This design comes from an exercise in tuning for small area on the open sky130 flow, not from production work. Only simulation tests tie the RTL to the original design; equivalence was not proved. The series may have gaps, and a smaller design here may also do less where the tests do not look. Power figures rest on the tool's default switching activity, not on a simulated workload.

==> flow/design.v <==
`timescale 1ns / 1ps
module clk_divider (
    input wire clk,
    input wire rst,
    output wire display_en,
    output wire sym_en,
    output wire scan_en
);
    reg [11:0] q;
    always @(posedge clk) begin
        if (rst)
            q <= 0;
        else
            q <= q + 1;
    end
    assign display_en = (q[1:0] == 2'b01);       
    assign scan_en    = (q[9:0] == 10'h1FF);     
    assign sym_en     = (q[11:0] == 12'h7FF);    
endmodule
`timescale 1ns / 1ps
module vga640x480(
input wire clk,  
input wire rst,  
input wire en,  
output wire hsync,  
output wire vsync,  
output reg [2:0] red,  
output reg [2:0] green,  
output reg [1:0] blue,  
input wire [1:0] symbol
);
parameter hpixels = 800; 
parameter vlines = 521;  
parameter hpulse = 96;  
parameter vpulse = 2;  
parameter hbp = 144;  
parameter hfp = 784;  
parameter vbp = 31;  
parameter vfp = 511;  
reg [9:0] hc;
reg [9:0] vc;
wire [9:0] tmp1;
wire [9:0] tmp2;
always @(posedge clk)
begin
if (rst == 1)
begin
hc <= 0;
vc <= 0;
end
else if (en)
begin
if (hc < hpixels - 1)
hc <= hc + 1;
else
begin
hc <= 0;
if (vc < vlines - 1)
vc <= vc + 1;
else
vc <= 0;
end
end
end
assign hsync = (hc < hpulse) ? 0:1;
assign vsync = (vc < vpulse) ? 0:1;
assign tmp1 = (hc > hbp + 320) ? (hc - (hbp + 320)) : (-hc + (hbp + 320));
assign tmp2 = (vc > vbp + 240) ? (vc - (vbp + 240)) : (-vc + (vbp + 240));
always @(*)
begin
if (vc >= vbp && vc < vfp && hc >= hbp && hc < hfp)
begin
  if (symbol == 0) begin
     red = 3'b000;
     green = 3'b111;
     blue = 2'b00;
  end else if (symbol == 1) begin
     if (hc >= (hbp+240) && hc <= (hbp+400) && vc >= (vbp+160) && vc <= (vbp+320)) begin
          red = 3'b111;
          green = 3'b000;
          blue = 2'b00;
     end else begin
          red = 3'b000;
               green = 3'b111;
               blue = 2'b00;
     end
  end else if (symbol == 2) begin
          red = 3'b111;
          green = 3'b000;
          blue = 2'b00;
  end else begin
     if ((tmp1 + tmp2) <= 120) begin
          red = 3'b000;
               green = 3'b111;
               blue = 2'b00;
     end else begin
               red = 3'b111;
               green = 3'b000;
               blue = 2'b00;
          end
  end
end
else
begin
red = 0;
green = 0;
blue = 0;
end
end
endmodule
`timescale 1ns / 1ps
module main(
    input wire clk,
    input wire rst,
    input wire btnC,
    input wire btnL,
    input wire btnR,
    output reg [6:0] seg,
    output reg [3:0] an_on,
    output wire [2:0] vgaRed,
    output wire [2:0] vgaGreen,
    output wire [1:0] vgaBlue,
    output wire Hsync,
    output wire Vsync
);
    wire display_en;
    wire sym_en;
    wire scan_en;
    reg [4:0] score_p1_tens;
    reg [4:0] score_p1_units;
    reg [4:0] score_p2_tens;
    reg [4:0] score_p2_units;
    reg winner_determined;
    reg [4:0] digit_to_display;
    reg [1:0] symbol;
    reg [1:0] prev_symbol;
    reg [5:0] lfsr;
    wire feedback = lfsr[5] ^ lfsr[0];
    reg [4:0] n_p1_tens;
    reg [4:0] n_p1_units;
    reg [4:0] n_p2_tens;
    reg [4:0] n_p2_units;
    reg n_winner;
    reg [1:0] n_prev_symbol;
    reg [3:0] n_an_on;
    reg [6:0] n_seg;
    clk_divider div (
        .clk(clk),
        .rst(rst),
        .display_en(display_en),
        .sym_en(sym_en),
        .scan_en(scan_en)
    );
    vga640x480 display (
        .clk(clk),
        .rst(rst),
        .en(display_en),
        .hsync(Hsync),
        .vsync(Vsync),
        .red(vgaRed),
        .green(vgaGreen),
        .blue(vgaBlue),
        .symbol(symbol)
    );
    always @(posedge clk) begin
        if (rst) begin
            lfsr <= 6'b000001;
            symbol <= 2'b00;
        end else if (sym_en) begin
            lfsr <= { lfsr[4:0], feedback };
            symbol <= { lfsr[0], feedback };
        end
    end
    always @(*) begin
        n_prev_symbol = prev_symbol;
        n_winner = winner_determined;
        n_p1_tens = score_p1_tens;
        n_p1_units = score_p1_units;
        n_p2_tens = score_p2_tens;
        n_p2_units = score_p2_units;
        if (prev_symbol != symbol) begin
            n_prev_symbol = symbol;
            n_winner = 0;
        end
        if (btnC) begin
            n_p1_tens = 0;
            n_p1_units = 0;
            n_p2_tens = 0;
            n_p2_units = 0;
        end
        if (n_winner == 0) begin
            if (btnR) begin
                n_winner = 1;
                if (symbol == 3) begin
                    if (n_p2_units == 9) begin
                        n_p2_units = 0;
                        if (n_p2_tens == 9) begin
                            n_p2_tens = 0;
                        end else begin
                            n_p2_tens = n_p2_tens + 1;
                        end
                    end else begin
                        n_p2_units = n_p2_units + 1;
                    end
                end else begin
                    if (n_p2_units == 0) begin
                        if (n_p2_tens != 0) begin
                            n_p2_units = 9;
                            n_p2_tens = n_p2_tens - 1;
                        end
                    end else begin
                        n_p2_units = n_p2_units - 1;
                    end
                end
            end
            if (btnL) begin
                n_winner = 1;
                if (symbol == 3) begin        
                    if (n_p1_units == 9) begin
                        n_p1_units = 0;
                        if (n_p1_tens == 9) begin
                            n_p1_tens = 0;
                        end else begin
                            n_p1_tens = n_p1_tens + 1;
                        end
                    end else begin
                        n_p1_units = n_p1_units + 1;
                    end
                 end else begin
                    if (n_p1_units == 0) begin
                        if (n_p1_tens != 0) begin
                            n_p1_units = 9;
                            n_p1_tens = n_p1_tens - 1;
                        end
                    end else begin
                        n_p1_units = n_p1_units - 1;
                    end
                end
            end
        end
    end
    always @(posedge clk) begin
        if (rst) begin
            prev_symbol <= 2'b00;
            winner_determined <= 1'b0;
            score_p1_tens <= 0;
            score_p1_units <= 0;
            score_p2_tens <= 0;
            score_p2_units <= 0;
        end else begin
            prev_symbol <= n_prev_symbol;
            winner_determined <= n_winner;
            score_p1_tens <= n_p1_tens;
            score_p1_units <= n_p1_units;
            score_p2_tens <= n_p2_tens;
            score_p2_units <= n_p2_units;
        end
    end
    always @(*) begin
            if (an_on == 4'b0111) begin
                n_an_on = 4'b1011;
                digit_to_display = score_p1_units;
            end else if (an_on == 4'b1011) begin
                n_an_on = 4'b1101;
                digit_to_display = score_p2_tens;
            end else if (an_on == 4'b1101) begin
                n_an_on = 4'b1110;
                digit_to_display = score_p2_units;
            end else begin
                n_an_on = 4'b0111;
                digit_to_display = score_p1_tens;
            end
            if (digit_to_display == 0) n_seg = 7'b1000000;
            else if (digit_to_display == 1) n_seg = 7'b1111001;
            else if (digit_to_display == 2) n_seg = 7'b0100100;
            else if (digit_to_display == 3) n_seg = 7'b0110000;
            else if (digit_to_display == 4) n_seg = 7'b0011001;
            else if (digit_to_display == 5) n_seg = 7'b0010010;
            else if (digit_to_display == 6) n_seg = 7'b0000010;
            else if (digit_to_display == 7) n_seg = 7'b1111000;
            else if (digit_to_display == 8) n_seg = 7'b0000000;
            else if (digit_to_display == 9) n_seg = 7'b0010000;
            else n_seg = 7'b1111111;
    end
    always @(posedge clk) begin
        if (rst) begin
            an_on <= 4'b1111;
            seg <= 7'b1111111;
        end else if (scan_en) begin
            an_on <= n_an_on;
            seg <= n_seg;
        end
    end
endmodule
==> flow/run.sh <==
#!/bin/bash
# synth_recipe.tcl (not shown) runs the flow's synth.tcl, then flattens the netlist and writes it again
# the make line also repeats each setting of config.mk as NAME=value (left out here)
make -C /OpenROAD-flow-scripts/flow DESIGN_CONFIG=/design/flow/config.mk WORK_HOME=/design/flow/orfs CLKGATE_MAP_FILE= SYNTH_SCRIPT=/design/flow/synth_recipe.tcl finish
==> flow/config.mk <==
export PLATFORM = sky130hd
export DESIGN_NAME = main
export DESIGN_NICKNAME = main
export VERILOG_FILES = /design/flow/design.v
export SDC_FILE = /design/flow/constraint.sdc
export NUM_CORES = 4
export LEC_CHECK = 0
export CAP_MARGIN = 20
export CORE_MARGIN = 2
export CORE_UTILIZATION = 40
export SLEW_MARGIN = 20
==> flow/constraint.sdc <==
create_clock -name core_clock -period 7.0 [get_ports {clk}]
set_input_delay 1.4000 -clock core_clock [delete_from_list [all_inputs] [get_ports {clk}]]
set_output_delay 1.4000 -clock core_clock [all_outputs]
set_load 0.01 [all_outputs]
Figure 1. Signal wires on met1 (run 1).
Drawn at 4 px/µm. Supply wires on this layer in gray. Cells faint in the background.
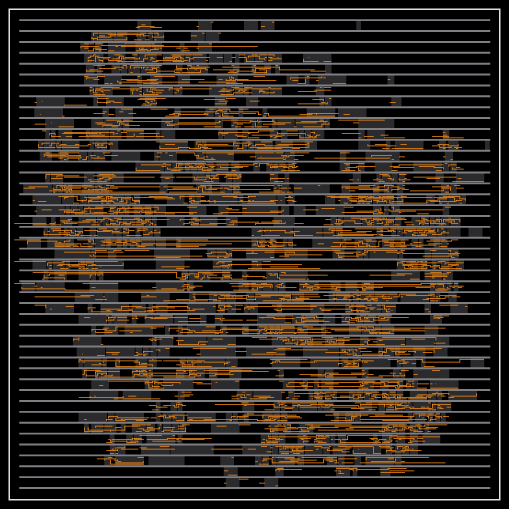
- share of all routed wire: 46%
- longest straight run: 35.9 µm
- nets with wire on the layer: 723
- main direction: horizontal
- wire length on this layer: 6660 µm

Figure 2. The metal 2 layer (run 1).
Drawn at 3 px/µm. Cells faint in the background.
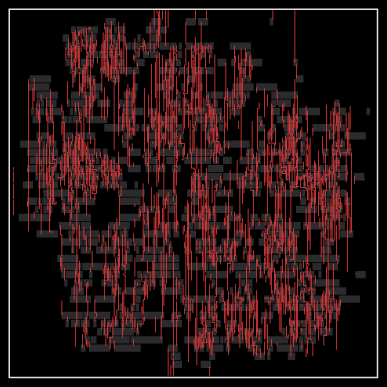
- share of all routed wire: 48%
- longest straight run: 50.7 µm

Figure 3. The metal 3 layer (run 1).
Drawn at 6 px/µm.
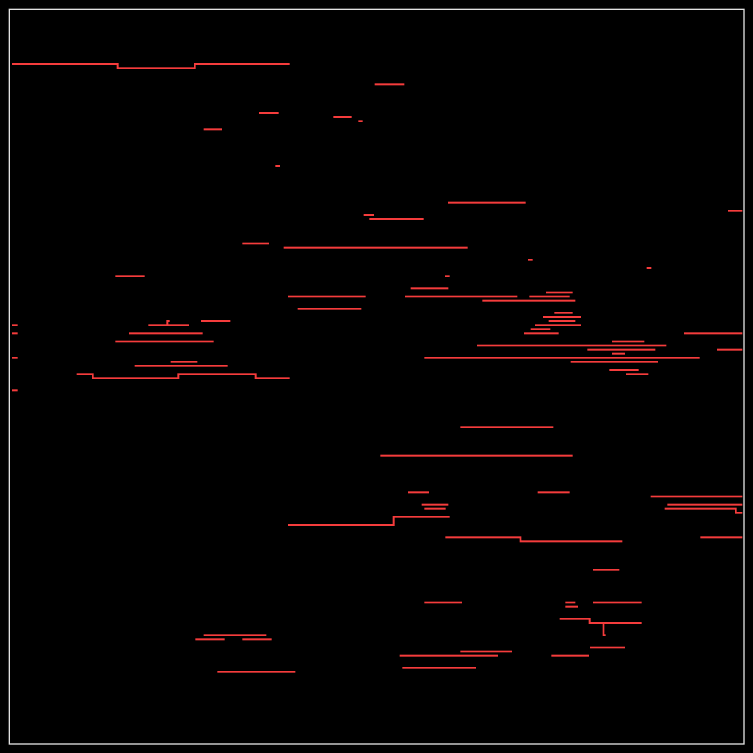
- main direction: horizontal
- wire length on this layer: 742 µm
- nets with wire on the layer: 57
- share of all routed wire: 5.1%
- longest straight run: 45.5 µm

==> flow_metrics.py, run 1 <==
metrics = {
    "synthesis": {
        "synth_edf_count": 0,
        "syn_inst": 733,
        "syn-cell-area_um2": 5590,
        "synth_cell_type_count": 72,
        "ys_seq_elements": 73,
        "synth_area_per_cell_um2": 7.63,
        "ys_warn_count": 3,
        "netlist.area_leader.share_pct": 26.1,
        "synth_ff_type": "dfxtp_1",
        "synth_top_cell_by_area": "dfxtp_1",
        "synth.area.top_cells": "dfxtp_1 (26%), ha_1 (7.6%), nor2_1 (5.5%)",
        "async_flop_share_pct": 0,
        "ys_seq_area_share_pct": 26.1,
    },
    "place": {
        "numPortBuffers": 23,
        "dp_worst_setup_slack_ns": 0.882,
        "numPlacedInstances": 901,
        "dpl_cell_area_um2": 5880,
        "place_hpwl_um": 10500,
        "gp_congestion": 0.877,
    },
    "cells_and_area": {
        "area_growth_pct": 10.5,
        "register_area_um2": 1460,
        "layout.core_utilization_pct": 44.9,
        "fill_cells": 1427,
        "finalNonFillerCells": 917,
        "n_antenna_cell": 0,
        "design_area_um2": 6180,
        "final_common_cell": "nor2_1",
        "final_layout_size_suffix_gt1_share_pct": 4.48,
        "nets": 772,
        "mostFrequentLayoutCells": "nor2_1 (82), dfxtp_1 (73), o21ai_0 (60), a21oi_1 (51), nand2_1 (44)",
        "multi_input_area_um2": 3840,
    },
    "cts": {
        "cts_buffers": 9,
        "post_cts_buffers": 0,
        "cts_hold_buffers": 0,
        "clk-insertion-delay-late_ns": 0.35,
        "cts_tree": "built",
        "cts_root_buf": "clkbuf_16",
        "cts.sinks": 73,
        "clk_pin_slew_ns": 0.06,
        "ctsResizeCount": 0,
        "cts.path.max_buffers": 2,
        "htreeDepth": 3,
    },
    "floorplanning": {
        "initial_core_util_pct": 40.6,
        "die_h_um": 122,
        "pin_count": 26,
        "core_area_um2": 13800,
        "die_x_um": 122,
        "dieArea_um2": 14900,
        "num_rows": 43,
    },
    "routing": {
        "avgRoutedWirePerCell_um": 15.9,
        "antenna_left": 0,
        "routed_via_density": 5.84,
        "drt-total-wl_um": 14600,
        "route.detailed.drc": 0,
        "via_count": 5355,
        "drt_pass1_iterations": 5,
        "drt_iter0_markers": 442,
    },
    "grt": {
        "grt_max_degree": 52,
        "grt_usage_pct": 20.0,
        "grt_pass1_wl_um": 23900,
        "grt-ovfl-total": 0,
        "grt_antenna_before_repair": 0,
        "grt_pass1_vias": 4935,
    },
    "power": {
        "pwr.group.clock_mw": 0.472,
        "clock_power_share_pct": 46.0,
        "largestPowerGroup": "the clock network",
        "powerDensity_nw_per_um2": 166,
        "irDropWorstVdd_uv": 174,
        "finalPower_mw": 1.03,
        "swShare_pct": 27.0,
        "p_int_mw": 0.750,
        "leakagePower_nw": 2.30,
        "power_frac_seq_pct": 41.5,
        "p_sw_mw": 0.277,
        "p_comb_share_pct": 12.5,
        "p_comb_mw": 0.128,
        "seq-power_mw": 0.427,
    },
    "timing": {
        "worst_slack_ns": 0.554,
        "period_minus_slack_ns": 6.45,
        "finalSetupViolations": 0,
        "finalCritPeriodShare_pct": 92.1,
        "fmax_mhz": 155,
        "fin_skew_ns": 0.00750,
        "timing.hold.ws_ns": 0.467,
        "max-slew-margin-rel_pct": 38.8,
        "hold_violations": 0,
        "tightest_slew_ns": 0.918,
        "drv_slew": 0,
        "rsz0062_at_grt": "false",
        "fin_tns_setup_ns": 0,
    },
    "outcome": {
        "outcome": "no timing/DRC/antenna violations",
    },
    "critical_path": {
        "cp_max_fo": 9,
        "worstPathArrival_ns": 5.05,
        "endpoint_kind": "primary output",
        "cp-start-kind": "register",
        "cp_data_required_time_ns": 5.60,
        "crit_type": "register to primary output",
    },
    "job": {
        "drv_cap": 0,
    },
    "min_path": {
        "min_path_type": "register to register",
    },
}
run 1: critical path, stage by stage (launching register included):
cell             delay [ns]
dfxtp_1                0.39
inv_1                  0.17
ha_1                   0.29
a41oi_1                0.16
nand2b_1               0.17
a21oi_1                0.53
mux2i_1                0.39
ha_1                   0.30
a211oi_2               0.42
o21ba_2                0.24
o2111ai_1              0.12
a41oi_1                0.30
nand2b_1               0.10
o41ai_1                0.47
clkdlybuf4s50_1        0.63
run 1: Yosys cell counts, types with 4 or more instances:
master	n
nor4_1	5
and4b_1	4
mux2i_1	17
dfxtp_1	73
ha_1	34
o21a_1	5
o22ai_1	11
a21oi_1	51
and3_1	12
a41oi_1	5
nor2b_1	16
or3_1	13
clkbuf_1	23
nand3_1	29
nor3_1	25
nand2b_1	16
o41ai_1	4
and2_1	4
nand4_1	14
xor2_1	14
a31oi_1	11
o211ai_1	6
inv_1	30
buf_2	6
buf_4	8
a211oi_1	7
or3b_1	5
nor2_1	82
xnor2_1	23
a22oi_1	4
o21ai_0	60
a21o_1	8
nand2_1	44
a311oi_1	6
run 1: state kept, by name, indices dropped and copies added, names as in the netlist, 6 cells and up:
| name | flops |
|---|---|
| div.q | 12 |
| display.hc | 10 |
| lfsr | 6 |
| seg | 7 |
| display.vc | 10 |
run 1: cell type report:
cell class | count | area share [%]
clock buffers | 9 | 3.65
well taps | 180 | 3.65
clock inverters | 7 | 1.26
inverters | 31 | 1.88
repair buffers | 24 | 3.77
multi-input cells | 593 | 62.2
flip-flops and latches | 73 | 23.7
run 1: layer usage:
metal | part of all wire (%) | vias to the layer above | GRT usage, %
li1 | - | 2683 | -
met1 | 46 | 2514 | 25.7
met2 | 48 | 141 | 33.2
met3 | 5.1 | 17 | 4.46
met4 | 1.5 | 0 | 6.54
met5 | 0 | - | 0
run 1: kinds of logic after synthesis:
logic type | after synthesis | share of synthesized area (%)
simple gates | 293 | 27.8
compound gates | 207 | 23.5
flops | 73 | 26.1
buf+inv | 68 | 5.24
xor+xnor | 37 | 5.80
fa+ha+maj | 35 | 7.97
mux | 19 | 3.51
other cells | 1 | 0.0671
run 1: final timing paths:
path | from | endpoint | slack, ns | cells after the start
setup / recovery | display.vc[5] | vgaRed[1] | 0.55 | 14
hold reg to reg | div.q[0] | div.q[0] | 0.47 | 1
setup reg to reg | an_on[1] | seg[3] | 4.55 | 6
hold / removal | div.q[0] | div.q[0] | 0.47 | 1
Figure 4. The whole layout, all layers (run 1).
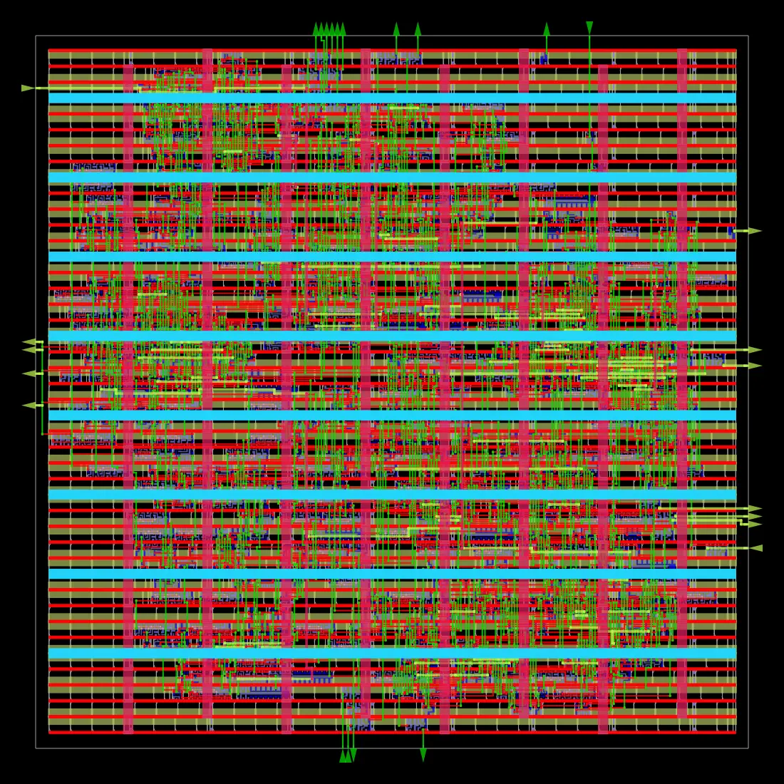

==> run 2: a larger rewrite; changed files in full <==
==> flow/design.v <==
`timescale 1ns / 1ps
module clk_divider (
    input wire clk,
    input wire rst,
    output wire display_en,
    output wire scan_en,
    output wire sym_en
);
    reg [11:0] q;
    always @(posedge clk) begin
        if (rst) q <= 12'd0;
        else     q <= q + 12'd1;
    end
    assign display_en = (q[1:0] == 2'b01);
    wire low = &q[8:0];
    assign scan_en    = low & ~q[9];                  
    assign sym_en     = low & q[9] & q[10] & ~q[11];  
endmodule
`timescale 1ns / 1ps
module vga640x480(
    input wire clk, input wire rst, input wire en, input wire [1:0] symbol,
    output wire hsync, output wire vsync,
    output wire [2:0] red, output wire [2:0] green, output wire [1:0] blue
);
    reg [9:0] hx;
    wire hend = hx[9] & hx[8] & hx[6] & hx[3] & hx[2] & hx[1] & hx[0];  
    wire hwrap = en & hend;
    always @(posedge clk) begin
        if (rst | hwrap) hx <= 10'd48;
        else hx <= hx + {9'd0, en};
    end
    reg [8:0] ws;
    reg vdn;
    wire vtop = ws[8] & ws[6] & ws[5] & ws[4] & ws[2] & ws[1] & ws[0];  
    wire vend = ~ws[8] & ~ws[7];                                       
    wire [9:0] vt;
    assign vt[0] = hwrap;
    genvar i;
    generate for (i = 0; i < 9; i = i + 1) begin : vch
        assign vt[i+1] = vt[i] & (ws[i] ^ vdn);
    end endgenerate
    always @(posedge clk) begin
        if (rst | (hwrap & vdn & vend)) begin
            ws <= 9'd105;
            vdn <= 1'b0;
        end else begin
            ws <= ws ^ vt[8:0];
            if (hwrap & ~vdn & vtop) vdn <= 1'b1;
        end
    end
    assign hsync = (hx >= 10'd144);
    assign vsync = (ws >= 9'd107);
    wire activeh = (hx >= 10'd192) && (hx < 10'd832);
    wire activev = (ws > 9'd136) || (ws == 9'd136 && !vdn);
    wire active = activeh & activev;
    wire recth = (hx >= 10'd432) && (hx <= 10'd592);
    wire rectv = (ws >= 9'd296);
    wire rect = recth & rectv;
    wire [8:0] ax = hx[9] ? hx[8:0] : ~hx[8:0];
    wire [6:0] nb = ~ws[6:0];
    wire [7:0] c;
    assign c[0] = ~hx[9];
    generate for (i = 0; i < 7; i = i + 1) begin : ch
        assign c[i+1] = (ax[i] & nb[i]) | (c[i] & (ax[i] | nb[i]));
    end endgenerate
    wire diam = (ax[8:7] == 2'b00) && ws[8] && !c[7];
    wire r = (symbol == 2'd2) || (symbol == 2'd1 && rect) || (symbol == 2'd3 && !diam);
    assign red = {3{active & r}};
    assign green = {3{active & ~r}};
    assign blue = 2'b00;
endmodule
`timescale 1ns / 1ps
module main(
    input wire clk,
    input wire rst,
    input wire btnC,
    input wire btnL,
    input wire btnR,
    output wire [6:0] seg,
    output wire [3:0] an_on,
    output wire [2:0] vgaRed,
    output wire [2:0] vgaGreen,
    output wire [1:0] vgaBlue,
    output wire Hsync,
    output wire Vsync
);
    wire display_en, scan_en, sym_en;
    clk_divider div (
        .clk(clk), .rst(rst),
        .display_en(display_en), .scan_en(scan_en), .sym_en(sym_en)
    );
    reg [5:0] lfsr;
    wire lz = ~|lfsr;
    wire fb = lfsr[5] ^ lfsr[0];
    wire [1:0] symbol = lfsr[1:0];
    wire sym_change = lz | lfsr[5] | (lfsr[1] ^ lfsr[0]);
    always @(posedge clk) begin
        if (rst) lfsr <= 6'd0;
        else if (sym_en) lfsr <= {lfsr[4:1], lfsr[0] | lz, fb | lz};
    end
    vga640x480 display (
        .clk(clk), .rst(rst), .en(display_en), .symbol(symbol),
        .hsync(Hsync), .vsync(Vsync),
        .red(vgaRed), .green(vgaGreen), .blue(vgaBlue)
    );
    reg winner;
    reg [3:0] p1t, p1u, p2t, p2u;
    wire inc = lfsr[1] & lfsr[0];
    wire act1 = ~winner & btnL;
    wire act2 = ~winner & btnR;
    function [7:0] upd;
        input [3:0] t0;
        input [3:0] u0;
        input clr;
        input act;
        input up;
        reg [3:0] t, u;
        begin
            t = clr ? 4'd0 : t0;
            u = clr ? 4'd0 : u0;
            if (act) begin
                if (up) begin
                    if (u[3] & u[0]) begin
                        u = 4'd0;
                        t = (t[3] & t[0]) ? 4'd0 : t + 4'd1;
                    end else
                        u = u + 4'd1;
                end else begin
                    if (u == 4'd0) begin
                        if (t != 4'd0) begin
                            u = 4'd9;
                            t = t - 4'd1;
                        end
                    end else
                        u = u - 4'd1;
                end
            end
            upd = {t, u};
        end
    endfunction
    wire [7:0] n1 = upd(p1t, p1u, btnC, act1, inc);
    wire [7:0] n2 = upd(p2t, p2u, btnC, act2, inc);
    always @(posedge clk) begin
        if (rst) begin
            winner <= 1'b0;
            p1t <= 4'd0; p1u <= 4'd0;
            p2t <= 4'd0; p2u <= 4'd0;
        end else begin
            winner <= (winner | btnL | btnR) & ~(sym_en & sym_change);
            {p1t, p1u} <= n1;
            {p2t, p2u} <= n2;
        end
    end
    reg [3:0] dg;
    reg [1:0] pos;
    wire blank = dg[3] & dg[2];
    wire [1:0] npos = blank ? 2'd0 : pos + 2'd1;
    reg [3:0] sel;
    always @(*) begin
        case (npos)
            2'd0: sel = p1t;
            2'd1: sel = p1u;
            2'd2: sel = p2t;
            default: sel = p2u;
        endcase
    end
    always @(posedge clk) begin
        if (rst)
            dg <= 4'hF;
        else if (scan_en) begin
            dg <= sel;
            pos <= npos;
        end
    end
    assign an_on = blank ? 4'b1111 : ~(4'b1000 >> pos);
    reg [6:0] sg;
    always @(*) begin
        case (dg)
            4'd0: sg = 7'b1000000;
            4'd1: sg = 7'b1111001;
            4'd2: sg = 7'b0100100;
            4'd3: sg = 7'b0110000;
            4'd4: sg = 7'b0011001;
            4'd5: sg = 7'b0010010;
            4'd6: sg = 7'b0000010;
            4'd7: sg = 7'b1111000;
            4'd8: sg = 7'b0000000;
            4'd9: sg = 7'b0010000;
            default: sg = 7'b1111111;
        endcase
    end
    assign seg = sg;
endmodule
Figure 5. The whole layout, all layers (run 2).
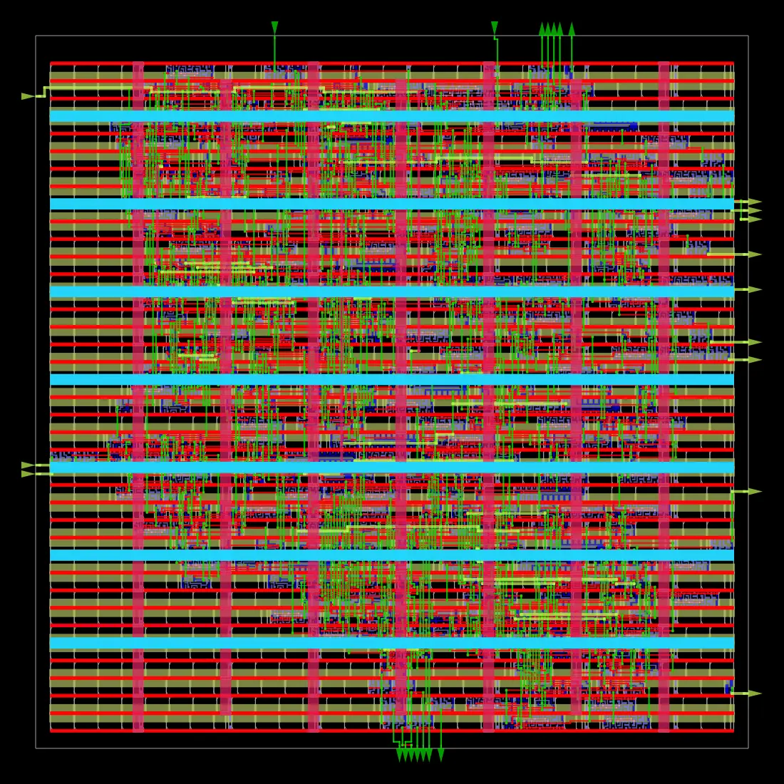
final cell count without fillers: 720
die area: 12200 µm²

Figure 6. The metal 2 layer (run 2).
Drawn at 3 px/µm. Cells faint in the background.
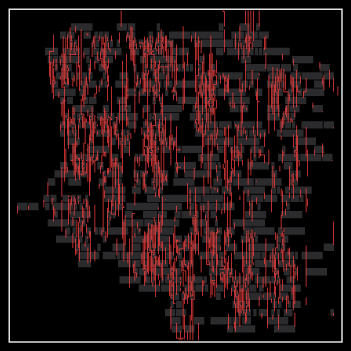
- share of all routed wire: 44%
- main direction: vertical

Figure 7. I/O pins on the die edge (run 2).
Drawn at 4 px/µm. Pins as bars across the die edge, other pins in gray.
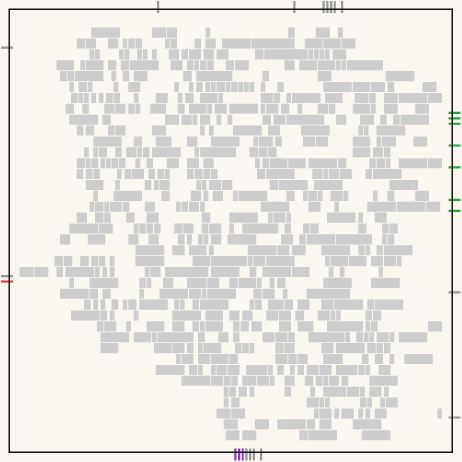
- red: `btnR` (pins 1; direction input; edge left)
- purple: `vgaRed` (pins 3; direction output; edge bottom)
- green: `seg` (pins 7; direction output; edge right)
- all pins by edge: 9 right, 7 bottom, 7 top, 3 left

==> flow_metrics.py, run 2 <==
metrics = {
    "outcome": {
        "outcome": "no timing/DRC/antenna violations",
    },
    "timing": {
        "fin_tns_setup_ns": 0,
        "tightest_slew_ns": 0.665,
        "rsz0062_at_grt": "false",
        "fin_skew_ns": 0.00578,
        "drv_slew": 0,
        "fmax_mhz": 221,
        "timing.hold.ws_ns": 0.461,
        "finalCritPeriodShare_pct": 64.6,
        "period_minus_slack_ns": 4.52,
        "finalSetupViolations": 0,
        "hold_violations": 0,
        "max-slew-margin-rel_pct": 55.6,
    },
    "critical_path": {
        "cp-start-kind": "register",
        "cp_num_cells": 8,
        "rrSetupSlack_ns": 3.91,
        "reg2reg_to": "seg[3]",
        "cp_max_fo": 13,
        "crit_type": "register to primary output",
        "r2r_cells": 10,
        "crit_end": "vgaGreen[2]",
        "slowest_stage": "dfxtp_1",
        "cp_data_required_time_ns": 5.60,
        "cp_top_family": "compound AO/OA/AOI/OAI gates",
        "crit_chain": "inv_1 -> ha_1 -> o211ai_1 -> a21oi_1 -> o21ai_0 -> a2111oi_0 -> nor2b_1 -> clkdlybuf4s50_1",
        "endpoint_kind": "primary output",
        "worstPathArrival_ns": 3.12,
        "crit-reg2reg-launch": "pos[0]",
        "cp_slowest_stage_delay_ns": 0.63,
        "critPathLaunch": "display.hx[9]",
        "critPathBufInv": 2,
    },
    "cts": {
        "ctsResizeCount": 0,
        "cts_buffers": 9,
        "cts_hold_buffers": 0,
        "clk-insertion-delay-late_ns": 0.34,
        "cts_root_buf": "clkbuf_16",
        "post_cts_buffers": 0,
        "cts.sinks": 68,
        "clk_pin_slew_ns": 0.05,
        "htreeDepth": 3,
        "cts_tree": "built",
        "cts.path.max_buffers": 2,
    },
    "floorplanning": {
        "die_x_um": 110,
        "num_rows": 38,
        "die_h_um": 110,
        "pin_count": 26,
        "core_area_um2": 10900,
        "initial_core_util_pct": 41.4,
    },
    "place": {
        "numPlacedInstances": 704,
        "place_hpwl_um": 6930,
        "numPortBuffers": 23,
        "dpl_cell_area_um2": 4750,
        "gp_congestion": 0.839,
    },
    "grt": {
        "grt_pass1_vias": 3636,
        "grt_pass1_wl_um": 16900,
        "grt_max_degree": 49,
        "grt_usage_pct": 17.4,
        "grt_antenna_before_repair": 0,
        "grt-ovfl-total": 0,
    },
    "synthesis": {
        "syn_inst": 581,
        "syn-cell-area_um2": 4530,
        "synth_top_cell_by_area": "dfxtp_1",
        "synth_edf_count": 2,
        "netlist.area_leader.share_pct": 29.2,
        "synthSimpleGateAreaFrac_pct": 24.4,
        "yosys.area_share.adder_pct": 8.29,
        "muxShareOfSynthArea_pct": 3.10,
        "synth_area_per_cell_um2": 7.79,
        "synth-xor-area-share_pct": 6.97,
        "async_flop_share_pct": 0,
        "synth_common_cells": "nand2_1 (69), dfxtp_1 (66), nor2_1 (59)",
        "ys_seq_elements": 68,
        "yosysMostFrequentCell": "nand2_1",
        "synth.area.top_cells": "dfxtp_1 (29%), ha_1 (8.3%), nand2_1 (5.7%)",
        "ys_warn_count": 3,
        "ys_seq_area_share_pct": 30.5,
        "synth-compound-area-share_pct": 19.9,
        "synth_ff_type": "dfxtp_1",
        "synth_top_family_by_area": "simple AND/OR/NAND/NOR gates",
        "synth_cell_type_count": 70,
    },
    "routing": {
        "antenna_left": 0,
        "drt-total-wl_um": 10000,
        "drt_pass1_iterations": 5,
        "route.detailed.drc": 0,
        "avgRoutedWirePerCell_um": 13.9,
        "drt_iter0_markers": 276,
        "via_count": 3954,
        "routed_via_density": 5.49,
    },
    "cells_and_area": {
        "multi_input_area_um2": 2840,
        "design_area_um2": 5080,
        "reg_top3": "div.q x12, display.hx x10, display.ws x9",
        "max_flop_register": "div.q",
        "final_common_cell": "nand2_1",
        "mostFrequentLayoutCells": "nand2_1 (69), dfxtp_1 (66), nor2_1 (59), a21oi_1 (45), ha_1 (30)",
        "n_antenna_cell": 0,
        "final_layout_size_suffix_gt1_share_pct": 6.03,
        "register_area_um2": 1380,
        "fill_cells": 1093,
        "area_growth_pct": 12.1,
        "largest_register_ffs": 12,
        "layout.core_utilization_pct": 46.4,
        "nets": 610,
    },
    "power": {
        "clock_power_share_pct": 52.7,
        "irDropWorstVdd_uv": 115,
        "p_sw_mw": 0.213,
        "leakagePower_nw": 1.95,
        "power_frac_seq_pct": 42.4,
        "p_comb_share_pct": 5.0,
        "powerDensity_nw_per_um2": 186,
        "swShare_pct": 22.6,
        "p_int_mw": 0.732,
    },
    "min_path": {
        "min_path_type": "register to register",
    },
    "job": {
        "drv_cap": 0,
    },
}
## run 2: worst register-to-register path, delay by kind of cell (launching register included)
family                   cells  cell delay (ns)
adder cells (fa/ha/maj)      2             0.85
AO/OA/AOI/OAI                4             0.80
multiplexers                 2             0.53
buffers and inverters        2             0.25
flip-flops                   1             0.52
## run 2: kinds of logic after synthesis
group,after synthesis
flip-flops,68
XOR/XNOR,36
AO/OA/AOI/OAI,140
multiplexers,13
buffers and inverters,71
AND/OR/NAND/NOR,222
other,1
adder cells (fa/ha/maj),30
## run 2: layer usage
layer / vias to the layer above / track usage [%] / wire length, µm / part of all wire, %
met5: - / 0 / 0 / 0
met4: 0 / 5.45 / 103 / 1.0
met3: 8 / 4.53 / 428 / 4.3
met2: 75 / 26.1 / 4380 / 44
met1: 1865 / 24.3 / 5100 / 51
li1: 2006 / - / - / -
## run 2: worst min path at each step
stage | from | endpoint | slack, ns | cells past startpoint
floorplan | div.q[0] | div.q[0] | 0.43 | 1
global placement | div.q[0] | div.q[0] | 0.44 | 1
detailed placement | dg[1] | dg[1] | 0.45 | 1
CTS | dg[1] | dg[1] | 0.47 | 1
global route | dg[1] | dg[1] | 0.48 | 1
finish | div.q[0] | div.q[0] | 0.46 | 1
## run 2: area by class of cell
type                    instances  share of cell area (%)
clock buffers                  10                    4.71
repair buffers                 27                    5.03
inverters                      26                    1.92
clock inverters                 6                    1.73
flip-flops and latches         68                    27.2
multi-input cells             443                    56.0
well taps                     140                    3.45
## run 2: power by group through the flow
| stage | clock, mW | sequential [mW] | combinational (mW) |
|---|---|---|---|
| 6_report | 0.498 | 0.401 | 0.0471 |
| 5_1_grt | 0.528 | 0.401 | 0.0531 |
| 4_1_cts | 0.507 | 0.400 | 0.0470 |
| 3_5_place_dp | 0 | 0.409 | 0.0467 |
| 3_3_place_gp | 0 | 0.409 | 0.0459 |
| 2_1_floorplan | 0 | 0.407 | 0.0364 |
## run 2: metrics by stage
step / worst slack, ns / power [mW]
finish: 2.48 / 0.946
global route: 2.15 / 0.982
CTS: 2.45 / 0.954
detailed placement: 2.81 / 0.456
global placement: 2.88 / 0.455
floorplan: 3.45 / 0.443
Figure 8. The metal 3 layer (run 2).
Drawn at 6 px/µm.
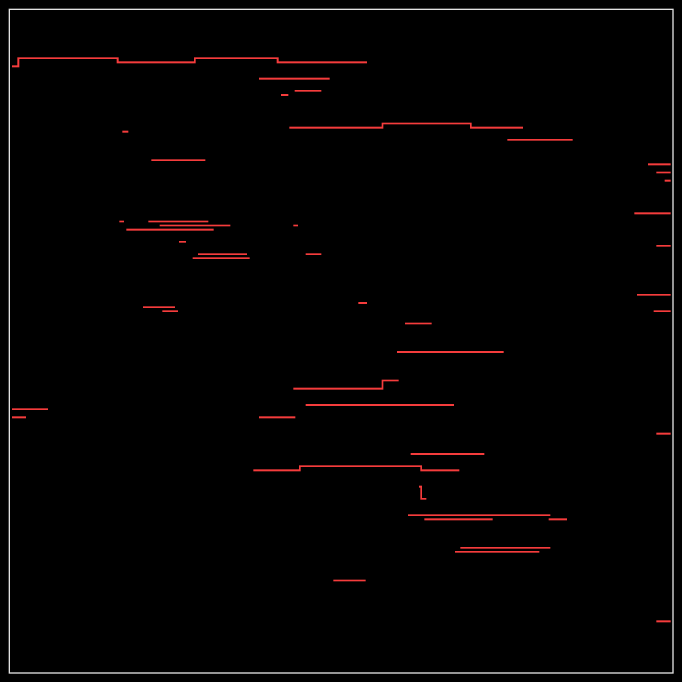

==> run 2 -> run 3 <==
--- a/flow/design.v
+++ b/flow/design.v
@@ -110,5 +110,15 @@
     wire act2 = ~winner & btnR;
+    function [3:0] tog;
+        input [3:0] d;
+        input up;
+        begin
+            tog[0] = 1'b1;
+            tog[1] = up ? (d[0] & ~d[3]) : (~d[0] & (d[3] | d[2] | d[1]));
+            tog[2] = up ? (d[1] & d[0]) : (~d[1] & ~d[0] & (d[3] | d[2]));
+            tog[3] = up ? ((d[2] & d[1] & d[0]) | (d[3] & d[0])) : (~d[2] & ~d[1] & ~d[0]);
+        end
+    endfunction
     function [7:0] upd;
-        input [3:0] t0;
-        input [3:0] u0;
+        input [3:0] t;
+        input [3:0] u;
         input clr;
@@ -116,24 +126,10 @@
         input up;
-        reg [3:0] t, u;
+        reg zu, zt, enu, ent;
         begin
-            t = clr ? 4'd0 : t0;
-            u = clr ? 4'd0 : u0;
-            if (act) begin
-                if (up) begin
-                    if (u[3] & u[0]) begin
-                        u = 4'd0;
-                        t = (t[3] & t[0]) ? 4'd0 : t + 4'd1;
-                    end else
-                        u = u + 4'd1;
-                end else begin
-                    if (u == 4'd0) begin
-                        if (t != 4'd0) begin
-                            u = 4'd9;
-                            t = t - 4'd1;
-                        end
-                    end else
-                        u = u - 4'd1;
-                end
-            end
-            upd = {t, u};
+            zu = ~|u;
+            zt = ~|t;
+            enu = act & (up | ~zu | ~zt);
+            ent = act & (up ? (u[3] & u[0]) : (zu & ~zt));
+            upd[3:0] = clr ? {3'b000, act & up} : u ^ ({4{enu}} & tog(u, up));
+            upd[7:4] = clr ? 4'b0000 : t ^ ({4{ent}} & tog(t, up));
         end
@@ -175,19 +171,10 @@
     assign an_on = blank ? 4'b1111 : ~(4'b1000 >> pos);
-    reg [6:0] sg;
-    always @(*) begin
-        case (dg)
-            4'd0: sg = 7'b1000000;
-            4'd1: sg = 7'b1111001;
-            4'd2: sg = 7'b0100100;
-            4'd3: sg = 7'b0110000;
-            4'd4: sg = 7'b0011001;
-            4'd5: sg = 7'b0010010;
-            4'd6: sg = 7'b0000010;
-            4'd7: sg = 7'b1111000;
-            4'd8: sg = 7'b0000000;
-            4'd9: sg = 7'b0010000;
-            default: sg = 7'b1111111;
-        endcase
-    end
-    assign seg = sg;
+    wire [3:0] d = dg;
+    assign seg[0] = (~d[3] & ~d[2] & ~d[1] & d[0]) | (d[3] & d[2]) | (d[2] & ~d[1] & ~d[0]);
+    assign seg[1] = (d[3] & d[2]) | (d[2] & ~d[1] & d[0]) | (d[2] & d[1] & ~d[0]);
+    assign seg[2] = (d[3] & d[2]) | (~d[2] & d[1] & ~d[0]);
+    assign seg[3] = (~d[3] & ~d[2] & ~d[1] & d[0]) | (d[2] & ~d[1] & ~d[0]) | (d[2] & d[1] & d[0]);
+    assign seg[4] = (d[2] & ~d[1]) | d[0];
+    assign seg[5] = (~d[3] & ~d[2] & d[0]) | (~d[2] & d[1]) | (d[1] & d[0]);
+    assign seg[6] = (~d[3] & ~d[2] & ~d[1]) | (d[2] & d[1] & d[0]);
 endmodule
Figure 9. The metal 3 layer (run 3).
Drawn at 8 px/µm.
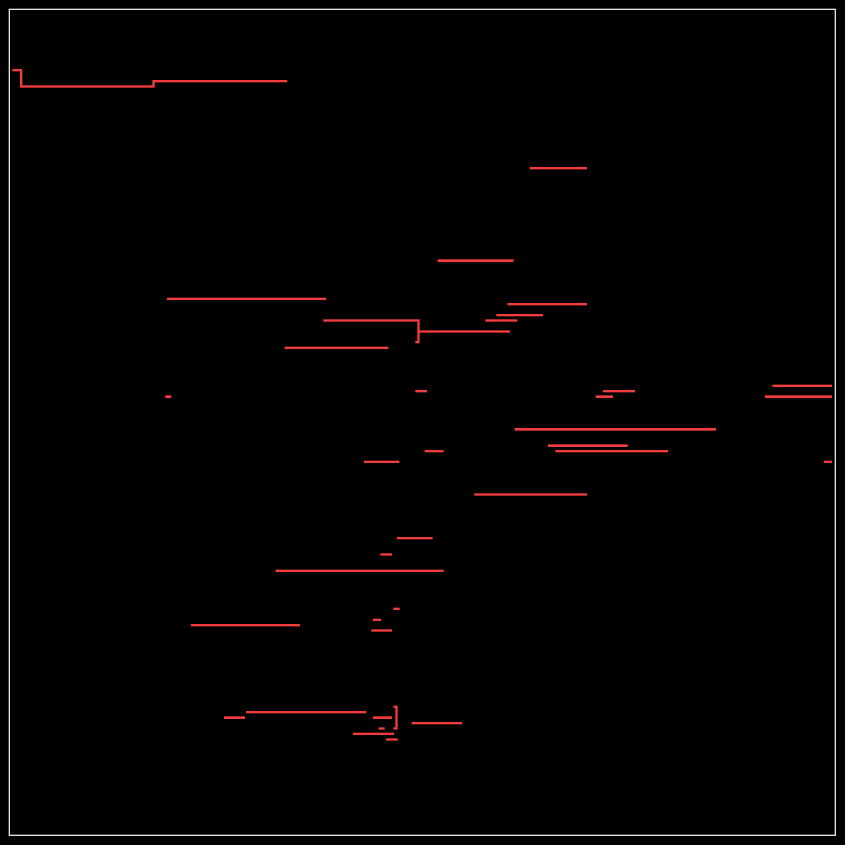
Routed Wire Length: 8630 µm
Vias: 3461
routing usage on met3: 4.07%

Figure 10. The metal 2 layer (run 3).
Drawn at 4 px/µm. Cells faint in the background.
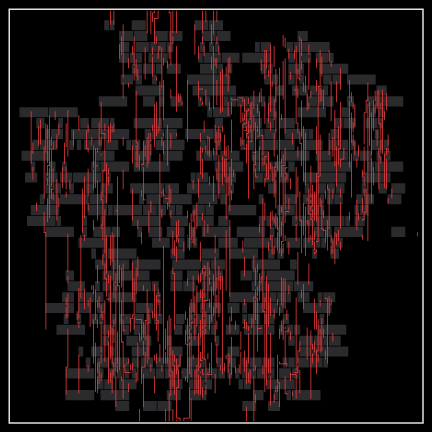
- nets with wire on the layer: 412
- wire length on this layer: 3970 µm
- share of all routed wire: 46%
- main direction: vertical
met2 Track Usage GR: 26.3%

Figure 11. I/O pins on the die edge (run 3).
Drawn at 4 px/µm. Pins as bars across the die edge, other pins in gray.
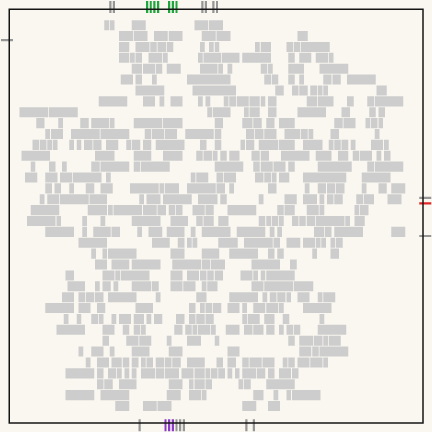
- green: `seg` (pins 7; direction output; edge top)
- red: `btnR` (pins 1; direction input; edge right)
- purple: `vgaRed` (pins 3; direction output; edge bottom)
- all pins by edge: 13 top, 9 bottom, 3 right, 1 left

==> flow_metrics.py, run 3 <==
metrics = {
    "cts": {
        "htreeDepth": 3,
        "cts.sinks": 61,
        "cts_root_buf": "clkbuf_8",
        "ctsResizeCount": 0,
        "cts_tree": "built",
        "post_cts_buffers": 0,
        "cts.path.max_buffers": 2,
        "clk-insertion-delay-late_ns": 0.34,
        "cts_buffers": 9,
        "clk_pin_slew_ns": 0.07,
        "cts_hold_buffers": 0,
    },
    "synthesis": {
        "ys_seq_area_share_pct": 31.6,
        "synth_ff_type": "dfxtp_1",
        "synth_common_cells": "nor2_1 (60), dfxtp_1 (59), nand2_1 (44)",
        "synth_top_cell_by_area": "dfxtp_1",
        "syn_inst": 509,
        "synth.area.top_cells": "dfxtp_1 (30%), nor2_1 (5.7%), ha_1 (5.4%)",
        "yosysMostFrequentCell": "nor2_1",
        "ys_warn_count": 3,
        "synth_edf_count": 2,
        "async_flop_share_pct": 0,
        "netlist.area_leader.share_pct": 30.1,
        "synth_cell_type_count": 64,
        "syn-cell-area_um2": 3930,
        "ys_seq_elements": 61,
        "synth_area_per_cell_um2": 7.71,
    },
    "timing": {
        "timing.hold.ws_ns": 0.465,
        "finalSetupViolations": 0,
        "worst_slack_ns": 2.67,
        "hold_violations": 0,
        "period_minus_slack_ns": 4.33,
        "fmax_mhz": 231,
        "fin_skew_ns": 0.0113,
        "max-slew-margin-rel_pct": 41.5,
        "tightest_slew_ns": 0.874,
        "finalCritPeriodShare_pct": 61.9,
        "fin_tns_setup_ns": 0,
        "drv_slew": 0,
        "rsz0062_at_grt": "false",
    },
    "place": {
        "dp_worst_setup_slack_ns": 3.05,
        "dpl_cell_area_um2": 4130,
        "numPlacedInstances": 620,
        "gp_congestion": 0.895,
        "numPortBuffers": 23,
        "place_hpwl_um": 6010,
    },
    "grt": {
        "grt_antenna_before_repair": 0,
        "grt_busiest_layer": "met2",
        "grt_usage_pct": 17.1,
        "grt_max_degree": 32,
        "grt_pass1_vias": 3137,
        "grtUsageMet1_pct": 23.5,
        "grt-ovfl-total": 0,
        "grt_pass1_wl_um": 14600,
    },
    "routing": {
        "antenna_left": 0,
        "drt_iter0_markers": 116,
        "route.detailed.drc": 0,
        "avgRoutedWirePerCell_um": 13.6,
        "routed_via_density": 5.44,
        "drt_pass1_iterations": 5,
    },
    "critical_path": {
        "slowest_stage": "dfxtp_1",
        "endpoint_kind": "primary output",
        "cp_data_required_time_ns": 5.60,
        "crit_type": "register to primary output",
        "cp-start-kind": "register",
        "cp_slowest_stage_delay_ns": 0.62,
        "crit_chain": "or4b_1 -> a2111oi_0 -> nor2b_1 -> o22ai_1 -> and4b_1 -> clkdlybuf4s50_1",
        "worstPathArrival_ns": 2.93,
        "cp_max_fo": 15,
    },
    "power": {
        "p_int_mw": 0.536,
        "leakagePower_nw": 1.55,
        "swShare_pct": 23.5,
        "power_frac_seq_pct": 50.9,
        "p_sw_mw": 0.165,
        "irDropWorstVdd_uv": 113,
        "finalPower_mw": 0.701,
        "clock_power_share_pct": 45.6,
        "powerDensity_nw_per_um2": 162,
        "p_comb_share_pct": 3.4,
    },
    "cells_and_area": {
        "nets": 520,
        "final_common_cell": "nor2_1",
        "max_flop_register": "div.q",
        "mostFrequentLayoutCells": "nor2_1 (60), dfxtp_1 (59), nand2_1 (44), a21oi_1 (32), o21ai_0 (32)",
        "layout.core_utilization_pct": 45.0,
        "design_area_um2": 4340,
        "reg_top3": "div.q x12, display.hx x10, display.ws x9",
        "final_layout_size_suffix_gt1_share_pct": 6.56,
        "n_antenna_cell": 0,
        "largest_register_ffs": 12,
        "area_growth_pct": 10.4,
        "finalNonFillerCells": 636,
    },
    "floorplanning": {
        "num_rows": 36,
        "pin_count": 26,
        "initial_core_util_pct": 40.7,
        "core_area_um2": 9640,
        "die_x_um": 103,
        "die_h_um": 103,
        "dieArea_um2": 10600,
    },
    "min_path": {
        "min_path_type": "register to register",
    },
    "outcome": {
        "outcome": "no timing/DRC/antenna violations",
    },
    "job": {
        "drv_cap": 0,
    },
}
-- run 3: changes by cell type after synthesis, sizes merged, moves of 7 or more --
cell,before,now
clkbuf,24,36
a21oi,45,32
nand2,69,44
dfxtp,66,59
ha,30,17
buf,21,12
inv,26,15
-- run 3: final cells by class --
cell class,count,area (µm²)
Tap cell,133,166
Sequential cell,61,1240
Clock inverter,5,60.1
Multi-Input combinational cell,386,2420
Timing Repair Buffer,25,245
Clock buffer,11,141
Fill cell,993,5300
Inverter,15,56.3
-- run 3: path summary, 6_finish.rpt --
| kind | start | endpoint | slack [ns] | cells after the start |
|---|---|---|---|---|
| min | div.q[0] | div.q[0] | 0.47 | 1 |
| min reg2reg | div.q[0] | div.q[0] | 0.47 | 1 |
| max reg2reg | lfsr[0] | p1t[3] | 4.45 | 7 |
| max | display.vdn | vgaGreen[1] | 2.67 | 6 |
-- run 3: cells by family after synthesis --
family / Yosys count / share of synthesized area (%)
adders and majority gates: 17 / 5.42
AOI/OAI and AO/OA: 122 / 19.5
xor gates and xnor gates: 37 / 8.25
other: 1 / 0.0955
buffers and inverters: 63 / 6.85
DFF: 61 / 31.6
and+or+nand+nor: 196 / 25.1
muxes: 12 / 3.19
-- run 3: worst max-delay path, delay by kind of cell, from the launching register on --
kind | cells | cell delay (ns)
buffers and inverters | 1 | 0.49
flip-flops | 1 | 0.62
AND/OR/NAND/NOR | 3 | 0.87
AO/OA/AOI/OAI | 2 | 0.60
-- run 3: layer usage --
layer  vias to the layer above  share of wire [%]
li1                       1762                  -
met4                         0                1.6
met3                        14                3.4
met1                      1624                 49
met2                        61                 46
met5                         -                  0
-- run 3: power groups by stage --
stage	combinational [mW]	clock [mW]	sequential [mW]
6_report	0.0241	0.320	0.357
5_1_grt	0.0274	0.345	0.357
4_1_cts	0.0244	0.331	0.357
3_5_place_dp	0.0243	0	0.365
3_3_place_gp	0.0236	0	0.365
2_1_floorplan	0.0188	0	0.362
Figure 12. Signal wires on met1 (run 3).
Drawn at 4 px/µm. Supply wires on this layer in gray. Cells faint in the background.
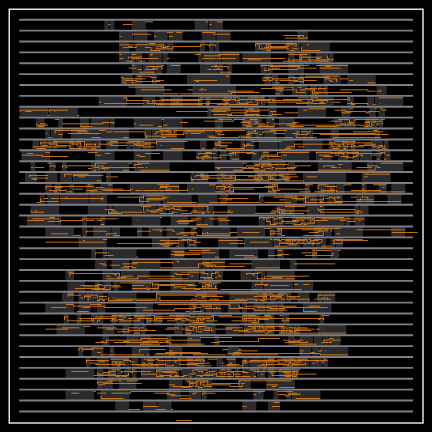

==> run 3 -> run 4 <==
--- a/flow/config.mk
+++ b/flow/config.mk
@@ -7,2 +7,3 @@
 export LEC_CHECK = 0
+export ABC_AREA = 1
 export CAP_MARGIN = 20
@@ -10,2 +11,5 @@
 export CORE_UTILIZATION = 40
+export CTS_BUF_LIST = sky130_fd_sc_hd__clkbuf_4
+export CTS_CLUSTER_DIAMETER = 200
+export CTS_CLUSTER_SIZE = 40
 export SLEW_MARGIN = 20
Figure 13. Signal wires on met1 (run 4).
Drawn at 4 px/µm. Supply wires on this layer in gray. Cells faint in the background.
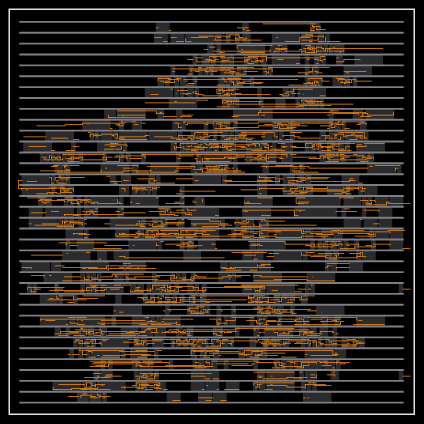
Routed Wire Length: 8100 µm
routing usage on met1: 24.4%

Figure 14. The whole layout, all layers (run 4).
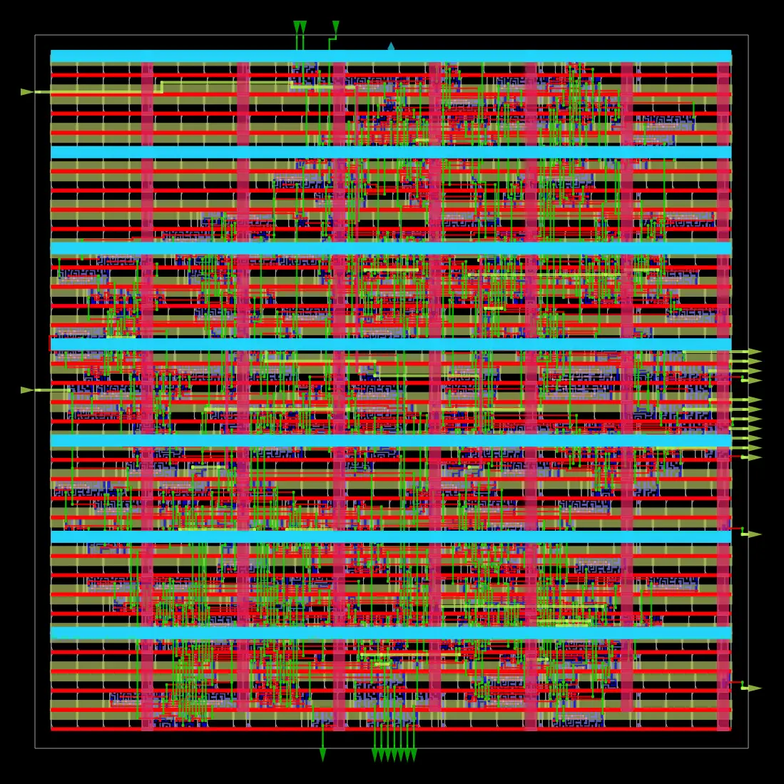
die area: 10200 µm²
Final Util: 44.9%
Final Cell Area: 4110 µm²

==> flow_metrics.py, run 4 <==
metrics = {
    "synthesis": {
        "async_flop_share_pct": 0,
        "synth.area.top_cells": "dfxtp_1 (31%), nand2_1 (12%), inv_1 (8.1%)",
        "synth_cell_type_count": 39,
        "synth_common_cells": "nand2_1 (117), inv_1 (81), dfxtp_1 (59)",
        "ys_seq_elements": 61,
        "synth_ff_type": "dfxtp_1",
        "syn-cell-area_um2": 3750,
        "ys_warn_count": 3,
        "yosysMostFrequentCell": "nand2_1",
        "ys_seq_area_share_pct": 33.1,
        "synth_edf_count": 2,
        "syn_inst": 562,
        "synth_top_cell_by_area": "dfxtp_1",
    },
    "cells_and_area": {
        "fill_cells": 933,
        "nets": 599,
        "reg_top3": "div.q x12, display.hx x10, display.ws x9",
        "final_common_cell": "nand2_1",
        "max_flop_register": "div.q",
        "largest_register_ffs": 12,
        "area_growth_pct": 9.40,
    },
    "place": {
        "gp_congestion": 0.855,
        "place_hpwl_um": 6180,
        "numPortBuffers": 23,
    },
    "critical_path": {
        "cp_top_family": "buffers and inverters",
        "crit_chain": "inv_2 -> ha_1 -> o21ai_0 -> nor3_1 -> nand2_1 -> nand2_1 -> nand2_1 -> nor2_1 -> clkdlybuf4s50_1",
        "crit_type": "register to primary output",
        "slowest_stage": "dfxtp_1",
        "cp_max_fo": 11,
        "crit-reg2reg-launch": "div.q[0]",
        "cp_data_required_time_ns": 5.60,
        "cp_slowest_stage_delay_ns": 0.57,
        "worstPathArrival_ns": 2.58,
        "r2r_cells": 13,
        "cp-start-kind": "register",
        "critPathBufInv": 2,
    },
    "routing": {
        "avgRoutedWirePerCell_um": 11.7,
        "routed_via_density": 5.01,
        "route.detailed.drc": 0,
        "drt_pass1_iterations": 5,
        "antenna_left": 0,
        "via_count": 3461,
        "drt_iter0_markers": 151,
    },
    "power": {
        "powerDensity_nw_per_um2": 140,
        "leakagePower_nw": 1.72,
        "p_comb_share_pct": 3.9,
        "power_frac_seq_pct": 61.7,
        "p_sw_mw": 0.139,
        "swShare_pct": 24.1,
        "irDropWorstVdd_uv": 111,
        "clock_power_share_pct": 34.4,
    },
    "timing": {
        "tightest_slew_ns": 0.984,
        "period_minus_slack_ns": 3.98,
        "finalSetupViolations": 0,
        "rsz0062_at_grt": "false",
        "max-slew-margin-rel_pct": 33.9,
        "fin_skew_ns": 0.0147,
        "drv_slew": 0,
        "finalCritPeriodShare_pct": 56.8,
    },
    "min_path": {
        "min_path_type": "register to register",
        "hold_start": "div.q[11]",
        "hold_depth": 1,
        "hold_end": "div.q[11]",
    },
    "cts": {
        "cts_buffers": 9,
        "clk_pin_slew_ns": 0.10,
        "htreeDepth": 3,
        "cts_hold_buffers": 0,
        "cts_tree": "built",
        "cts.sinks": 61,
        "post_cts_buffers": 0,
        "cts_root_buf": "clkbuf_4",
        "ctsResizeCount": 0,
    },
    "floorplanning": {
        "die_h_um": 101,
        "initial_core_util_pct": 41.0,
        "core_area_um2": 9150,
        "num_rows": 35,
        "die_x_um": 101,
        "pin_count": 26,
    },
    "grt": {
        "grt-ovfl-total": 0,
        "grt_pass1_wl_um": 14000,
        "grt_usage_pct": 16.8,
        "grt_pass1_vias": 3028,
        "grt_max_degree": 24,
    },
    "outcome": {
        "outcome": "no timing/DRC/antenna violations",
    },
}
Figure 15. The metal 2 layer (run 4).
Drawn at 4 px/µm. Cells faint in the background.
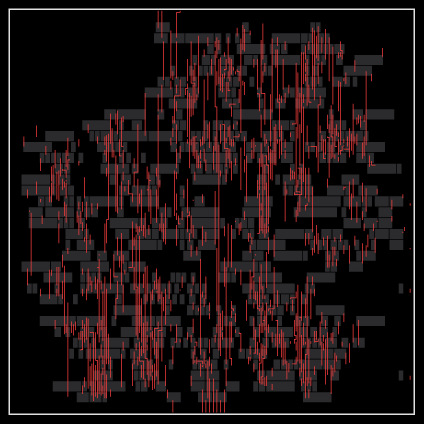
- nets with wire on the layer: 461
- longest straight run: 51.3 µm
- wire length on this layer: 3480 µm
- share of all routed wire: 43%
met2 Track Usage GR: 25.5%

-- run 4: cells by family after synthesis --
kind of cell | Yosys count | synth area share (%)
buf+inv | 103 | 11.4
simple gates | 237 | 27.4
xor+xnor | 13 | 3.03
other cells | 1 | 0.0999
compound gates | 130 | 19.3
flops | 61 | 33.1
fa+ha+maj | 17 | 5.66
-- run 4: how the worst max path moves through the flow --
stage                             start          end  slack [ns]  depth (start not counted)
after floorplan           display.hx[9]  vgaGreen[1]        3.96                         10
after global placement    display.hx[9]  vgaGreen[0]        3.47                          9
after detailed placement  display.hx[9]  vgaGreen[2]        3.43                          9
after CTS                 display.hx[9]  vgaGreen[2]        3.00                          9
after global routing      display.hx[9]    vgaRed[0]        2.71                          8
final                     display.hx[9]  vgaGreen[2]        3.02                          9
-- run 4: layer usage --
layer	part of all wire (%)	GRT usage (%)	up-vias	wire, µm
li1	-	-	1861	-
met1	52	24.4	1534	4230
met2	43	25.5	59	3480
met3	3.7	2.57	7	302
met4	1.1	5.37	0	86
met5	0	0	-	0
-- run 4: power groups by stage --
stage / combinational [mW] / sequential (mW) / clock (mW)
after global routing: 0.0265 / 0.355 / 0.219
after floorplan: 0.0171 / 0.362 / 0
final: 0.0226 / 0.354 / 0.197
after global placement: 0.0223 / 0.362 / 0
after CTS: 0.0228 / 0.354 / 0.206
after detailed placement: 0.0228 / 0.363 / 0
-- run 4: final cells by class --
class	count	area share, %
Clock inverter	3	0.366
Inverter	83	7.58
Sequential cell	61	30.2
Multi-Input combinational cell	399	50.8
Clock buffer	11	2.01
Timing Repair Buffer	23	5.60
Tap cell	111	3.38
-- run 4: per-stage QoR --
stage                     hold WS, ns  std cells  instance area (µm²)  worst slack [ns]  utilization, %
final                           0.475        691                 4110              3.02            44.9
after global routing            0.495        691                 4110              2.71            44.9
after CTS                       0.476        691                 4110              3.00            44.9
after detailed placement        0.446        677                 4010              3.43            43.8
after global placement          0.442        677                 4010              3.47            43.8
after floorplan                 0.424        563                 3760              3.96               -
Figure 16. The metal 3 layer (run 4).
Drawn at 8 px/µm.
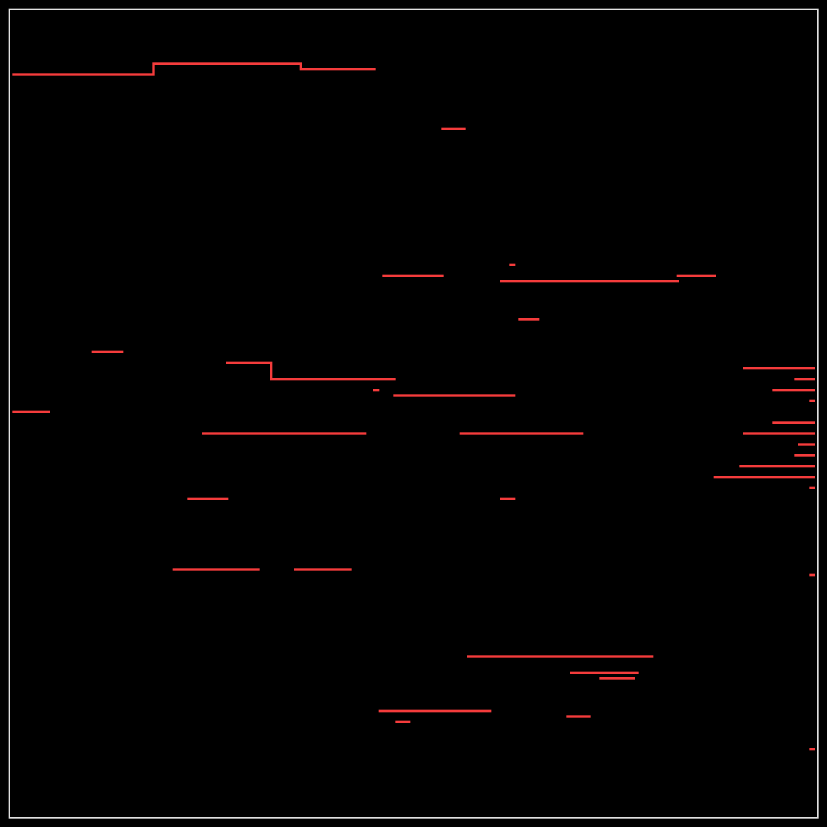

==> run 4 -> run 5 <==
--- a/flow/design.v
+++ b/flow/design.v
@@ -6,13 +6,22 @@
     output wire scan_en,
-    output wire sym_en
+    output wire sym_en,
+    output wire [2:0] qh        
 );
-    reg [11:0] q;
+    reg [1:0] j;
+    reg [9:0] u;
+    wire j3 = j[1] & ~j[0];
     always @(posedge clk) begin
-        if (rst) q <= 12'd0;
-        else     q <= q + 12'd1;
+        if (rst) begin
+            j <= 2'b00;
+            u <= 10'd0;
+        end else begin
+            j <= {j[0], ~j[1]};
+            u <= u + {9'd0, j3};
+        end
     end
-    assign display_en = (q[1:0] == 2'b01);
-    wire low = &q[8:0];
-    assign scan_en    = low & ~q[9];                  
-    assign sym_en     = low & q[9] & q[10] & ~q[11];  
+    assign display_en = ~j[1] & j[0];                      
+    wire low = j3 & (&u[6:0]);                             
+    assign scan_en    = low & ~u[7];                       
+    assign sym_en     = low & u[7] & u[8] & ~u[9];         
+    assign qh = u[9:7];
 endmodule
@@ -87,5 +96,6 @@
     wire display_en, scan_en, sym_en;
+    wire [2:0] qh;
     clk_divider div (
         .clk(clk), .rst(rst),
-        .display_en(display_en), .scan_en(scan_en), .sym_en(sym_en)
+        .display_en(display_en), .scan_en(scan_en), .sym_en(sym_en), .qh(qh)
     );
@@ -150,8 +160,6 @@
     reg [3:0] dg;
-    reg [1:0] pos;
     wire blank = dg[3] & dg[2];
-    wire [1:0] npos = blank ? 2'd0 : pos + 2'd1;
     reg [3:0] sel;
     always @(*) begin
-        case (npos)
+        case (qh[2:1])
             2'd0: sel = p1t;
@@ -165,8 +173,9 @@
             dg <= 4'hF;
-        else if (scan_en) begin
+        else if (scan_en)
             dg <= sel;
-            pos <= npos;
-        end
     end
-    assign an_on = blank ? 4'b1111 : ~(4'b1000 >> pos);
+    assign an_on[3] = blank | ~(qh == 3'd1 | qh == 3'd2);
+    assign an_on[2] = blank | ~(qh == 3'd3 | qh == 3'd4);
+    assign an_on[1] = blank | ~(qh == 3'd5 | qh == 3'd6);
+    assign an_on[0] = blank | ~(qh == 3'd7 | qh == 3'd0);
     wire [3:0] d = dg;
Figure 17. The metal 3 layer (run 5).
Drawn at 8 px/µm.
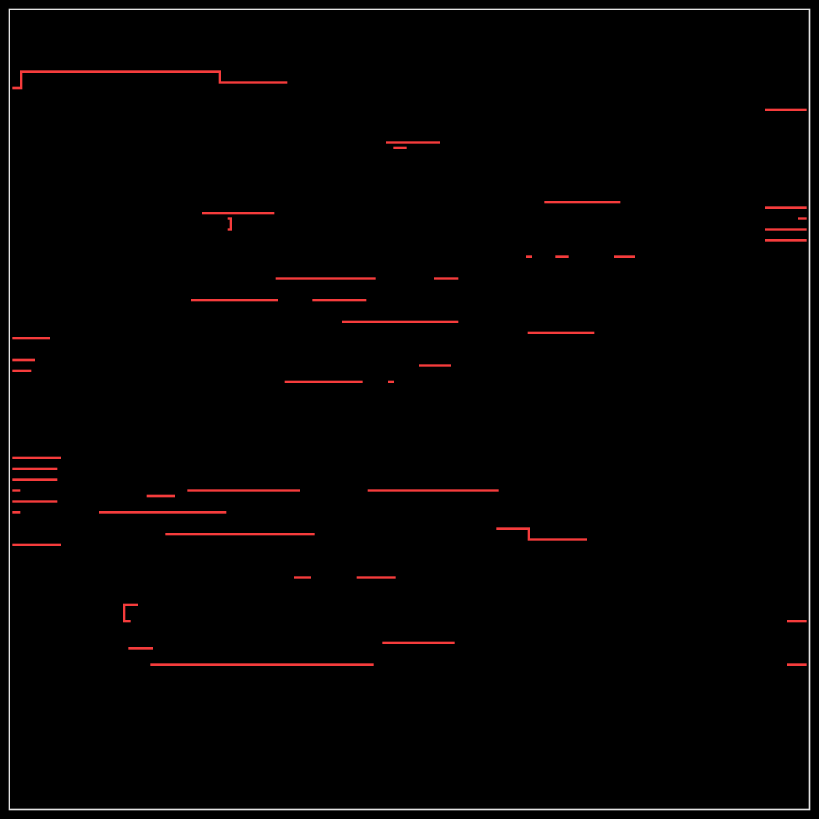
routing usage on met3: 3.62%
Vias: 3438
Routed Wire Length: 8280 µm

Figure 18. The metal 2 layer (run 5).
Drawn at 4 px/µm. Cells faint in the background.
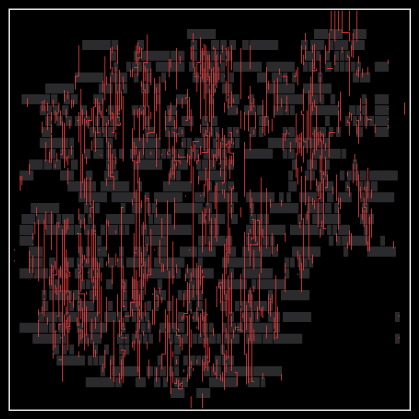
- wire length on this layer: 3400 µm
- main direction: vertical
- longest straight run: 38.1 µm
- share of all routed wire: 41%
met2 Track Usage GR: 27.7%

Figure 19. Signal wires on met1 (run 5).
Drawn at 4 px/µm. Supply wires on this layer in gray. Cells faint in the background.
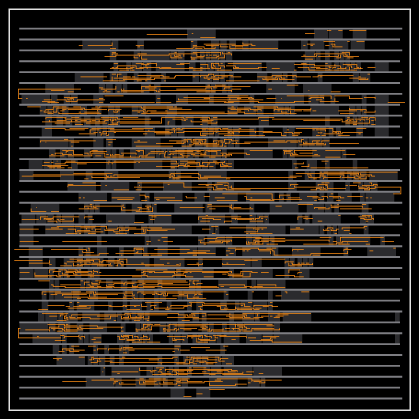
routing usage on met1: 26.0%

==> flow_metrics.py, run 5 <==
metrics = {
    "timing": {
        "period_minus_slack_ns": 4.40,
        "fin_skew_ns": 0.00784,
        "rsz0062_at_grt": "false",
        "tightest_slew_ns": 0.777,
        "finalSetupViolations": 0,
        "fin_tns_setup_ns": 0,
        "finalCritPeriodShare_pct": 62.9,
        "max-slew-margin-rel_pct": 48.2,
    },
    "grt": {
        "grt_usage_pct": 18.1,
        "grt_pass1_wl_um": 14800,
        "grt_pass1_vias": 3248,
        "grt-ovfl-total": 0,
    },
    "cts": {
        "htreeDepth": 3,
        "cts_root_buf": "clkbuf_4",
        "post_cts_buffers": 0,
        "clk_pin_slew_ns": 0.10,
        "cts_hold_buffers": 0,
        "cts_buffers": 9,
        "cts.sinks": 59,
        "ctsResizeCount": 0,
    },
    "place": {
        "numPortBuffers": 23,
        "gp_congestion": 0.909,
        "place_hpwl_um": 6160,
    },
    "synthesis": {
        "synth_top_cell_by_area": "dfxtp_1",
        "async_flop_share_pct": 0,
        "synth_common_cells": "nand2_1 (95), inv_1 (82), dfxtp_1 (59)",
        "ys_seq_area_share_pct": 32.1,
        "syn_inst": 545,
        "syn-cell-area_um2": 3670,
        "synth_cell_type_count": 49,
        "ys_warn_count": 3,
        "synth_ff_type": "dfxtp_1",
        "synth.area.top_cells": "dfxtp_1 (32%), nand2_1 (9.7%), inv_1 (8.4%)",
        "ys_seq_elements": 59,
        "yosysMostFrequentCell": "nand2_1",
        "synth_edf_count": 0,
    },
    "critical_path": {
        "cp_max_fo": 14,
        "worstPathArrival_ns": 3.00,
        "crit_type": "register to primary output",
        "r2r_cells": 7,
        "endpoint_kind": "primary output",
        "crit-reg2reg-launch": "lfsr[0]",
    },
    "floorplanning": {
        "die_x_um": 99.9,
        "num_rows": 34,
        "core_area_um2": 8810,
        "pin_count": 26,
    },
    "outcome": {
        "outcome": "no timing/DRC/antenna violations",
    },
    "cells_and_area": {
        "layout.core_utilization_pct": 45.9,
        "reg_top3": "display.hx x10, div.u x10, display.ws x9",
        "area_growth_pct": 9.94,
        "fill_cells": 929,
        "nets": 576,
    },
    "routing": {
        "antenna_left": 0,
        "routed_via_density": 5.12,
        "avgRoutedWirePerCell_um": 12.3,
        "route.detailed.drc": 0,
        "drt_iter0_markers": 280,
    },
    "min_path": {
        "hold_depth": 1,
        "min_path_type": "register to register",
        "hold_start": "div.j[1]",
    },
    "power": {
        "irDropWorstVdd_uv": 80.0,
        "leakagePower_nw": 1.68,
        "powerDensity_nw_per_um2": 147,
    },
}
[run 5: cell types whose count changed in the layout (fill, tap and decap cells not counted), sizes merged, moves of 4 or more]
cell,change
nand3,+7
nand3b,+5
ha,-5
o21bai,-10
o21a,+4
nand2,-26
nor3,+5
o31ai,+5
nand4,-5
[run 5: metrics by stage]
stage          hold WS (ns)  area (µm²)  setup WS, ns  cells  total power [mW]
3_3_place_gp          0.420        3920          3.15    656             0.372
6_report              0.452        4040          2.60    671             0.595
2_1_floorplan         0.414        3680          3.89    546             0.365
3_5_place_dp          0.434        3920          3.06    656             0.373
4_1_cts               0.454        4040          2.58    671             0.605
5_1_grt               0.466        4040          2.32    671             0.623
[run 5: cell families (layout without fill, tap and decap cells)]
group           Yosys count  after routing  synth area share [%]
buf+inv                 104            121                  11.8
flops                    59             59                  32.1
simple gates            222            222                  27.7
compound gates          136            136                  21.5
xor+xnor                 11             11                  2.62
fa+ha+maj                12             12                  4.09
other cells               1              2                 0.102
[run 5: how the worst max path moves through the flow]
stage	from	end	slack (ns)	cells after the start
2_1_floorplan	display.hx[9]	vgaGreen[1]	3.89	9
3_3_place_gp	display.hx[9]	vgaGreen[1]	3.15	9
3_5_place_dp	display.hx[9]	vgaGreen[1]	3.06	9
4_1_cts	display.hx[9]	vgaGreen[1]	2.58	9
5_1_grt	display.hx[9]	vgaGreen[0]	2.32	9
6_report	display.hx[9]	vgaGreen[1]	2.60	9
[run 5: routing by layer]
layer / GRT usage, % / up-vias / routed length, µm
li1: - / 1832 / -
met1: 26.0 / 1527 / 4460
met2: 27.7 / 71 / 3390
met3: 3.62 / 8 / 328
met4: 5.48 / 0 / 101
met5: 0 / - / 0
[run 5: worst max-delay path, stage by stage, from the launching register on]
cell and delay, ns:
dfxtp_1 0.64, inv_1 0.20, ha_1 0.31, o21ai_0 0.07
a2111oi_0 0.38, nand2_1 0.11, nand2_1 0.08, nand2_1 0.06
nor2_1 0.18, clkdlybuf4s50_1 0.58
[run 5: area by class of cell]
type / instances / share of cell area (%)
timing repair buffer: 23 / 5.70
clock inverter: 5 / 1.11
tap: 108 / 3.34
multi-input combinational: 383 / 51.0
clock buffer: 10 / 1.86
inverter: 83 / 7.71
sequential: 59 / 29.2
[run 5: power by group]
part	internal, mW	switching, mW
Clock	0.107	0.123
Sequential	0.338	0.00286
Combinational	0.00825	0.0155
Total	0.453	0.142
Figure 20. I/O pins on the die edge (run 5).
Drawn at 4 px/µm. Pins as bars across the die edge, other pins in gray.
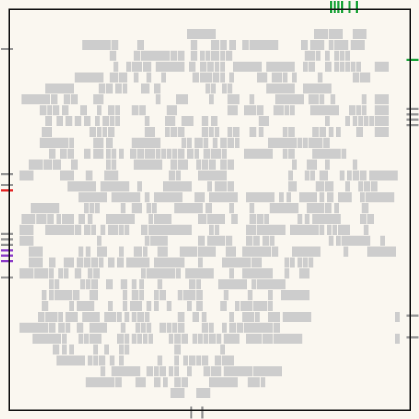

==> run 5 -> run 6 <==
==> flow/flow/run.sh (new file) <==
#!/bin/bash
# Own layout flow: the standard synthesis, then its combinational logic
# re-mapped by ABC with a stronger area script (registers untouched: same
# instances, names and cells), then the standard ORFS flow from floorplan on,
# with the smallest buffer on the ports and a smaller clock tree.
# Each tool's output goes to a log file of its own in the work folder.
set -euo pipefail
W=$(pwd)
F=$W/flow
YOSYS=$(command -v yosys || echo "$FLOW_HOME/../tools/install/yosys/bin/yosys")
R=$W/orfs/results/$FLOW_PLATFORM/main/base
LIB=$FLOW_HOME/platforms/$FLOW_PLATFORM/lib/sky130_fd_sc_hd__tt_025C_1v80.lib

# 1. standard synthesis
bash standard.sh synth > $W/1_synth_standard.log 2>&1
cp $R/1_2_yosys.v $W/standard_synth.v

# 2. re-map the combinational logic
SEQ=$(grep -o 'sky130_fd_sc_hd__[a-z0-9_]*' $W/standard_synth.v | sort -u | grep -E '__(dfxtp|dfrtp|dfstp|dfbbp|dfrbp|dfsbp|dfxbp|edfxtp|edfxbp|sdf|dlx|dlr|sedf|dfrtn)' | tr '\n' ' ')
printf 'set_driving_cell sky130_fd_sc_hd__buf_1\nset_load 5\n' > $W/abc.constr
sed -e "s#@LIB@#$LIB#g" -e "s#@IN@#$W/standard_synth.v#" -e "s#@OUT@#$W/resyn.v#g" \
    -e "s#@SCRIPT@#$F/area.abc#" -e "s#@CONSTR@#$W/abc.constr#" -e "s#@SEQ@#$SEQ#g" \
    $F/resyn.ys > $W/resyn.ys
$YOSYS -s $W/resyn.ys > $W/2_resyn_yosys.log 2>&1
# every register of the standard synthesis must be there, unchanged
grep -E '^\s*sky130_fd_sc_hd__\S+ \S+' $W/standard_synth.v | grep -E "$(echo $SEQ | tr ' ' '|')" | sort > $W/regs_standard.txt
grep -E '^\s*sky130_fd_sc_hd__\S+ \S+' $W/resyn.v | grep -E "$(echo $SEQ | tr ' ' '|')" | sort > $W/regs_resyn.txt
cmp $W/regs_standard.txt $W/regs_resyn.txt

# 3. the standard flow from floorplan on, on the re-mapped netlist
cp $W/resyn.v $R/1_2_yosys.v
rm -f $R/1_synth.odb $R/1_synth.sdc
bash standard.sh \
    "BUFFER_PORTS_ARGS=-buffer_cell sky130_fd_sc_hd__buf_1" \
    "CTS_ARGS=-sink_clustering_enable -repair_clock_nets -buf_list sky130_fd_sc_hd__clkbuf_8 -sink_clustering_size 60 -sink_clustering_max_diameter 500 -dont_use_dummy_load" \
    finish > $W/3_layout_standard.log 2>&1
==> flow/flow/area.abc (new file) <==
strash
&get -n
&deepsyn -T 60
&put
strash
&get -n
&dch -f
&nf -R 1000
&put
topo
==> flow/flow/resyn.ys (new file) <==
# Re-map the combinational logic of the standard synthesis netlist with a
# stronger ABC area script. The registers stay as they are: same instances,
# same names, same cells.
read_liberty -ignore_miss_func @LIB@
read_verilog @IN@
hierarchy -top main
setattr -mod -set keep_hierarchy 1 @SEQ@
flatten
blackbox @SEQ@
hierarchy -top main
techmap
opt -fast -purge
abc -liberty @LIB@ -dont_use *probe* -dont_use *lpflow* -constr @CONSTR@ -D 7000 -script @SCRIPT@
read_liberty -lib -overwrite @LIB@
opt_clean -purge
hilomap -singleton -hicell sky130_fd_sc_hd__conb_1 HI -locell sky130_fd_sc_hd__conb_1 LO
splitnets
opt_clean -purge
insbuf -buf sky130_fd_sc_hd__buf_4 A X
check -assert -mapped
tee -o @OUT@.stat stat -liberty @LIB@
write_verilog -noattr -nohex -nodec @OUT@
==> flow/standard.sh (new file) <==
#!/bin/bash
# synth_recipe.tcl (not shown) runs the flow's synth.tcl, then flattens the netlist and writes it again
# the make line also repeats each setting of config.mk as NAME=value (left out here)
make -C /OpenROAD-flow-scripts/flow DESIGN_CONFIG=/design/flow/config.mk WORK_HOME=/design/flow/orfs CLKGATE_MAP_FILE= SYNTH_SCRIPT=/design/flow/synth_recipe.tcl "${@:-finish}"
removed: flow/run.sh
Figure 21. I/O pins on the die edge (run 6).
Drawn at 4 px/µm. Pins as bars across the die edge, other pins in gray.
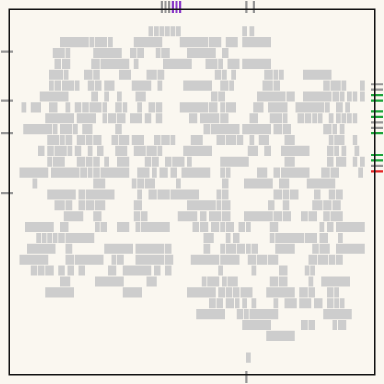
# port buffers: 23
Die Span X: 91.0 µm

Figure 22. The whole layout, all layers (run 6).
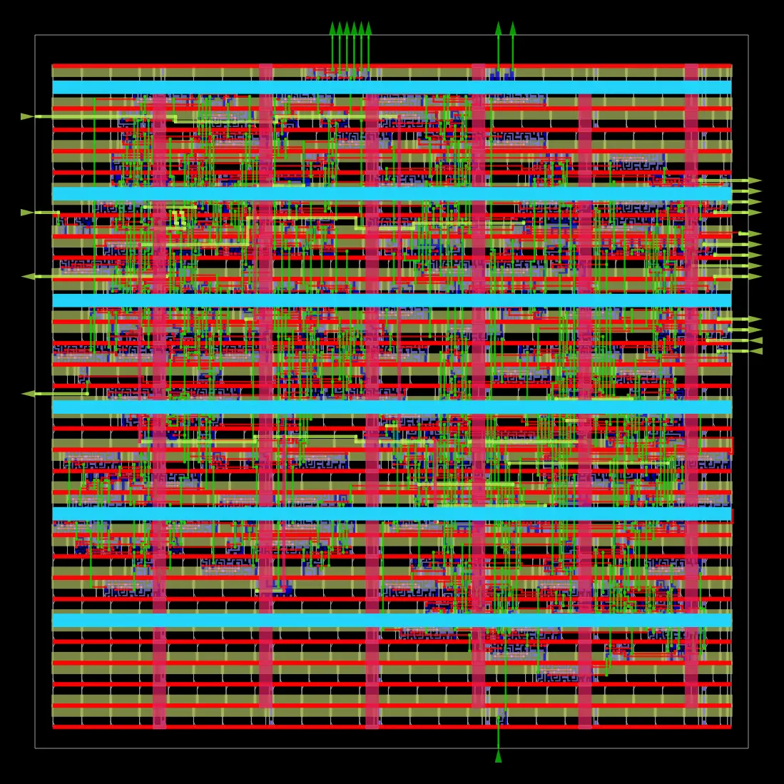
Final Util: 44.4%
Ports: 26
Routed Wire Length: 6360 µm

==> flow_metrics.py, run 6 <==
metrics = {
    "outcome": {
        "outcome": "no timing/DRC/antenna violations",
    },
    "grt": {
        "grt_pass1_wl_um": 10800,
        "grt_antenna_before_repair": 0,
        "grt-ovfl-total": 0,
        "grt_pass1_vias": 2410,
        "grt_usage_pct": 16.3,
        "grt_max_degree": 29,
    },
    "critical_path": {
        "endpoint_kind": "primary output",
        "cp_data_required_time_ns": 5.60,
        "cp-start-kind": "register",
        "cp_top_family": "compound AO/OA/AOI/OAI gates",
        "critPathBufInv": 1,
        "cp_max_fo": 11,
        "cp_common_cell": "o21ai_0",
        "cp_slowest_stage_delay_ns": 0.57,
        "crit_chain": "xor2_1 -> o22ai_1 -> o21ai_0 -> o21ai_0 -> a21oi_1 -> a221oi_1 -> o21ai_0 -> o21ai_0 -> nor2_1 -> buf_1",
        "worstPathArrival_ns": 2.39,
        "crit_type": "register to primary output",
        "slowest_stage": "dfxtp_1",
    },
    "synthesis": {
        "syn-cell-area_um2": 3030,
        "synth_area_per_cell_um2": 7.86,
        "syn_inst": 385,
        "ys_warn_count": 3,
    },
    "timing": {
        "max-slew-margin-rel_pct": 59.5,
        "finalSetupViolations": 0,
        "hold_violations": 0,
        "period_minus_slack_ns": 3.79,
        "tightest_slew_ns": 0.605,
        "timing.hold.ws_ns": 0.451,
        "finalCritPeriodShare_pct": 54.1,
        "fmax_mhz": 264,
        "fin_skew_ns": 0.0140,
        "drv_slew": 0,
        "rsz0062_at_grt": "false",
        "fin_tns_setup_ns": 0,
    },
    "cells_and_area": {
        "area_growth_pct": 6.94,
        "final_common_cell": "dfxtp_1",
        "reg_top3": "display.hx x10, div.u x10, display.ws x9",
        "fill_cells": 783,
        "design_area_um2": 3240,
        "finalNonFillerCells": 500,
        "n_antenna_cell": 0,
        "final_layout_size_suffix_gt1_share_pct": 2.49,
        "nets": 408,
        "mostFrequentLayoutCells": "dfxtp_1 (59), nand2_1 (39), nor2_1 (38), o21ai_0 (37), a21oi_1 (32)",
    },
    "cts": {
        "post_cts_buffers": 0,
        "clk-insertion-delay-late_ns": 0.34,
        "ctsResizeCount": 0,
        "cts_tree": "built",
        "cts.sinks": 59,
        "clk_pin_slew_ns": 0.05,
        "htreeDepth": 3,
        "cts_buffers": 9,
        "cts_hold_buffers": 0,
        "cts.path.max_buffers": 2,
        "cts_root_buf": "clkbuf_8",
    },
    "floorplanning": {
        "initial_core_util_pct": 41.5,
        "core_area_um2": 7290,
        "num_rows": 31,
        "dieArea_um2": 8280,
    },
    "routing": {
        "avgRoutedWirePerCell_um": 12.7,
        "drt_pass1_iterations": 4,
        "route.detailed.drc": 0,
        "routed_via_density": 5.33,
        "antenna_left": 0,
        "drt_iter0_markers": 102,
    },
    "place": {
        "numPlacedInstances": 491,
        "gp_congestion": 0.780,
        "dpl_cell_area_um2": 3110,
        "place_hpwl_um": 4530,
    },
    "power": {
        "irDropWorstVdd_uv": 120,
        "leakagePower_nw": 1.21,
        "powerDensity_nw_per_um2": 181,
    },
    "job": {
        "drv_cap": 0,
    },
    "min_path": {
        "min_path_type": "register to register",
    },
}
Figure 23. The metal 2 layer (run 6).
Drawn at 4 px/µm. Cells faint in the background.
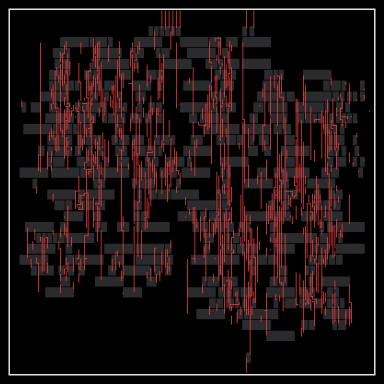
- main direction: vertical
- share of all routed wire: 45%
- nets with wire on the layer: 330
met2 Track Usage GR: 26.2%
Vias: 2663

-- run 6: area by class of cell --
class	count	area, µm²	share of cell area (%)
inverter	9	33.8	1.04
sequential	59	1180	36.5
multi-input combinational	300	1680	51.9
tap	99	124	3.83
clock buffer	9	124	3.83
timing repair buffer	24	93.8	2.90
-- run 6: layer usage --
layer	track usage (%)	wire length (µm)	vias up	part of all wire, %
li1	-	-	1394	-
met1	20.2	3040	1212	48
met2	26.2	2890	46	45
met3	5.48	314	11	4.9
met4	6.06	111	0	1.7
met5	0	0	-	0
-- run 6: worst register-to-register path: stages (launching register included) --
cell      delay [ns]
dfxtp_1         0.39
and3_1          0.25
and3_1          0.21
and2_0          0.27
and4_1          0.39
nand2_1         0.12
a21oi_1         0.23
o21a_1          0.25
o211a_1         0.25
a21boi_0        0.30
o21a_1          0.17
nor3_1          0.04
-- run 6: report_power, final --
| group | leakage [nW] | switching [mW] | internal, mW |
|---|---|---|---|
| Sequential | 0.477 | 0.00235 | 0.338 |
| Clock | 0.0647 | 0.115 | 0.114 |
| Combinational | 0.668 | 0.0112 | 0.00567 |
| Total | 1.21 | 0.129 | 0.458 |
-- run 6: path summary, 6_finish.rpt --
kind | slack (ns) | cells past startpoint | to | start
max | 3.21 | 10 | vgaGreen[0] | display.hx[9]
min | 0.45 | 1 | div.j[0] | div.j[1]
max reg2reg | 4.00 | 11 | display.ws[8] | display.hx[0]
min reg2reg | 0.45 | 1 | div.j[0] | div.j[1]
-- run 6: through the flow --
| step | total power [mW] | setup slack, ns |
|---|---|---|
| floorplan | 0.358 | 3.80 |
| global placement | 0.364 | 3.59 |
| detailed placement | 0.365 | 3.54 |
| CTS | 0.596 | 3.16 |
| global route | 0.609 | 2.89 |
| finish | 0.587 | 3.21 |
Figure 24. Signal wires on met1 (run 6).
Drawn at 4 px/µm. Supply wires on this layer in gray. Cells faint in the background.
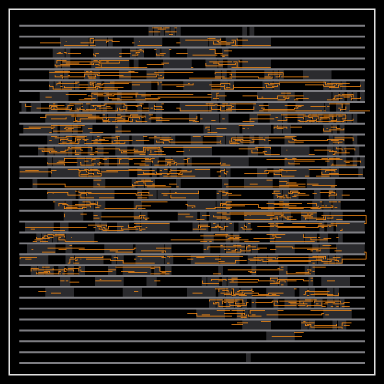

==> run 6 -> run 7 <==
--- a/flow/flow/run.sh
+++ b/flow/flow/run.sh
@@ -34,3 +34,3 @@
     "BUFFER_PORTS_ARGS=-buffer_cell sky130_fd_sc_hd__buf_1" \
-    "CTS_ARGS=-sink_clustering_enable -repair_clock_nets -buf_list sky130_fd_sc_hd__clkbuf_8 -sink_clustering_size 60 -sink_clustering_max_diameter 500 -dont_use_dummy_load" \
+    "CTS_ARGS=-sink_clustering_enable -repair_clock_nets -buf_list sky130_fd_sc_hd__clkbuf_4 -sink_clustering_size 60 -sink_clustering_max_diameter 500 -dont_use_dummy_load" \
     finish > $W/3_layout_standard.log 2>&1
Figure 25. Signal wires on met1 (run 7).
Drawn at 4 px/µm. Supply wires on this layer in gray. Cells faint in the background.
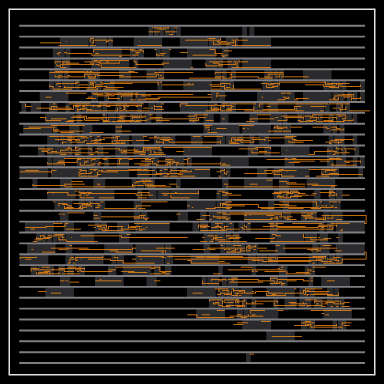
Routed Wire Length: 6360 µm
routing usage on met1: 20.3%
Vias: 2666

Figure 26. The metal 3 layer (run 7).
Drawn at 8 px/µm.
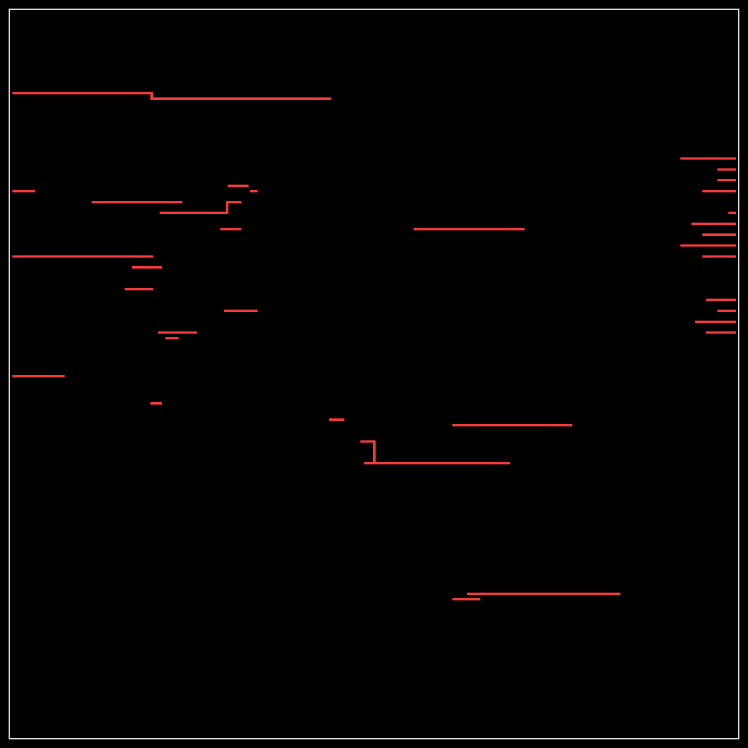
- nets with wire on the layer: 28
- main direction: horizontal

Figure 27. The whole layout, all layers (run 7).
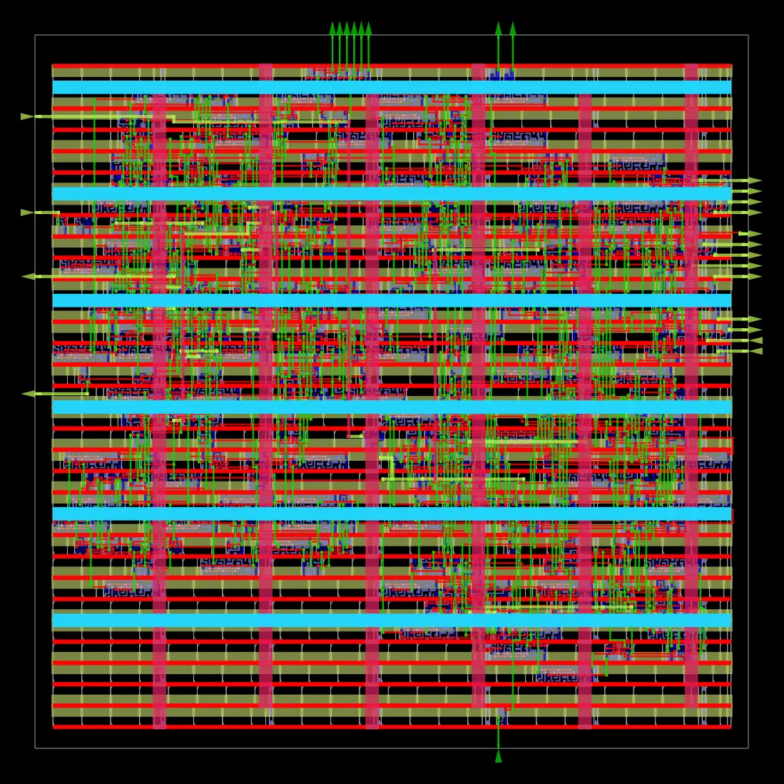
die area: 8280 µm²
Final Cell Area: 3180 µm²
Final Util: 43.6%
chip height: 91.0 µm

==> flow_metrics.py, run 7 <==
metrics = {
    "synthesis": {
        "ys_warn_count": 3,
        "syn-cell-area_um2": 3030,
        "syn_inst": 385,
        "synth_area_per_cell_um2": 7.86,
    },
    "cts": {
        "cts_root_buf": "clkbuf_4",
        "cts_hold_buffers": 0,
        "cts.sinks": 59,
        "htreeDepth": 3,
        "clk-insertion-delay-late_ns": 0.40,
        "ctsResizeCount": 0,
        "cts_buffers": 9,
        "post_cts_buffers": 0,
        "cts.path.max_buffers": 2,
        "clk_pin_slew_ns": 0.08,
        "cts_tree": "built",
    },
    "grt": {
        "grt_antenna_before_repair": 0,
        "grt_max_degree": 29,
        "grt_usage_pct": 16.2,
        "grt_pass1_vias": 2410,
        "grt-ovfl-total": 0,
        "grt_pass1_wl_um": 10900,
    },
    "floorplanning": {
        "initial_core_util_pct": 41.5,
        "core_area_um2": 7290,
        "die_x_um": 91.0,
        "num_rows": 31,
        "pin_count": 26,
    },
    "cells_and_area": {
        "reg_top3": "display.hx x10, div.u x10, display.ws x9",
        "area_growth_pct": 5.08,
        "final_layout_size_suffix_gt1_share_pct": 2.49,
        "n_antenna_cell": 0,
        "nets": 408,
        "final_common_cell": "dfxtp_1",
        "mostFrequentLayoutCells": "dfxtp_1 (59), nand2_1 (39), nor2_1 (38), o21ai_0 (37), a21oi_1 (32)",
        "finalNonFillerCells": 500,
    },
    "outcome": {
        "outcome": "no timing/DRC/antenna violations",
    },
    "routing": {
        "routed_via_density": 5.33,
        "drt_pass1_iterations": 4,
        "antenna_left": 0,
        "avgRoutedWirePerCell_um": 12.7,
        "route.detailed.drc": 0,
        "drt_iter0_markers": 78,
    },
    "critical_path": {
        "cp_data_required_time_ns": 5.60,
        "cp_max_fo": 11,
        "crit_type": "register to primary output",
        "worstPathArrival_ns": 2.45,
        "endpoint_kind": "primary output",
        "cp-start-kind": "register",
        "rrSetupSlack_ns": 3.98,
    },
    "place": {
        "numPlacedInstances": 491,
        "place_hpwl_um": 4530,
        "dpl_cell_area_um2": 3110,
        "gp_congestion": 0.780,
        "numPortBuffers": 23,
    },
    "timing": {
        "fin_skew_ns": 0.0228,
        "fmax_mhz": 260,
        "hold_violations": 0,
        "timing.hold.ws_ns": 0.456,
        "tightest_slew_ns": 0.603,
        "drv_slew": 0,
        "period_minus_slack_ns": 3.85,
        "max-slew-margin-rel_pct": 59.7,
        "finalSetupViolations": 0,
        "fin_tns_setup_ns": 0,
        "finalCritPeriodShare_pct": 55.0,
        "rsz0062_at_grt": "false",
    },
    "power": {
        "leakagePower_nw": 1.19,
        "powerDensity_nw_per_um2": 165,
        "irDropWorstVdd_uv": 104,
    },
    "job": {
        "drv_cap": 0,
    },
    "min_path": {
        "min_path_type": "register to register",
    },
}
run 7: worst paths after layout:
path	from	endpoint	depth (start not counted)
min	div.j[1]	div.j[0]	1
max reg2reg	display.hx[0]	display.ws[8]	11
min reg2reg	div.j[1]	div.j[0]	1
max	display.hx[9]	vgaGreen[0]	10
run 7: layout make-up:
| type | instances | area (µm²) |
|---|---|---|
| multi-input combinational | 300 | 1680 |
| tap | 99 | 124 |
| clock buffer | 9 | 67.6 |
| inverter | 9 | 33.8 |
| fill | 791 | 4110 |
| timing repair buffer | 24 | 93.8 |
| sequential | 59 | 1180 |
run 7: layer usage:
layer  vias up  global-route usage [%]  wire length [µm]
met4         0                    5.18               108
met3         9                    5.23               234
met1      1212                    20.3              3080
li1       1397                       -                 -
met2        48                    26.4              2930
met5         -                       0                 0
run 7: critical path: stages (launching register included):
cell	delay, ns
dfxtp_1	0.58
xor2_1	0.23
o22ai_1	0.09
o21ai_0	0.22
o21ai_0	0.12
a21oi_1	0.14
a221oi_1	0.06
o21ai_0	0.16
o21ai_0	0.12
nor2_1	0.16
buf_1	0.17
run 7: stage by stage:
stage / worst slack [ns] / util [%] / power (mW)
after floorplan: 3.80 / - / 0.358
after global placement: 3.59 / 42.7 / 0.364
after detailed placement: 3.54 / 42.7 / 0.365
after CTS: 3.10 / 43.6 / 0.532
after global routing: 2.82 / 43.6 / 0.546
final: 3.15 / 43.6 / 0.525
run 7: report_power, final:
part | internal, mW | switching, mW | total (mW)
logic | 0.00567 | 0.0112 | 0.0168
clock network | 0.0596 | 0.109 | 0.168
registers | 0.338 | 0.00236 | 0.340
total | 0.403 | 0.122 | 0.525
==> run 7 -> run 8 <==
--- a/flow/flow/run.sh
+++ b/flow/flow/run.sh
@@ -34,3 +34,3 @@
     "BUFFER_PORTS_ARGS=-buffer_cell sky130_fd_sc_hd__buf_1" \
-    "CTS_ARGS=-sink_clustering_enable -repair_clock_nets -buf_list sky130_fd_sc_hd__clkbuf_4 -sink_clustering_size 60 -sink_clustering_max_diameter 500 -dont_use_dummy_load" \
+    "CTS_ARGS=-sink_clustering_enable -repair_clock_nets -buf_list {sky130_fd_sc_hd__clkbuf_2 sky130_fd_sc_hd__clkbuf_4 sky130_fd_sc_hd__clkbuf_8} -sink_clustering_size 20 -sink_clustering_max_diameter 100 -dont_use_dummy_load" \
     finish > $W/3_layout_standard.log 2>&1
Figure 28. The metal 3 layer (run 8).
Drawn at 8 px/µm.
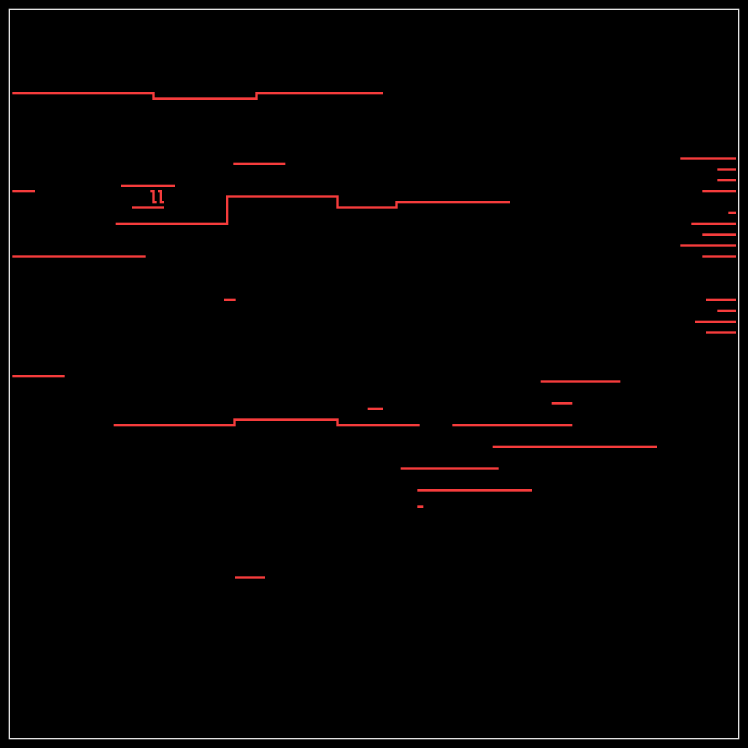
- share of all routed wire: 4.9%
- main direction: horizontal

==> flow_metrics.py, run 8 <==
metrics = {
    "cells_and_area": {
        "nets": 408,
        "final_layout_size_suffix_gt1_share_pct": 2.49,
        "area_growth_pct": 6.94,
        "reg_top3": "display.hx x10, div.u x10, display.ws x9",
        "mostFrequentLayoutCells": "dfxtp_1 (59), nand2_1 (39), nor2_1 (38), o21ai_0 (37), a21oi_1 (32)",
        "final_common_cell": "dfxtp_1",
        "n_antenna_cell": 0,
    },
    "critical_path": {
        "r2r_cells": 11,
        "cp-start-kind": "register",
        "crit-reg2reg-launch": "display.hx[0]",
        "endpoint_kind": "primary output",
        "crit_type": "register to primary output",
        "worstPathArrival_ns": 2.39,
        "crit_chain": "xor2_1 -> o22ai_1 -> o21ai_0 -> o21ai_0 -> a21oi_1 -> a221oi_1 -> o21ai_0 -> o21ai_0 -> nor2_1 -> buf_1",
        "rrSetupSlack_ns": 4.00,
        "cp_common_cell": "o21ai_0",
        "reg2reg_to": "display.ws[8]",
        "slowest_stage": "dfxtp_1",
        "critPathLaunch": "display.hx[9]",
        "cp_data_required_time_ns": 5.60,
        "cp_slowest_stage_delay_ns": 0.57,
        "cp_max_fo": 11,
    },
    "floorplanning": {
        "num_rows": 31,
        "die_h_um": 91.0,
        "dieArea_um2": 8280,
        "core_area_um2": 7290,
        "initial_core_util_pct": 41.5,
        "pin_count": 26,
        "die_x_um": 91.0,
    },
    "timing": {
        "fin_skew_ns": 0.0140,
        "fmax_mhz": 264,
        "rsz0062_at_grt": "false",
        "hold_violations": 0,
        "finalCritPeriodShare_pct": 54.1,
        "fin_tns_setup_ns": 0,
        "period_minus_slack_ns": 3.79,
        "drv_slew": 0,
        "max-slew-margin-rel_pct": 59.5,
        "worst_slack_ns": 3.21,
        "tightest_slew_ns": 0.605,
        "finalSetupViolations": 0,
        "timing.hold.ws_ns": 0.451,
    },
    "cts": {
        "cts.sinks": 59,
        "clk-insertion-delay-late_ns": 0.34,
        "htreeDepth": 3,
        "cts_root_buf": "clkbuf_8",
        "cts_tree": "built",
        "cts.path.max_buffers": 2,
        "cts_buffers": 9,
        "ctsResizeCount": 0,
        "clk_pin_slew_ns": 0.05,
        "post_cts_buffers": 0,
        "cts_hold_buffers": 0,
    },
    "power": {
        "irDropWorstVdd_uv": 120,
        "finalPower_mw": 0.587,
        "powerDensity_nw_per_um2": 181,
        "leakagePower_nw": 1.21,
    },
    "grt": {
        "grt_max_degree": 29,
        "grt_usage_pct": 16.3,
        "grt-ovfl-total": 0,
        "grt_pass1_vias": 2410,
        "grt_antenna_before_repair": 0,
        "grt_pass1_wl_um": 10800,
    },
    "min_path": {
        "min_path_type": "register to register",
        "hold_start": "div.j[1]",
        "hold_end": "div.j[0]",
        "hold_depth": 1,
    },
    "synthesis": {
        "syn-cell-area_um2": 3030,
        "ys_warn_count": 3,
        "synth_area_per_cell_um2": 7.86,
        "syn_inst": 385,
    },
    "job": {
        "drv_cap": 0,
    },
    "routing": {
        "routed_via_density": 5.33,
        "drt-total-wl_um": 6360,
        "antenna_left": 0,
        "via_count": 2663,
        "route.detailed.drc": 0,
        "drt_iter0_markers": 102,
        "drt_pass1_iterations": 4,
        "avgRoutedWirePerCell_um": 12.7,
    },
    "outcome": {
        "outcome": "no timing/DRC/antenna violations",
    },
    "place": {
        "dp_worst_setup_slack_ns": 3.54,
        "numPortBuffers": 23,
        "place_hpwl_um": 4530,
        "gp_congestion": 0.780,
    },
}
==> run 8: cell types whose count changed in the layout (fill, tap and decap cells not counted) <==
| cell | before | now |
|---|---|---|
| clkbuf_4 | 9 | 0 |
| clkbuf_8 | 0 | 9 |
==> run 8: cell type report <==
| cell class | instances | area (µm²) |
|---|---|---|
| Tap cell | 99 | 124 |
| Multi-Input combinational cell | 300 | 1680 |
| Fill cell | 783 | 4060 |
| Timing Repair Buffer | 24 | 93.8 |
| Clock buffer | 9 | 124 |
| Sequential cell | 59 | 1180 |
| Inverter | 9 | 33.8 |
==> run 8: how the worst max path moves through the flow <==
stage / end / slack [ns] / cells after the start
after floorplan: vgaRed[0] / 3.80 / 10
after global placement: vgaGreen[0] / 3.59 / 10
after detailed placement: vgaGreen[0] / 3.54 / 10
after CTS: vgaGreen[0] / 3.16 / 10
after global routing: vgaGreen[1] / 2.89 / 10
final: vgaGreen[0] / 3.21 / 10
==> run 8: stage by stage <==
stage / utilization (%) / cells / instance area (µm²)
4_1_cts: 44.4 / 500 / 3240
3_3_place_gp: 42.7 / 491 / 3110
5_1_grt: 44.4 / 500 / 3240
2_1_floorplan: - / 386 / 3030
3_5_place_dp: 42.7 / 491 / 3110
6_report: 44.4 / 500 / 3240
==> run 8: worst max-delay path, delay by kind of cell, from the launching register on <==
family                 cells  cell delay (ns)
buffers and inverters      1             0.17
flip-flops                 1             0.57
AND/OR/NAND/NOR            1             0.16
AO/OA/AOI/OAI              7             0.91
XOR/XNOR                   1             0.23
==> run 8: routing by layer <==
metal | global-route usage [%] | wire length (µm)
met5 | 0 | 0
met1 | 20.2 | 3040
met3 | 5.48 | 314
met4 | 6.06 | 111
met2 | 26.2 | 2890
==> run 8: power by group <==
group / leakage (nW) / switching [mW] / total, mW / internal [mW]
combinational: 0.668 / 0.0112 / 0.0168 / 0.00567
sequential: 0.477 / 0.00235 / 0.341 / 0.338
clock: 0.0647 / 0.115 / 0.229 / 0.114
total: 1.21 / 0.129 / 0.587 / 0.458
==> run 8 -> run 9 <==
--- a/flow/flow/run.sh
+++ b/flow/flow/run.sh
@@ -3,4 +3,3 @@
 # re-mapped by ABC with a stronger area script (registers untouched: same
-# instances, names and cells), then the standard ORFS flow from floorplan on,
-# with the smallest buffer on the ports and a smaller clock tree.
+# instances, names and cells), then the standard ORFS flow from floorplan on.
 # Each tool's output goes to a log file of its own in the work folder.
@@ -32,5 +31,2 @@
 rm -f $R/1_synth.odb $R/1_synth.sdc
-bash standard.sh \
-    "BUFFER_PORTS_ARGS=-buffer_cell sky130_fd_sc_hd__buf_1" \
-    "CTS_ARGS=-sink_clustering_enable -repair_clock_nets -buf_list {sky130_fd_sc_hd__clkbuf_2 sky130_fd_sc_hd__clkbuf_4 sky130_fd_sc_hd__clkbuf_8} -sink_clustering_size 20 -sink_clustering_max_diameter 100 -dont_use_dummy_load" \
-    finish > $W/3_layout_standard.log 2>&1
+bash standard.sh finish > $W/3_layout_standard.log 2>&1
Figure 29. I/O pins on the die edge (run 9).
Drawn at 4 px/µm. Pins as bars across the die edge, other pins in gray.
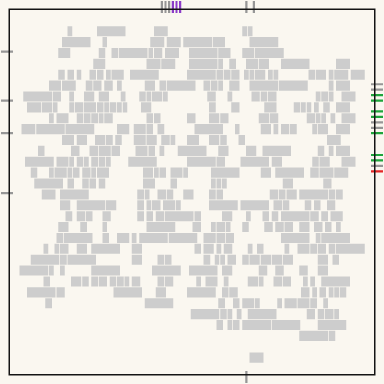

Figure 30. The metal 2 layer (run 9).
Drawn at 4 px/µm. Cells faint in the background.
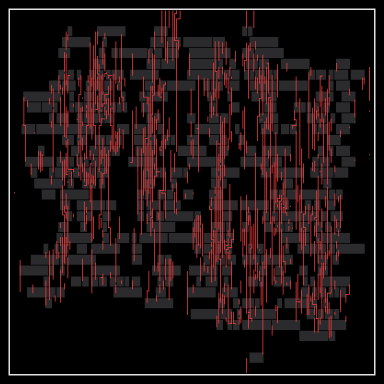
- wire length on this layer: 3020 µm
- share of all routed wire: 48%
- longest straight run: 36.7 µm

==> flow_metrics.py, run 9 <==
metrics = {
    "timing": {
        "finalCritPeriodShare_pct": 62.1,
        "hold_violations": 0,
        "drv_slew": 0,
        "max-slew-margin-rel_pct": 60.4,
        "fin_skew_ns": 0.0161,
        "finalSetupViolations": 0,
        "worst_slack_ns": 2.65,
        "period_minus_slack_ns": 4.35,
        "fmax_mhz": 230,
        "rsz0062_at_grt": "false",
        "tightest_slew_ns": 0.591,
        "fin_tns_setup_ns": 0,
    },
    "power": {
        "powerDensity_nw_per_um2": 167,
        "irDropWorstVdd_uv": 105,
        "leakagePower_nw": 1.28,
    },
    "outcome": {
        "outcome": "no timing/DRC/antenna violations",
    },
    "critical_path": {
        "cp-start-kind": "register",
        "cp_data_required_time_ns": 5.60,
        "crit_type": "register to primary output",
        "cp_common_cell": "o21ai_0",
        "cp_top_family": "compound AO/OA/AOI/OAI gates",
        "critPathLaunch": "display.hx[9]",
        "cp_slowest_stage_delay_ns": 0.60,
        "rrSetupSlack_ns": 3.98,
        "worstPathArrival_ns": 2.95,
        "crit-reg2reg-launch": "display.hx[0]",
        "endpoint_kind": "primary output",
        "crit_chain": "xor2_1 -> o22ai_1 -> o21ai_0 -> o21ai_0 -> a21oi_1 -> a221oi_1 -> o21ai_0 -> o21ai_0 -> nor2_1 -> clkdlybuf4s50_1",
        "slowest_stage": "dfxtp_1",
        "cp_max_fo": 11,
        "critPathBufInv": 1,
    },
    "routing": {
        "via_count": 2660,
        "drt_pass1_iterations": 4,
        "route.detailed.drc": 0,
        "drt-total-wl_um": 6320,
        "drt_iter0_markers": 67,
        "antenna_left": 0,
        "avgRoutedWirePerCell_um": 12.5,
        "routed_via_density": 5.25,
    },
    "cells_and_area": {
        "reg_top3": "display.hx x10, div.u x10, display.ws x9",
        "area_growth_pct": 11.3,
        "final_layout_size_suffix_gt1_share_pct": 4.17,
        "mostFrequentLayoutCells": "dfxtp_1 (59), nand2_1 (39), nor2_1 (38), o21ai_0 (37), a21oi_1 (32)",
        "final_common_cell": "dfxtp_1",
        "n_antenna_cell": 0,
        "nets": 408,
        "fill_cells": 770,
    },
    "grt": {
        "grt_busiest_layer": "met2",
        "grt-ovfl-total": 0,
        "grt_usage_pct": 16.1,
        "grt_max_degree": 29,
        "use_met2_pct": 27.2,
        "use_met3_pct": 6.06,
        "grt_antenna_before_repair": 0,
        "grt_pass1_wl_um": 10800,
        "grtUsageMet1_pct": 18.8,
        "grt_pass1_vias": 2445,
    },
    "floorplanning": {
        "core_area_um2": 7290,
        "pin_count": 26,
        "num_rows": 31,
        "dieArea_um2": 8280,
        "die_x_um": 91.0,
        "die_h_um": 91.0,
        "initial_core_util_pct": 41.5,
    },
    "cts": {
        "clk_pin_slew_ns": 0.09,
        "cts_buffers": 9,
        "ctsResizeCount": 0,
        "clk-insertion-delay-late_ns": 0.40,
        "cts_tree": "built",
        "cts.sinks": 59,
        "cts_hold_buffers": 0,
        "cts.path.max_buffers": 2,
        "cts_root_buf": "clkbuf_4",
        "post_cts_buffers": 0,
        "htreeDepth": 3,
    },
    "synthesis": {
        "syn_inst": 385,
        "ys_warn_count": 3,
        "syn-cell-area_um2": 3030,
        "synth_area_per_cell_um2": 7.86,
    },
    "place": {
        "place_hpwl_um": 4610,
        "dp_worst_setup_slack_ns": 3.10,
        "gp_congestion": 0.770,
        "numPortBuffers": 23,
    },
    "job": {
        "drv_cap": 0,
    },
    "min_path": {
        "hold_start": "div.j[1]",
        "min_path_type": "register to register",
    },
}
Figure 31. The whole layout, all layers (run 9).
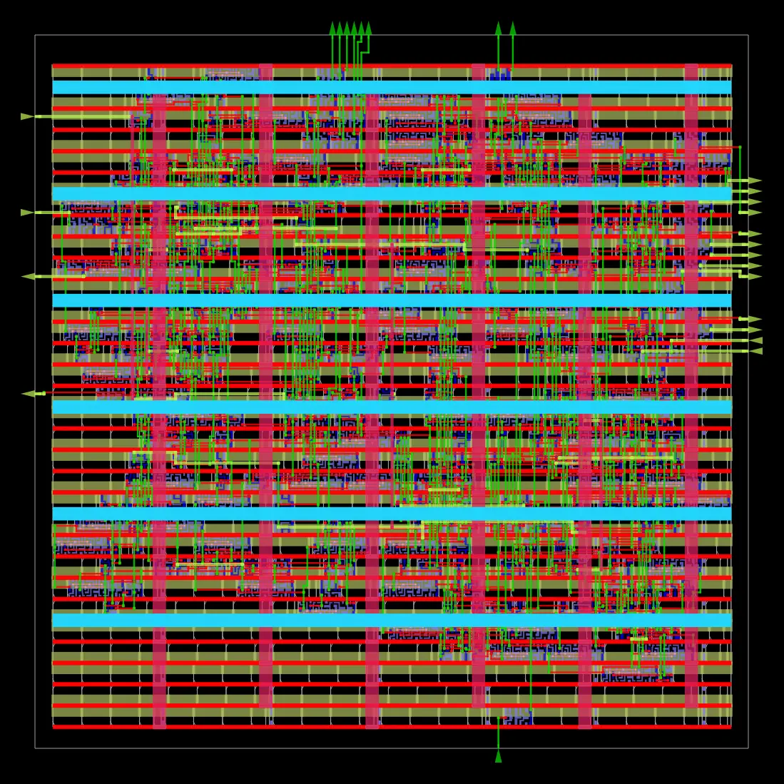
final cell count without fillers: 507
Final Util: 46.2%

run 9: worst paths after layout:
| check | cells past startpoint | endpoint |
|---|---|---|
| min | 1 | div.j[0] |
| min reg2reg | 1 | div.j[0] |
| max reg2reg | 11 | display.ws[8] |
| max | 10 | vgaGreen[2] |
run 9: where the power goes:
group,switching [mW],total (mW),internal [mW]
clock,0.118,0.206,0.0876
sequential,0.00243,0.340,0.338
combinational,0.0109,0.0180,0.00711
total,0.132,0.564,0.433
run 9: worst register-to-register path, delay by kind of cell, from the launching register on:
| family | cells | cell delay, ns |
|---|---|---|
| AND/OR/NAND/NOR | 6 | 1.30 |
| AO/OA/AOI/OAI | 5 | 1.20 |
| flip-flops | 1 | 0.41 |
run 9: layout make-up:
cell class	count	area, µm²	area share [%]
clock buffers	13	97.6	2.90
clock inverters	3	15.0	0.446
inverters	9	33.8	1.00
multi-input cells	300	1680	49.9
flip-flops and latches	59	1180	35.1
well taps	99	124	3.68
repair buffers	24	238	7.06
run 9: per-stage QoR:
| stage | power [mW] | instances | hold WS (ns) | area, µm² |
|---|---|---|---|---|
| 2_1_floorplan | 0.358 | 386 | 0.410 | 3030 |
| 3_3_place_gp | 0.366 | 491 | 0.426 | 3260 |
| 3_5_place_dp | 0.366 | 491 | 0.439 | 3260 |
| 4_1_cts | 0.573 | 507 | 0.461 | 3370 |
| 5_1_grt | 0.593 | 507 | 0.491 | 3370 |
| 6_report | 0.564 | 507 | 0.452 | 3370 |
run 9: per-layer routing:
layer / routed length (µm) / vias to the layer above
met5: 0 / -
met4: 106 / 0
met3: 326 / 9
met2: 3020 / 56
met1: 2870 / 1192
li1: - / 1403
Figure 32. Signal wires on met1 (run 9).
Drawn at 4 px/µm. Supply wires on this layer in gray. Cells faint in the background.
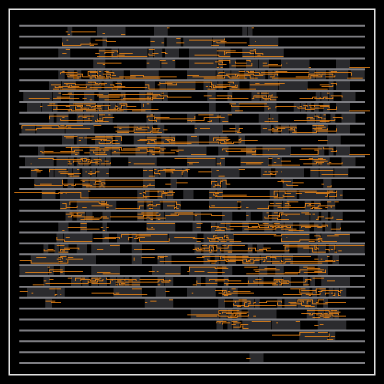

==> run 9 -> run 10 <==
--- a/flow/flow/run.sh
+++ b/flow/flow/run.sh
@@ -3,3 +3,4 @@
 # re-mapped by ABC with a stronger area script (registers untouched: same
-# instances, names and cells), then the standard ORFS flow from floorplan on.
+# instances, names and cells), then the standard ORFS flow from floorplan on,
+# with the smallest buffer on the ports and a smaller clock tree.
 # Each tool's output goes to a log file of its own in the work folder.
@@ -11,2 +12,3 @@
 LIB=$FLOW_HOME/platforms/$FLOW_PLATFORM/lib/sky130_fd_sc_hd__tt_025C_1v80.lib
+SEEDS=${RESYN_SEEDS:-"1 2 3 4 5 6 7 8"}
 
@@ -16,9 +18,22 @@
 
-# 2. re-map the combinational logic
+# 2. re-map the combinational logic, with several seeds of ABC's &deepsyn,
+#    four at a time, and keep the smallest result
 SEQ=$(grep -o 'sky130_fd_sc_hd__[a-z0-9_]*' $W/standard_synth.v | sort -u | grep -E '__(dfxtp|dfrtp|dfstp|dfbbp|dfrbp|dfsbp|dfxbp|edfxtp|edfxbp|sdf|dlx|dlr|sedf|dfrtn)' | tr '\n' ' ')
 printf 'set_driving_cell sky130_fd_sc_hd__buf_1\nset_load 5\n' > $W/abc.constr
-sed -e "s#@LIB@#$LIB#g" -e "s#@IN@#$W/standard_synth.v#" -e "s#@OUT@#$W/resyn.v#g" \
-    -e "s#@SCRIPT@#$F/area.abc#" -e "s#@CONSTR@#$W/abc.constr#" -e "s#@SEQ@#$SEQ#g" \
-    $F/resyn.ys > $W/resyn.ys
-$YOSYS -s $W/resyn.ys > $W/2_resyn_yosys.log 2>&1
+for s in $SEEDS; do
+  sed -e "s#@SEED@#$s#" $F/area.abc > $W/area_$s.abc
+  sed -e "s#@LIB@#$LIB#g" -e "s#@IN@#$W/standard_synth.v#" -e "s#@OUT@#$W/resyn_$s.v#g" \
+      -e "s#@SCRIPT@#$W/area_$s.abc#" -e "s#@CONSTR@#$W/abc.constr#" -e "s#@SEQ@#$SEQ#g" \
+      $F/resyn.ys > $W/resyn_$s.ys
+done
+printf '%s\n' $SEEDS | xargs -P 4 -I{} sh -c "$YOSYS -s $W/resyn_{}.ys > $W/2_resyn_yosys_{}.log 2>&1 || true"
+best=""; best_area=""
+for s in $SEEDS; do
+  [[ -f $W/resyn_$s.v.stat ]] || continue
+  a=$(awk '/Chip area for module/ {print $NF}' $W/resyn_$s.v.stat)
+  echo "seed $s area $a" >> $W/2_resyn_areas.log
+  if [[ -z "$best" ]] || awk "BEGIN{exit !($a < $best_area)}"; then best=$s; best_area=$a; fi
+done
+echo "best seed $best area $best_area" >> $W/2_resyn_areas.log
+cp $W/resyn_$best.v $W/resyn.v
 # every register of the standard synthesis must be there, unchanged
@@ -31,2 +46,5 @@
 rm -f $R/1_synth.odb $R/1_synth.sdc
-bash standard.sh finish > $W/3_layout_standard.log 2>&1
+bash standard.sh \
+    "BUFFER_PORTS_ARGS=-buffer_cell sky130_fd_sc_hd__buf_1" \
+    "CTS_ARGS=-sink_clustering_enable -repair_clock_nets -buf_list sky130_fd_sc_hd__clkbuf_4 -sink_clustering_size 60 -sink_clustering_max_diameter 500 -dont_use_dummy_load" \
+    finish > $W/3_layout_standard.log 2>&1
==> flow/flow/area.abc (replaced) <==
strash
&get -n
&deepsyn -T 60 -S @SEED@
&put
strash
&get -n
&dch -f
&nf -R 1000
&put
topo
Figure 33. Signal wires on met1 (run 10).
Drawn at 4 px/µm. Supply wires on this layer in gray. Cells faint in the background.
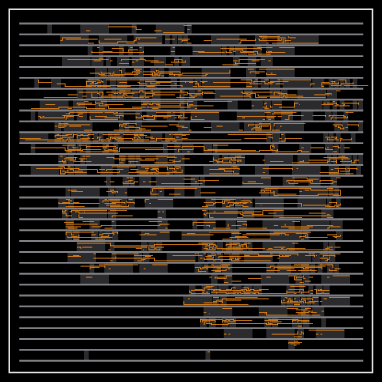
- longest straight run: 23.9 µm
- main direction: horizontal
- share of all routed wire: 49%
- nets with wire on the layer: 352

Figure 34. The metal 2 layer (run 10).
Drawn at 4 px/µm. Cells faint in the background.
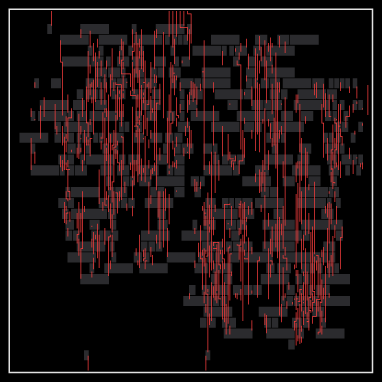
met2 Track Usage GR: 25.9%
Vias: 2557
Routed Wire Length: 6170 µm

Figure 35. The metal 3 layer (run 10).
Drawn at 8 px/µm.
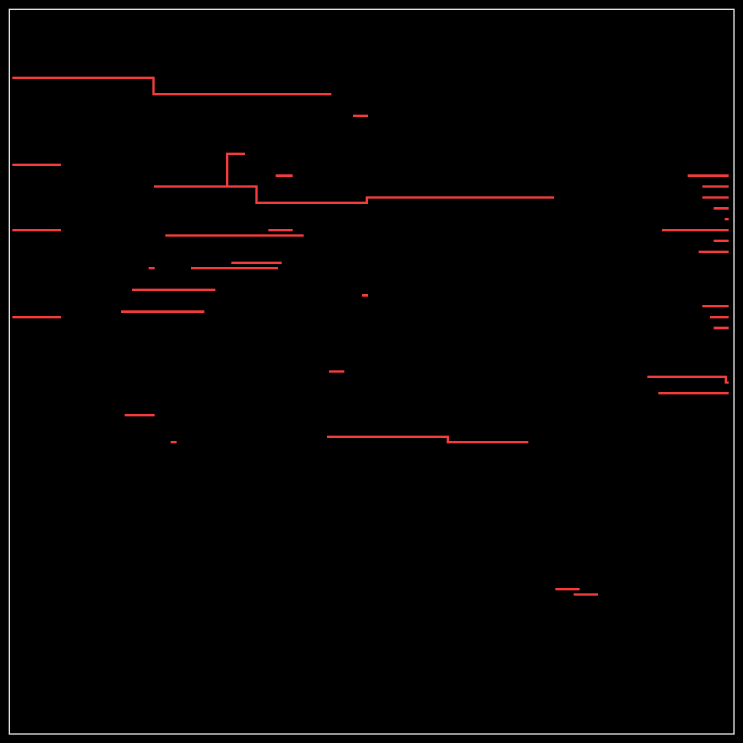
- main direction: horizontal
- nets with wire on the layer: 28
- wire length on this layer: 266 µm
routing usage on met3: 5.59%

==> flow_metrics.py, run 10 <==
metrics = {
    "place": {
        "dpl_cell_area_um2": 3070,
        "numPlacedInstances": 468,
        "numPortBuffers": 23,
        "gp_congestion": 0.825,
        "dp_worst_setup_slack_ns": 3.42,
        "place_hpwl_um": 4510,
    },
    "min_path": {
        "min_path_type": "register to register",
    },
    "grt": {
        "grt_max_degree": 21,
        "grt_antenna_before_repair": 0,
        "grt_pass1_vias": 2349,
        "grt_pass1_wl_um": 10700,
        "grt_usage_pct": 16.1,
        "grt-ovfl-total": 0,
    },
    "routing": {
        "routed_via_density": 5.36,
        "avgRoutedWirePerCell_um": 12.9,
        "drt_pass1_iterations": 4,
        "antenna_left": 0,
        "route.detailed.drc": 0,
        "drt_iter0_markers": 78,
    },
    "critical_path": {
        "crit_type": "register to primary output",
        "cp_data_required_time_ns": 5.60,
        "cp_max_fo": 7,
        "endpoint_kind": "primary output",
        "cp-start-kind": "register",
        "worstPathArrival_ns": 2.58,
    },
    "power": {
        "clock_power_share_pct": 31.2,
        "powerDensity_nw_per_um2": 168,
        "p_int_mw": 0.405,
        "swShare_pct": 23.1,
        "irDropWorstVdd_uv": 110,
        "p_sw_mw": 0.121,
        "leakagePower_nw": 1.12,
        "power_frac_seq_pct": 65.0,
        "p_comb_share_pct": 3.8,
    },
    "timing": {
        "period_minus_slack_ns": 3.98,
        "fin_tns_setup_ns": 0,
        "finalSetupViolations": 0,
        "max-slew-margin-rel_pct": 58.1,
        "worst_slack_ns": 3.02,
        "hold_violations": 0,
        "rsz0062_at_grt": "false",
        "fin_skew_ns": 0.0394,
        "finalCritPeriodShare_pct": 56.8,
        "fmax_mhz": 251,
        "tightest_slew_ns": 0.629,
        "drv_slew": 0,
    },
    "cells_and_area": {
        "nets": 385,
        "finalNonFillerCells": 477,
        "mostFrequentLayoutCells": "dfxtp_1 (59), a21oi_1 (38), nand2_1 (37), nor2_1 (34), o21ai_0 (29)",
        "area_growth_pct": 5.15,
        "final_layout_size_suffix_gt1_share_pct": 3.70,
        "final_common_cell": "dfxtp_1",
        "n_antenna_cell": 0,
        "design_area_um2": 3140,
        "reg_top3": "display.hx x10, div.u x10, display.ws x9",
    },
    "cts": {
        "ctsResizeCount": 0,
        "cts_tree": "built",
        "cts.path.max_buffers": 2,
        "cts_hold_buffers": 0,
        "clk_pin_slew_ns": 0.09,
        "htreeDepth": 3,
        "clk-insertion-delay-late_ns": 0.40,
        "cts_buffers": 9,
        "cts_root_buf": "clkbuf_4",
        "post_cts_buffers": 0,
        "cts.sinks": 59,
    },
    "synthesis": {
        "syn-cell-area_um2": 2990,
        "synth_area_per_cell_um2": 8.25,
        "syn_inst": 362,
        "ys_warn_count": 3,
    },
    "floorplanning": {
        "die_x_um": 90.4,
        "dieArea_um2": 8170,
        "core_area_um2": 7250,
        "initial_core_util_pct": 41.2,
        "die_h_um": 90.4,
        "pin_count": 26,
        "num_rows": 31,
    },
    "outcome": {
        "outcome": "no timing/DRC/antenna violations",
    },
    "job": {
        "drv_cap": 0,
    },
}
run 10: worst paths after layout:
check / from / end / slack (ns) / depth (start not counted)
worst max register to register: display.hx[0] / display.ws[8] / 3.47 / 12
worst min-delay path: div.j[1] / div.j[0] / 0.47 / 1
worst max-delay path: display.ws[0] / vgaRed[1] / 3.02 / 12
worst min register to register: div.j[1] / div.j[0] / 0.47 / 1
run 10: cell type report:
class / instances / area [µm²]
well taps: 99 / 124
flip-flops and latches: 59 / 1180
fillers: 770 / 4110
inverters: 9 / 33.8
repair buffers: 24 / 93.8
multi-input cells: 277 / 1640
clock buffers: 9 / 67.6
run 10: critical path, stage by stage (launching register included):
cell	delay [ns]
dfxtp_1	0.41
nor2_1	0.20
a21oi_1	0.06
o22ai_1	0.14
a21oi_1	0.08
o21ai_0	0.16
a21oi_1	0.11
a221oi_1	0.23
o21ai_0	0.13
o211ai_1	0.10
o2bb2ai_1	0.17
nor2b_1	0.23
buf_1	0.18
run 10: power by group through the flow:
| stage | sequential [mW] | combinational, mW | clock (mW) |
|---|---|---|---|
| after global routing | 0.342 | 0.0227 | 0.187 |
| final | 0.342 | 0.0200 | 0.164 |
| after CTS | 0.342 | 0.0201 | 0.172 |
| after detailed placement | 0.350 | 0.0200 | 0 |
| after global placement | 0.349 | 0.0201 | 0 |
| after floorplan | 0.349 | 0.0135 | 0 |
run 10: routing by layer:
metal	vias to the layer above	GRT usage, %	share of wire [%]
met1	1159	19.8	49
met2	47	25.9	45
met3	8	5.59	4.3
met5	-	0	0
li1	1343	-	-
met4	0	5.90	1.7
run 10: metrics by stage:
| step | power (mW) | hold slack (ns) | utilization [%] |
|---|---|---|---|
| 2_1_floorplan | 0.362 | 0.422 | - |
| 3_3_place_gp | 0.369 | 0.451 | 42.4 |
| 3_5_place_dp | 0.370 | 0.459 | 42.4 |
| 4_1_cts | 0.534 | 0.474 | 43.3 |
| 5_1_grt | 0.552 | 0.490 | 43.3 |
| 6_report | 0.526 | 0.468 | 43.3 |

==> gallery <==
The whole layout, all layers.
image #1
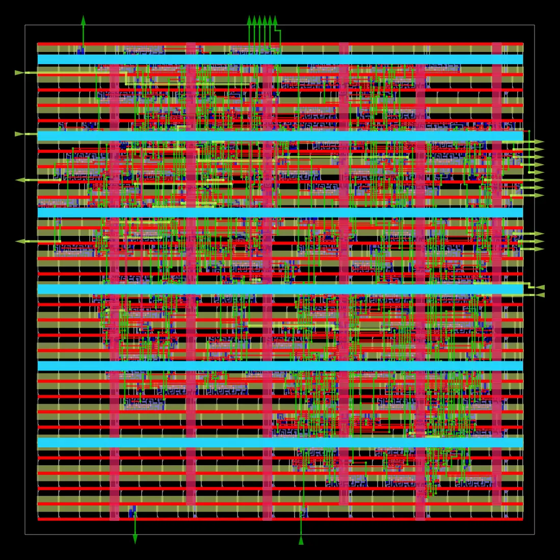
image #2
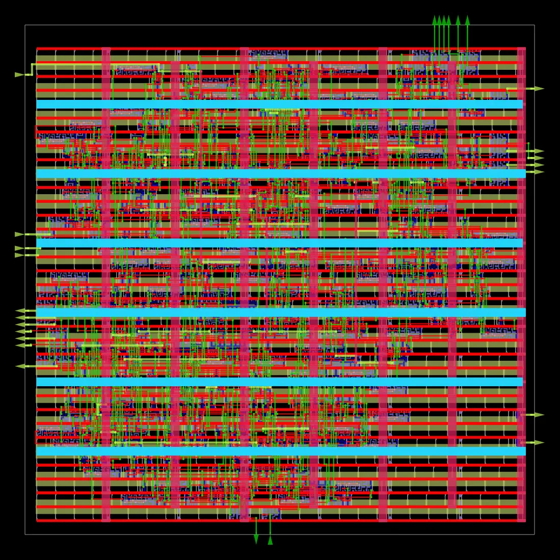
image #3
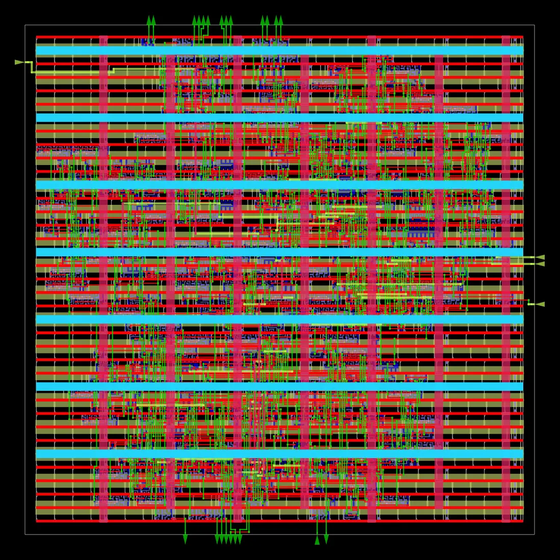
The one with the fewest cells is image #1.
The one with the smallest die is image #1.
run 3 -> image #3
run 10 -> image #1
run 5 -> image #2


==> layout pictures side by side <==
I/O pins on the die edge.
Drawn at 4 px/µm. Pins as bars across the die edge, other pins in gray.
Plate I
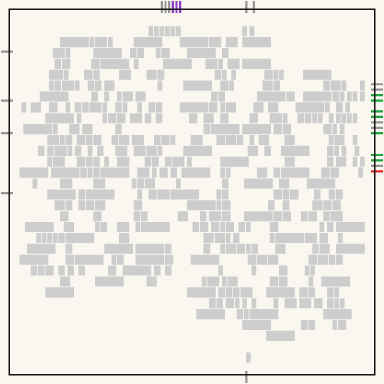
Plate II
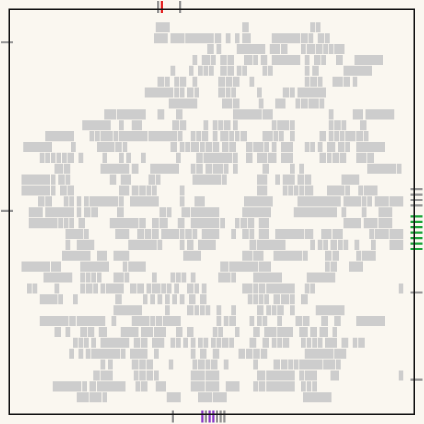
Plate II -> run 4
Plate I -> run 7

-- static timing again, ports no longer ideal --
The results above use ideal ports. As a check the final layouts listed here were re-extracted and re-timed, cells and wires unchanged. Step 1, drivers: a clkbuf_16 drives clk and a buf_2 each remaining input, both assumed. Step 2, shift: input delay + t, output delay - t, t = (earliest + latest rising clock arrival at the registers) / 2. This alone moves slack from input paths to output paths. Three values: ideal ports, drivers, drivers and shift; two values: the first two.
run	shift t [ns]	setup WS [ns]	worst setup path after step 2	pins driven straight from the clock port
run 1	0.386	0.554 / 0.514 / 0.899	register to output	1
run 2	0.376	2.480 / 2.439 / 2.815	register to output	1
run 3	0.366	2.669 / 2.639 / 3.005	register to output	1
run 4	0.404	3.021 / 2.992 / 3.396	register to output	1
run 5	0.424	2.595 / 2.567 / 2.991	register to output	1
run 6	0.366	3.215 / 3.183 / 3.549	register to output	1
run 7	0.417	3.149 / 3.121 / 3.538	register to output	1
run 8	0.366	3.215 / 3.183 / 3.549	register to output	1
run 9	0.421	2.652 / 2.623 / 3.044	register to output	1
run 10	0.406	3.021 / 2.994 / 3.400	register to output	1
After both steps every run listed still meets setup and hold.
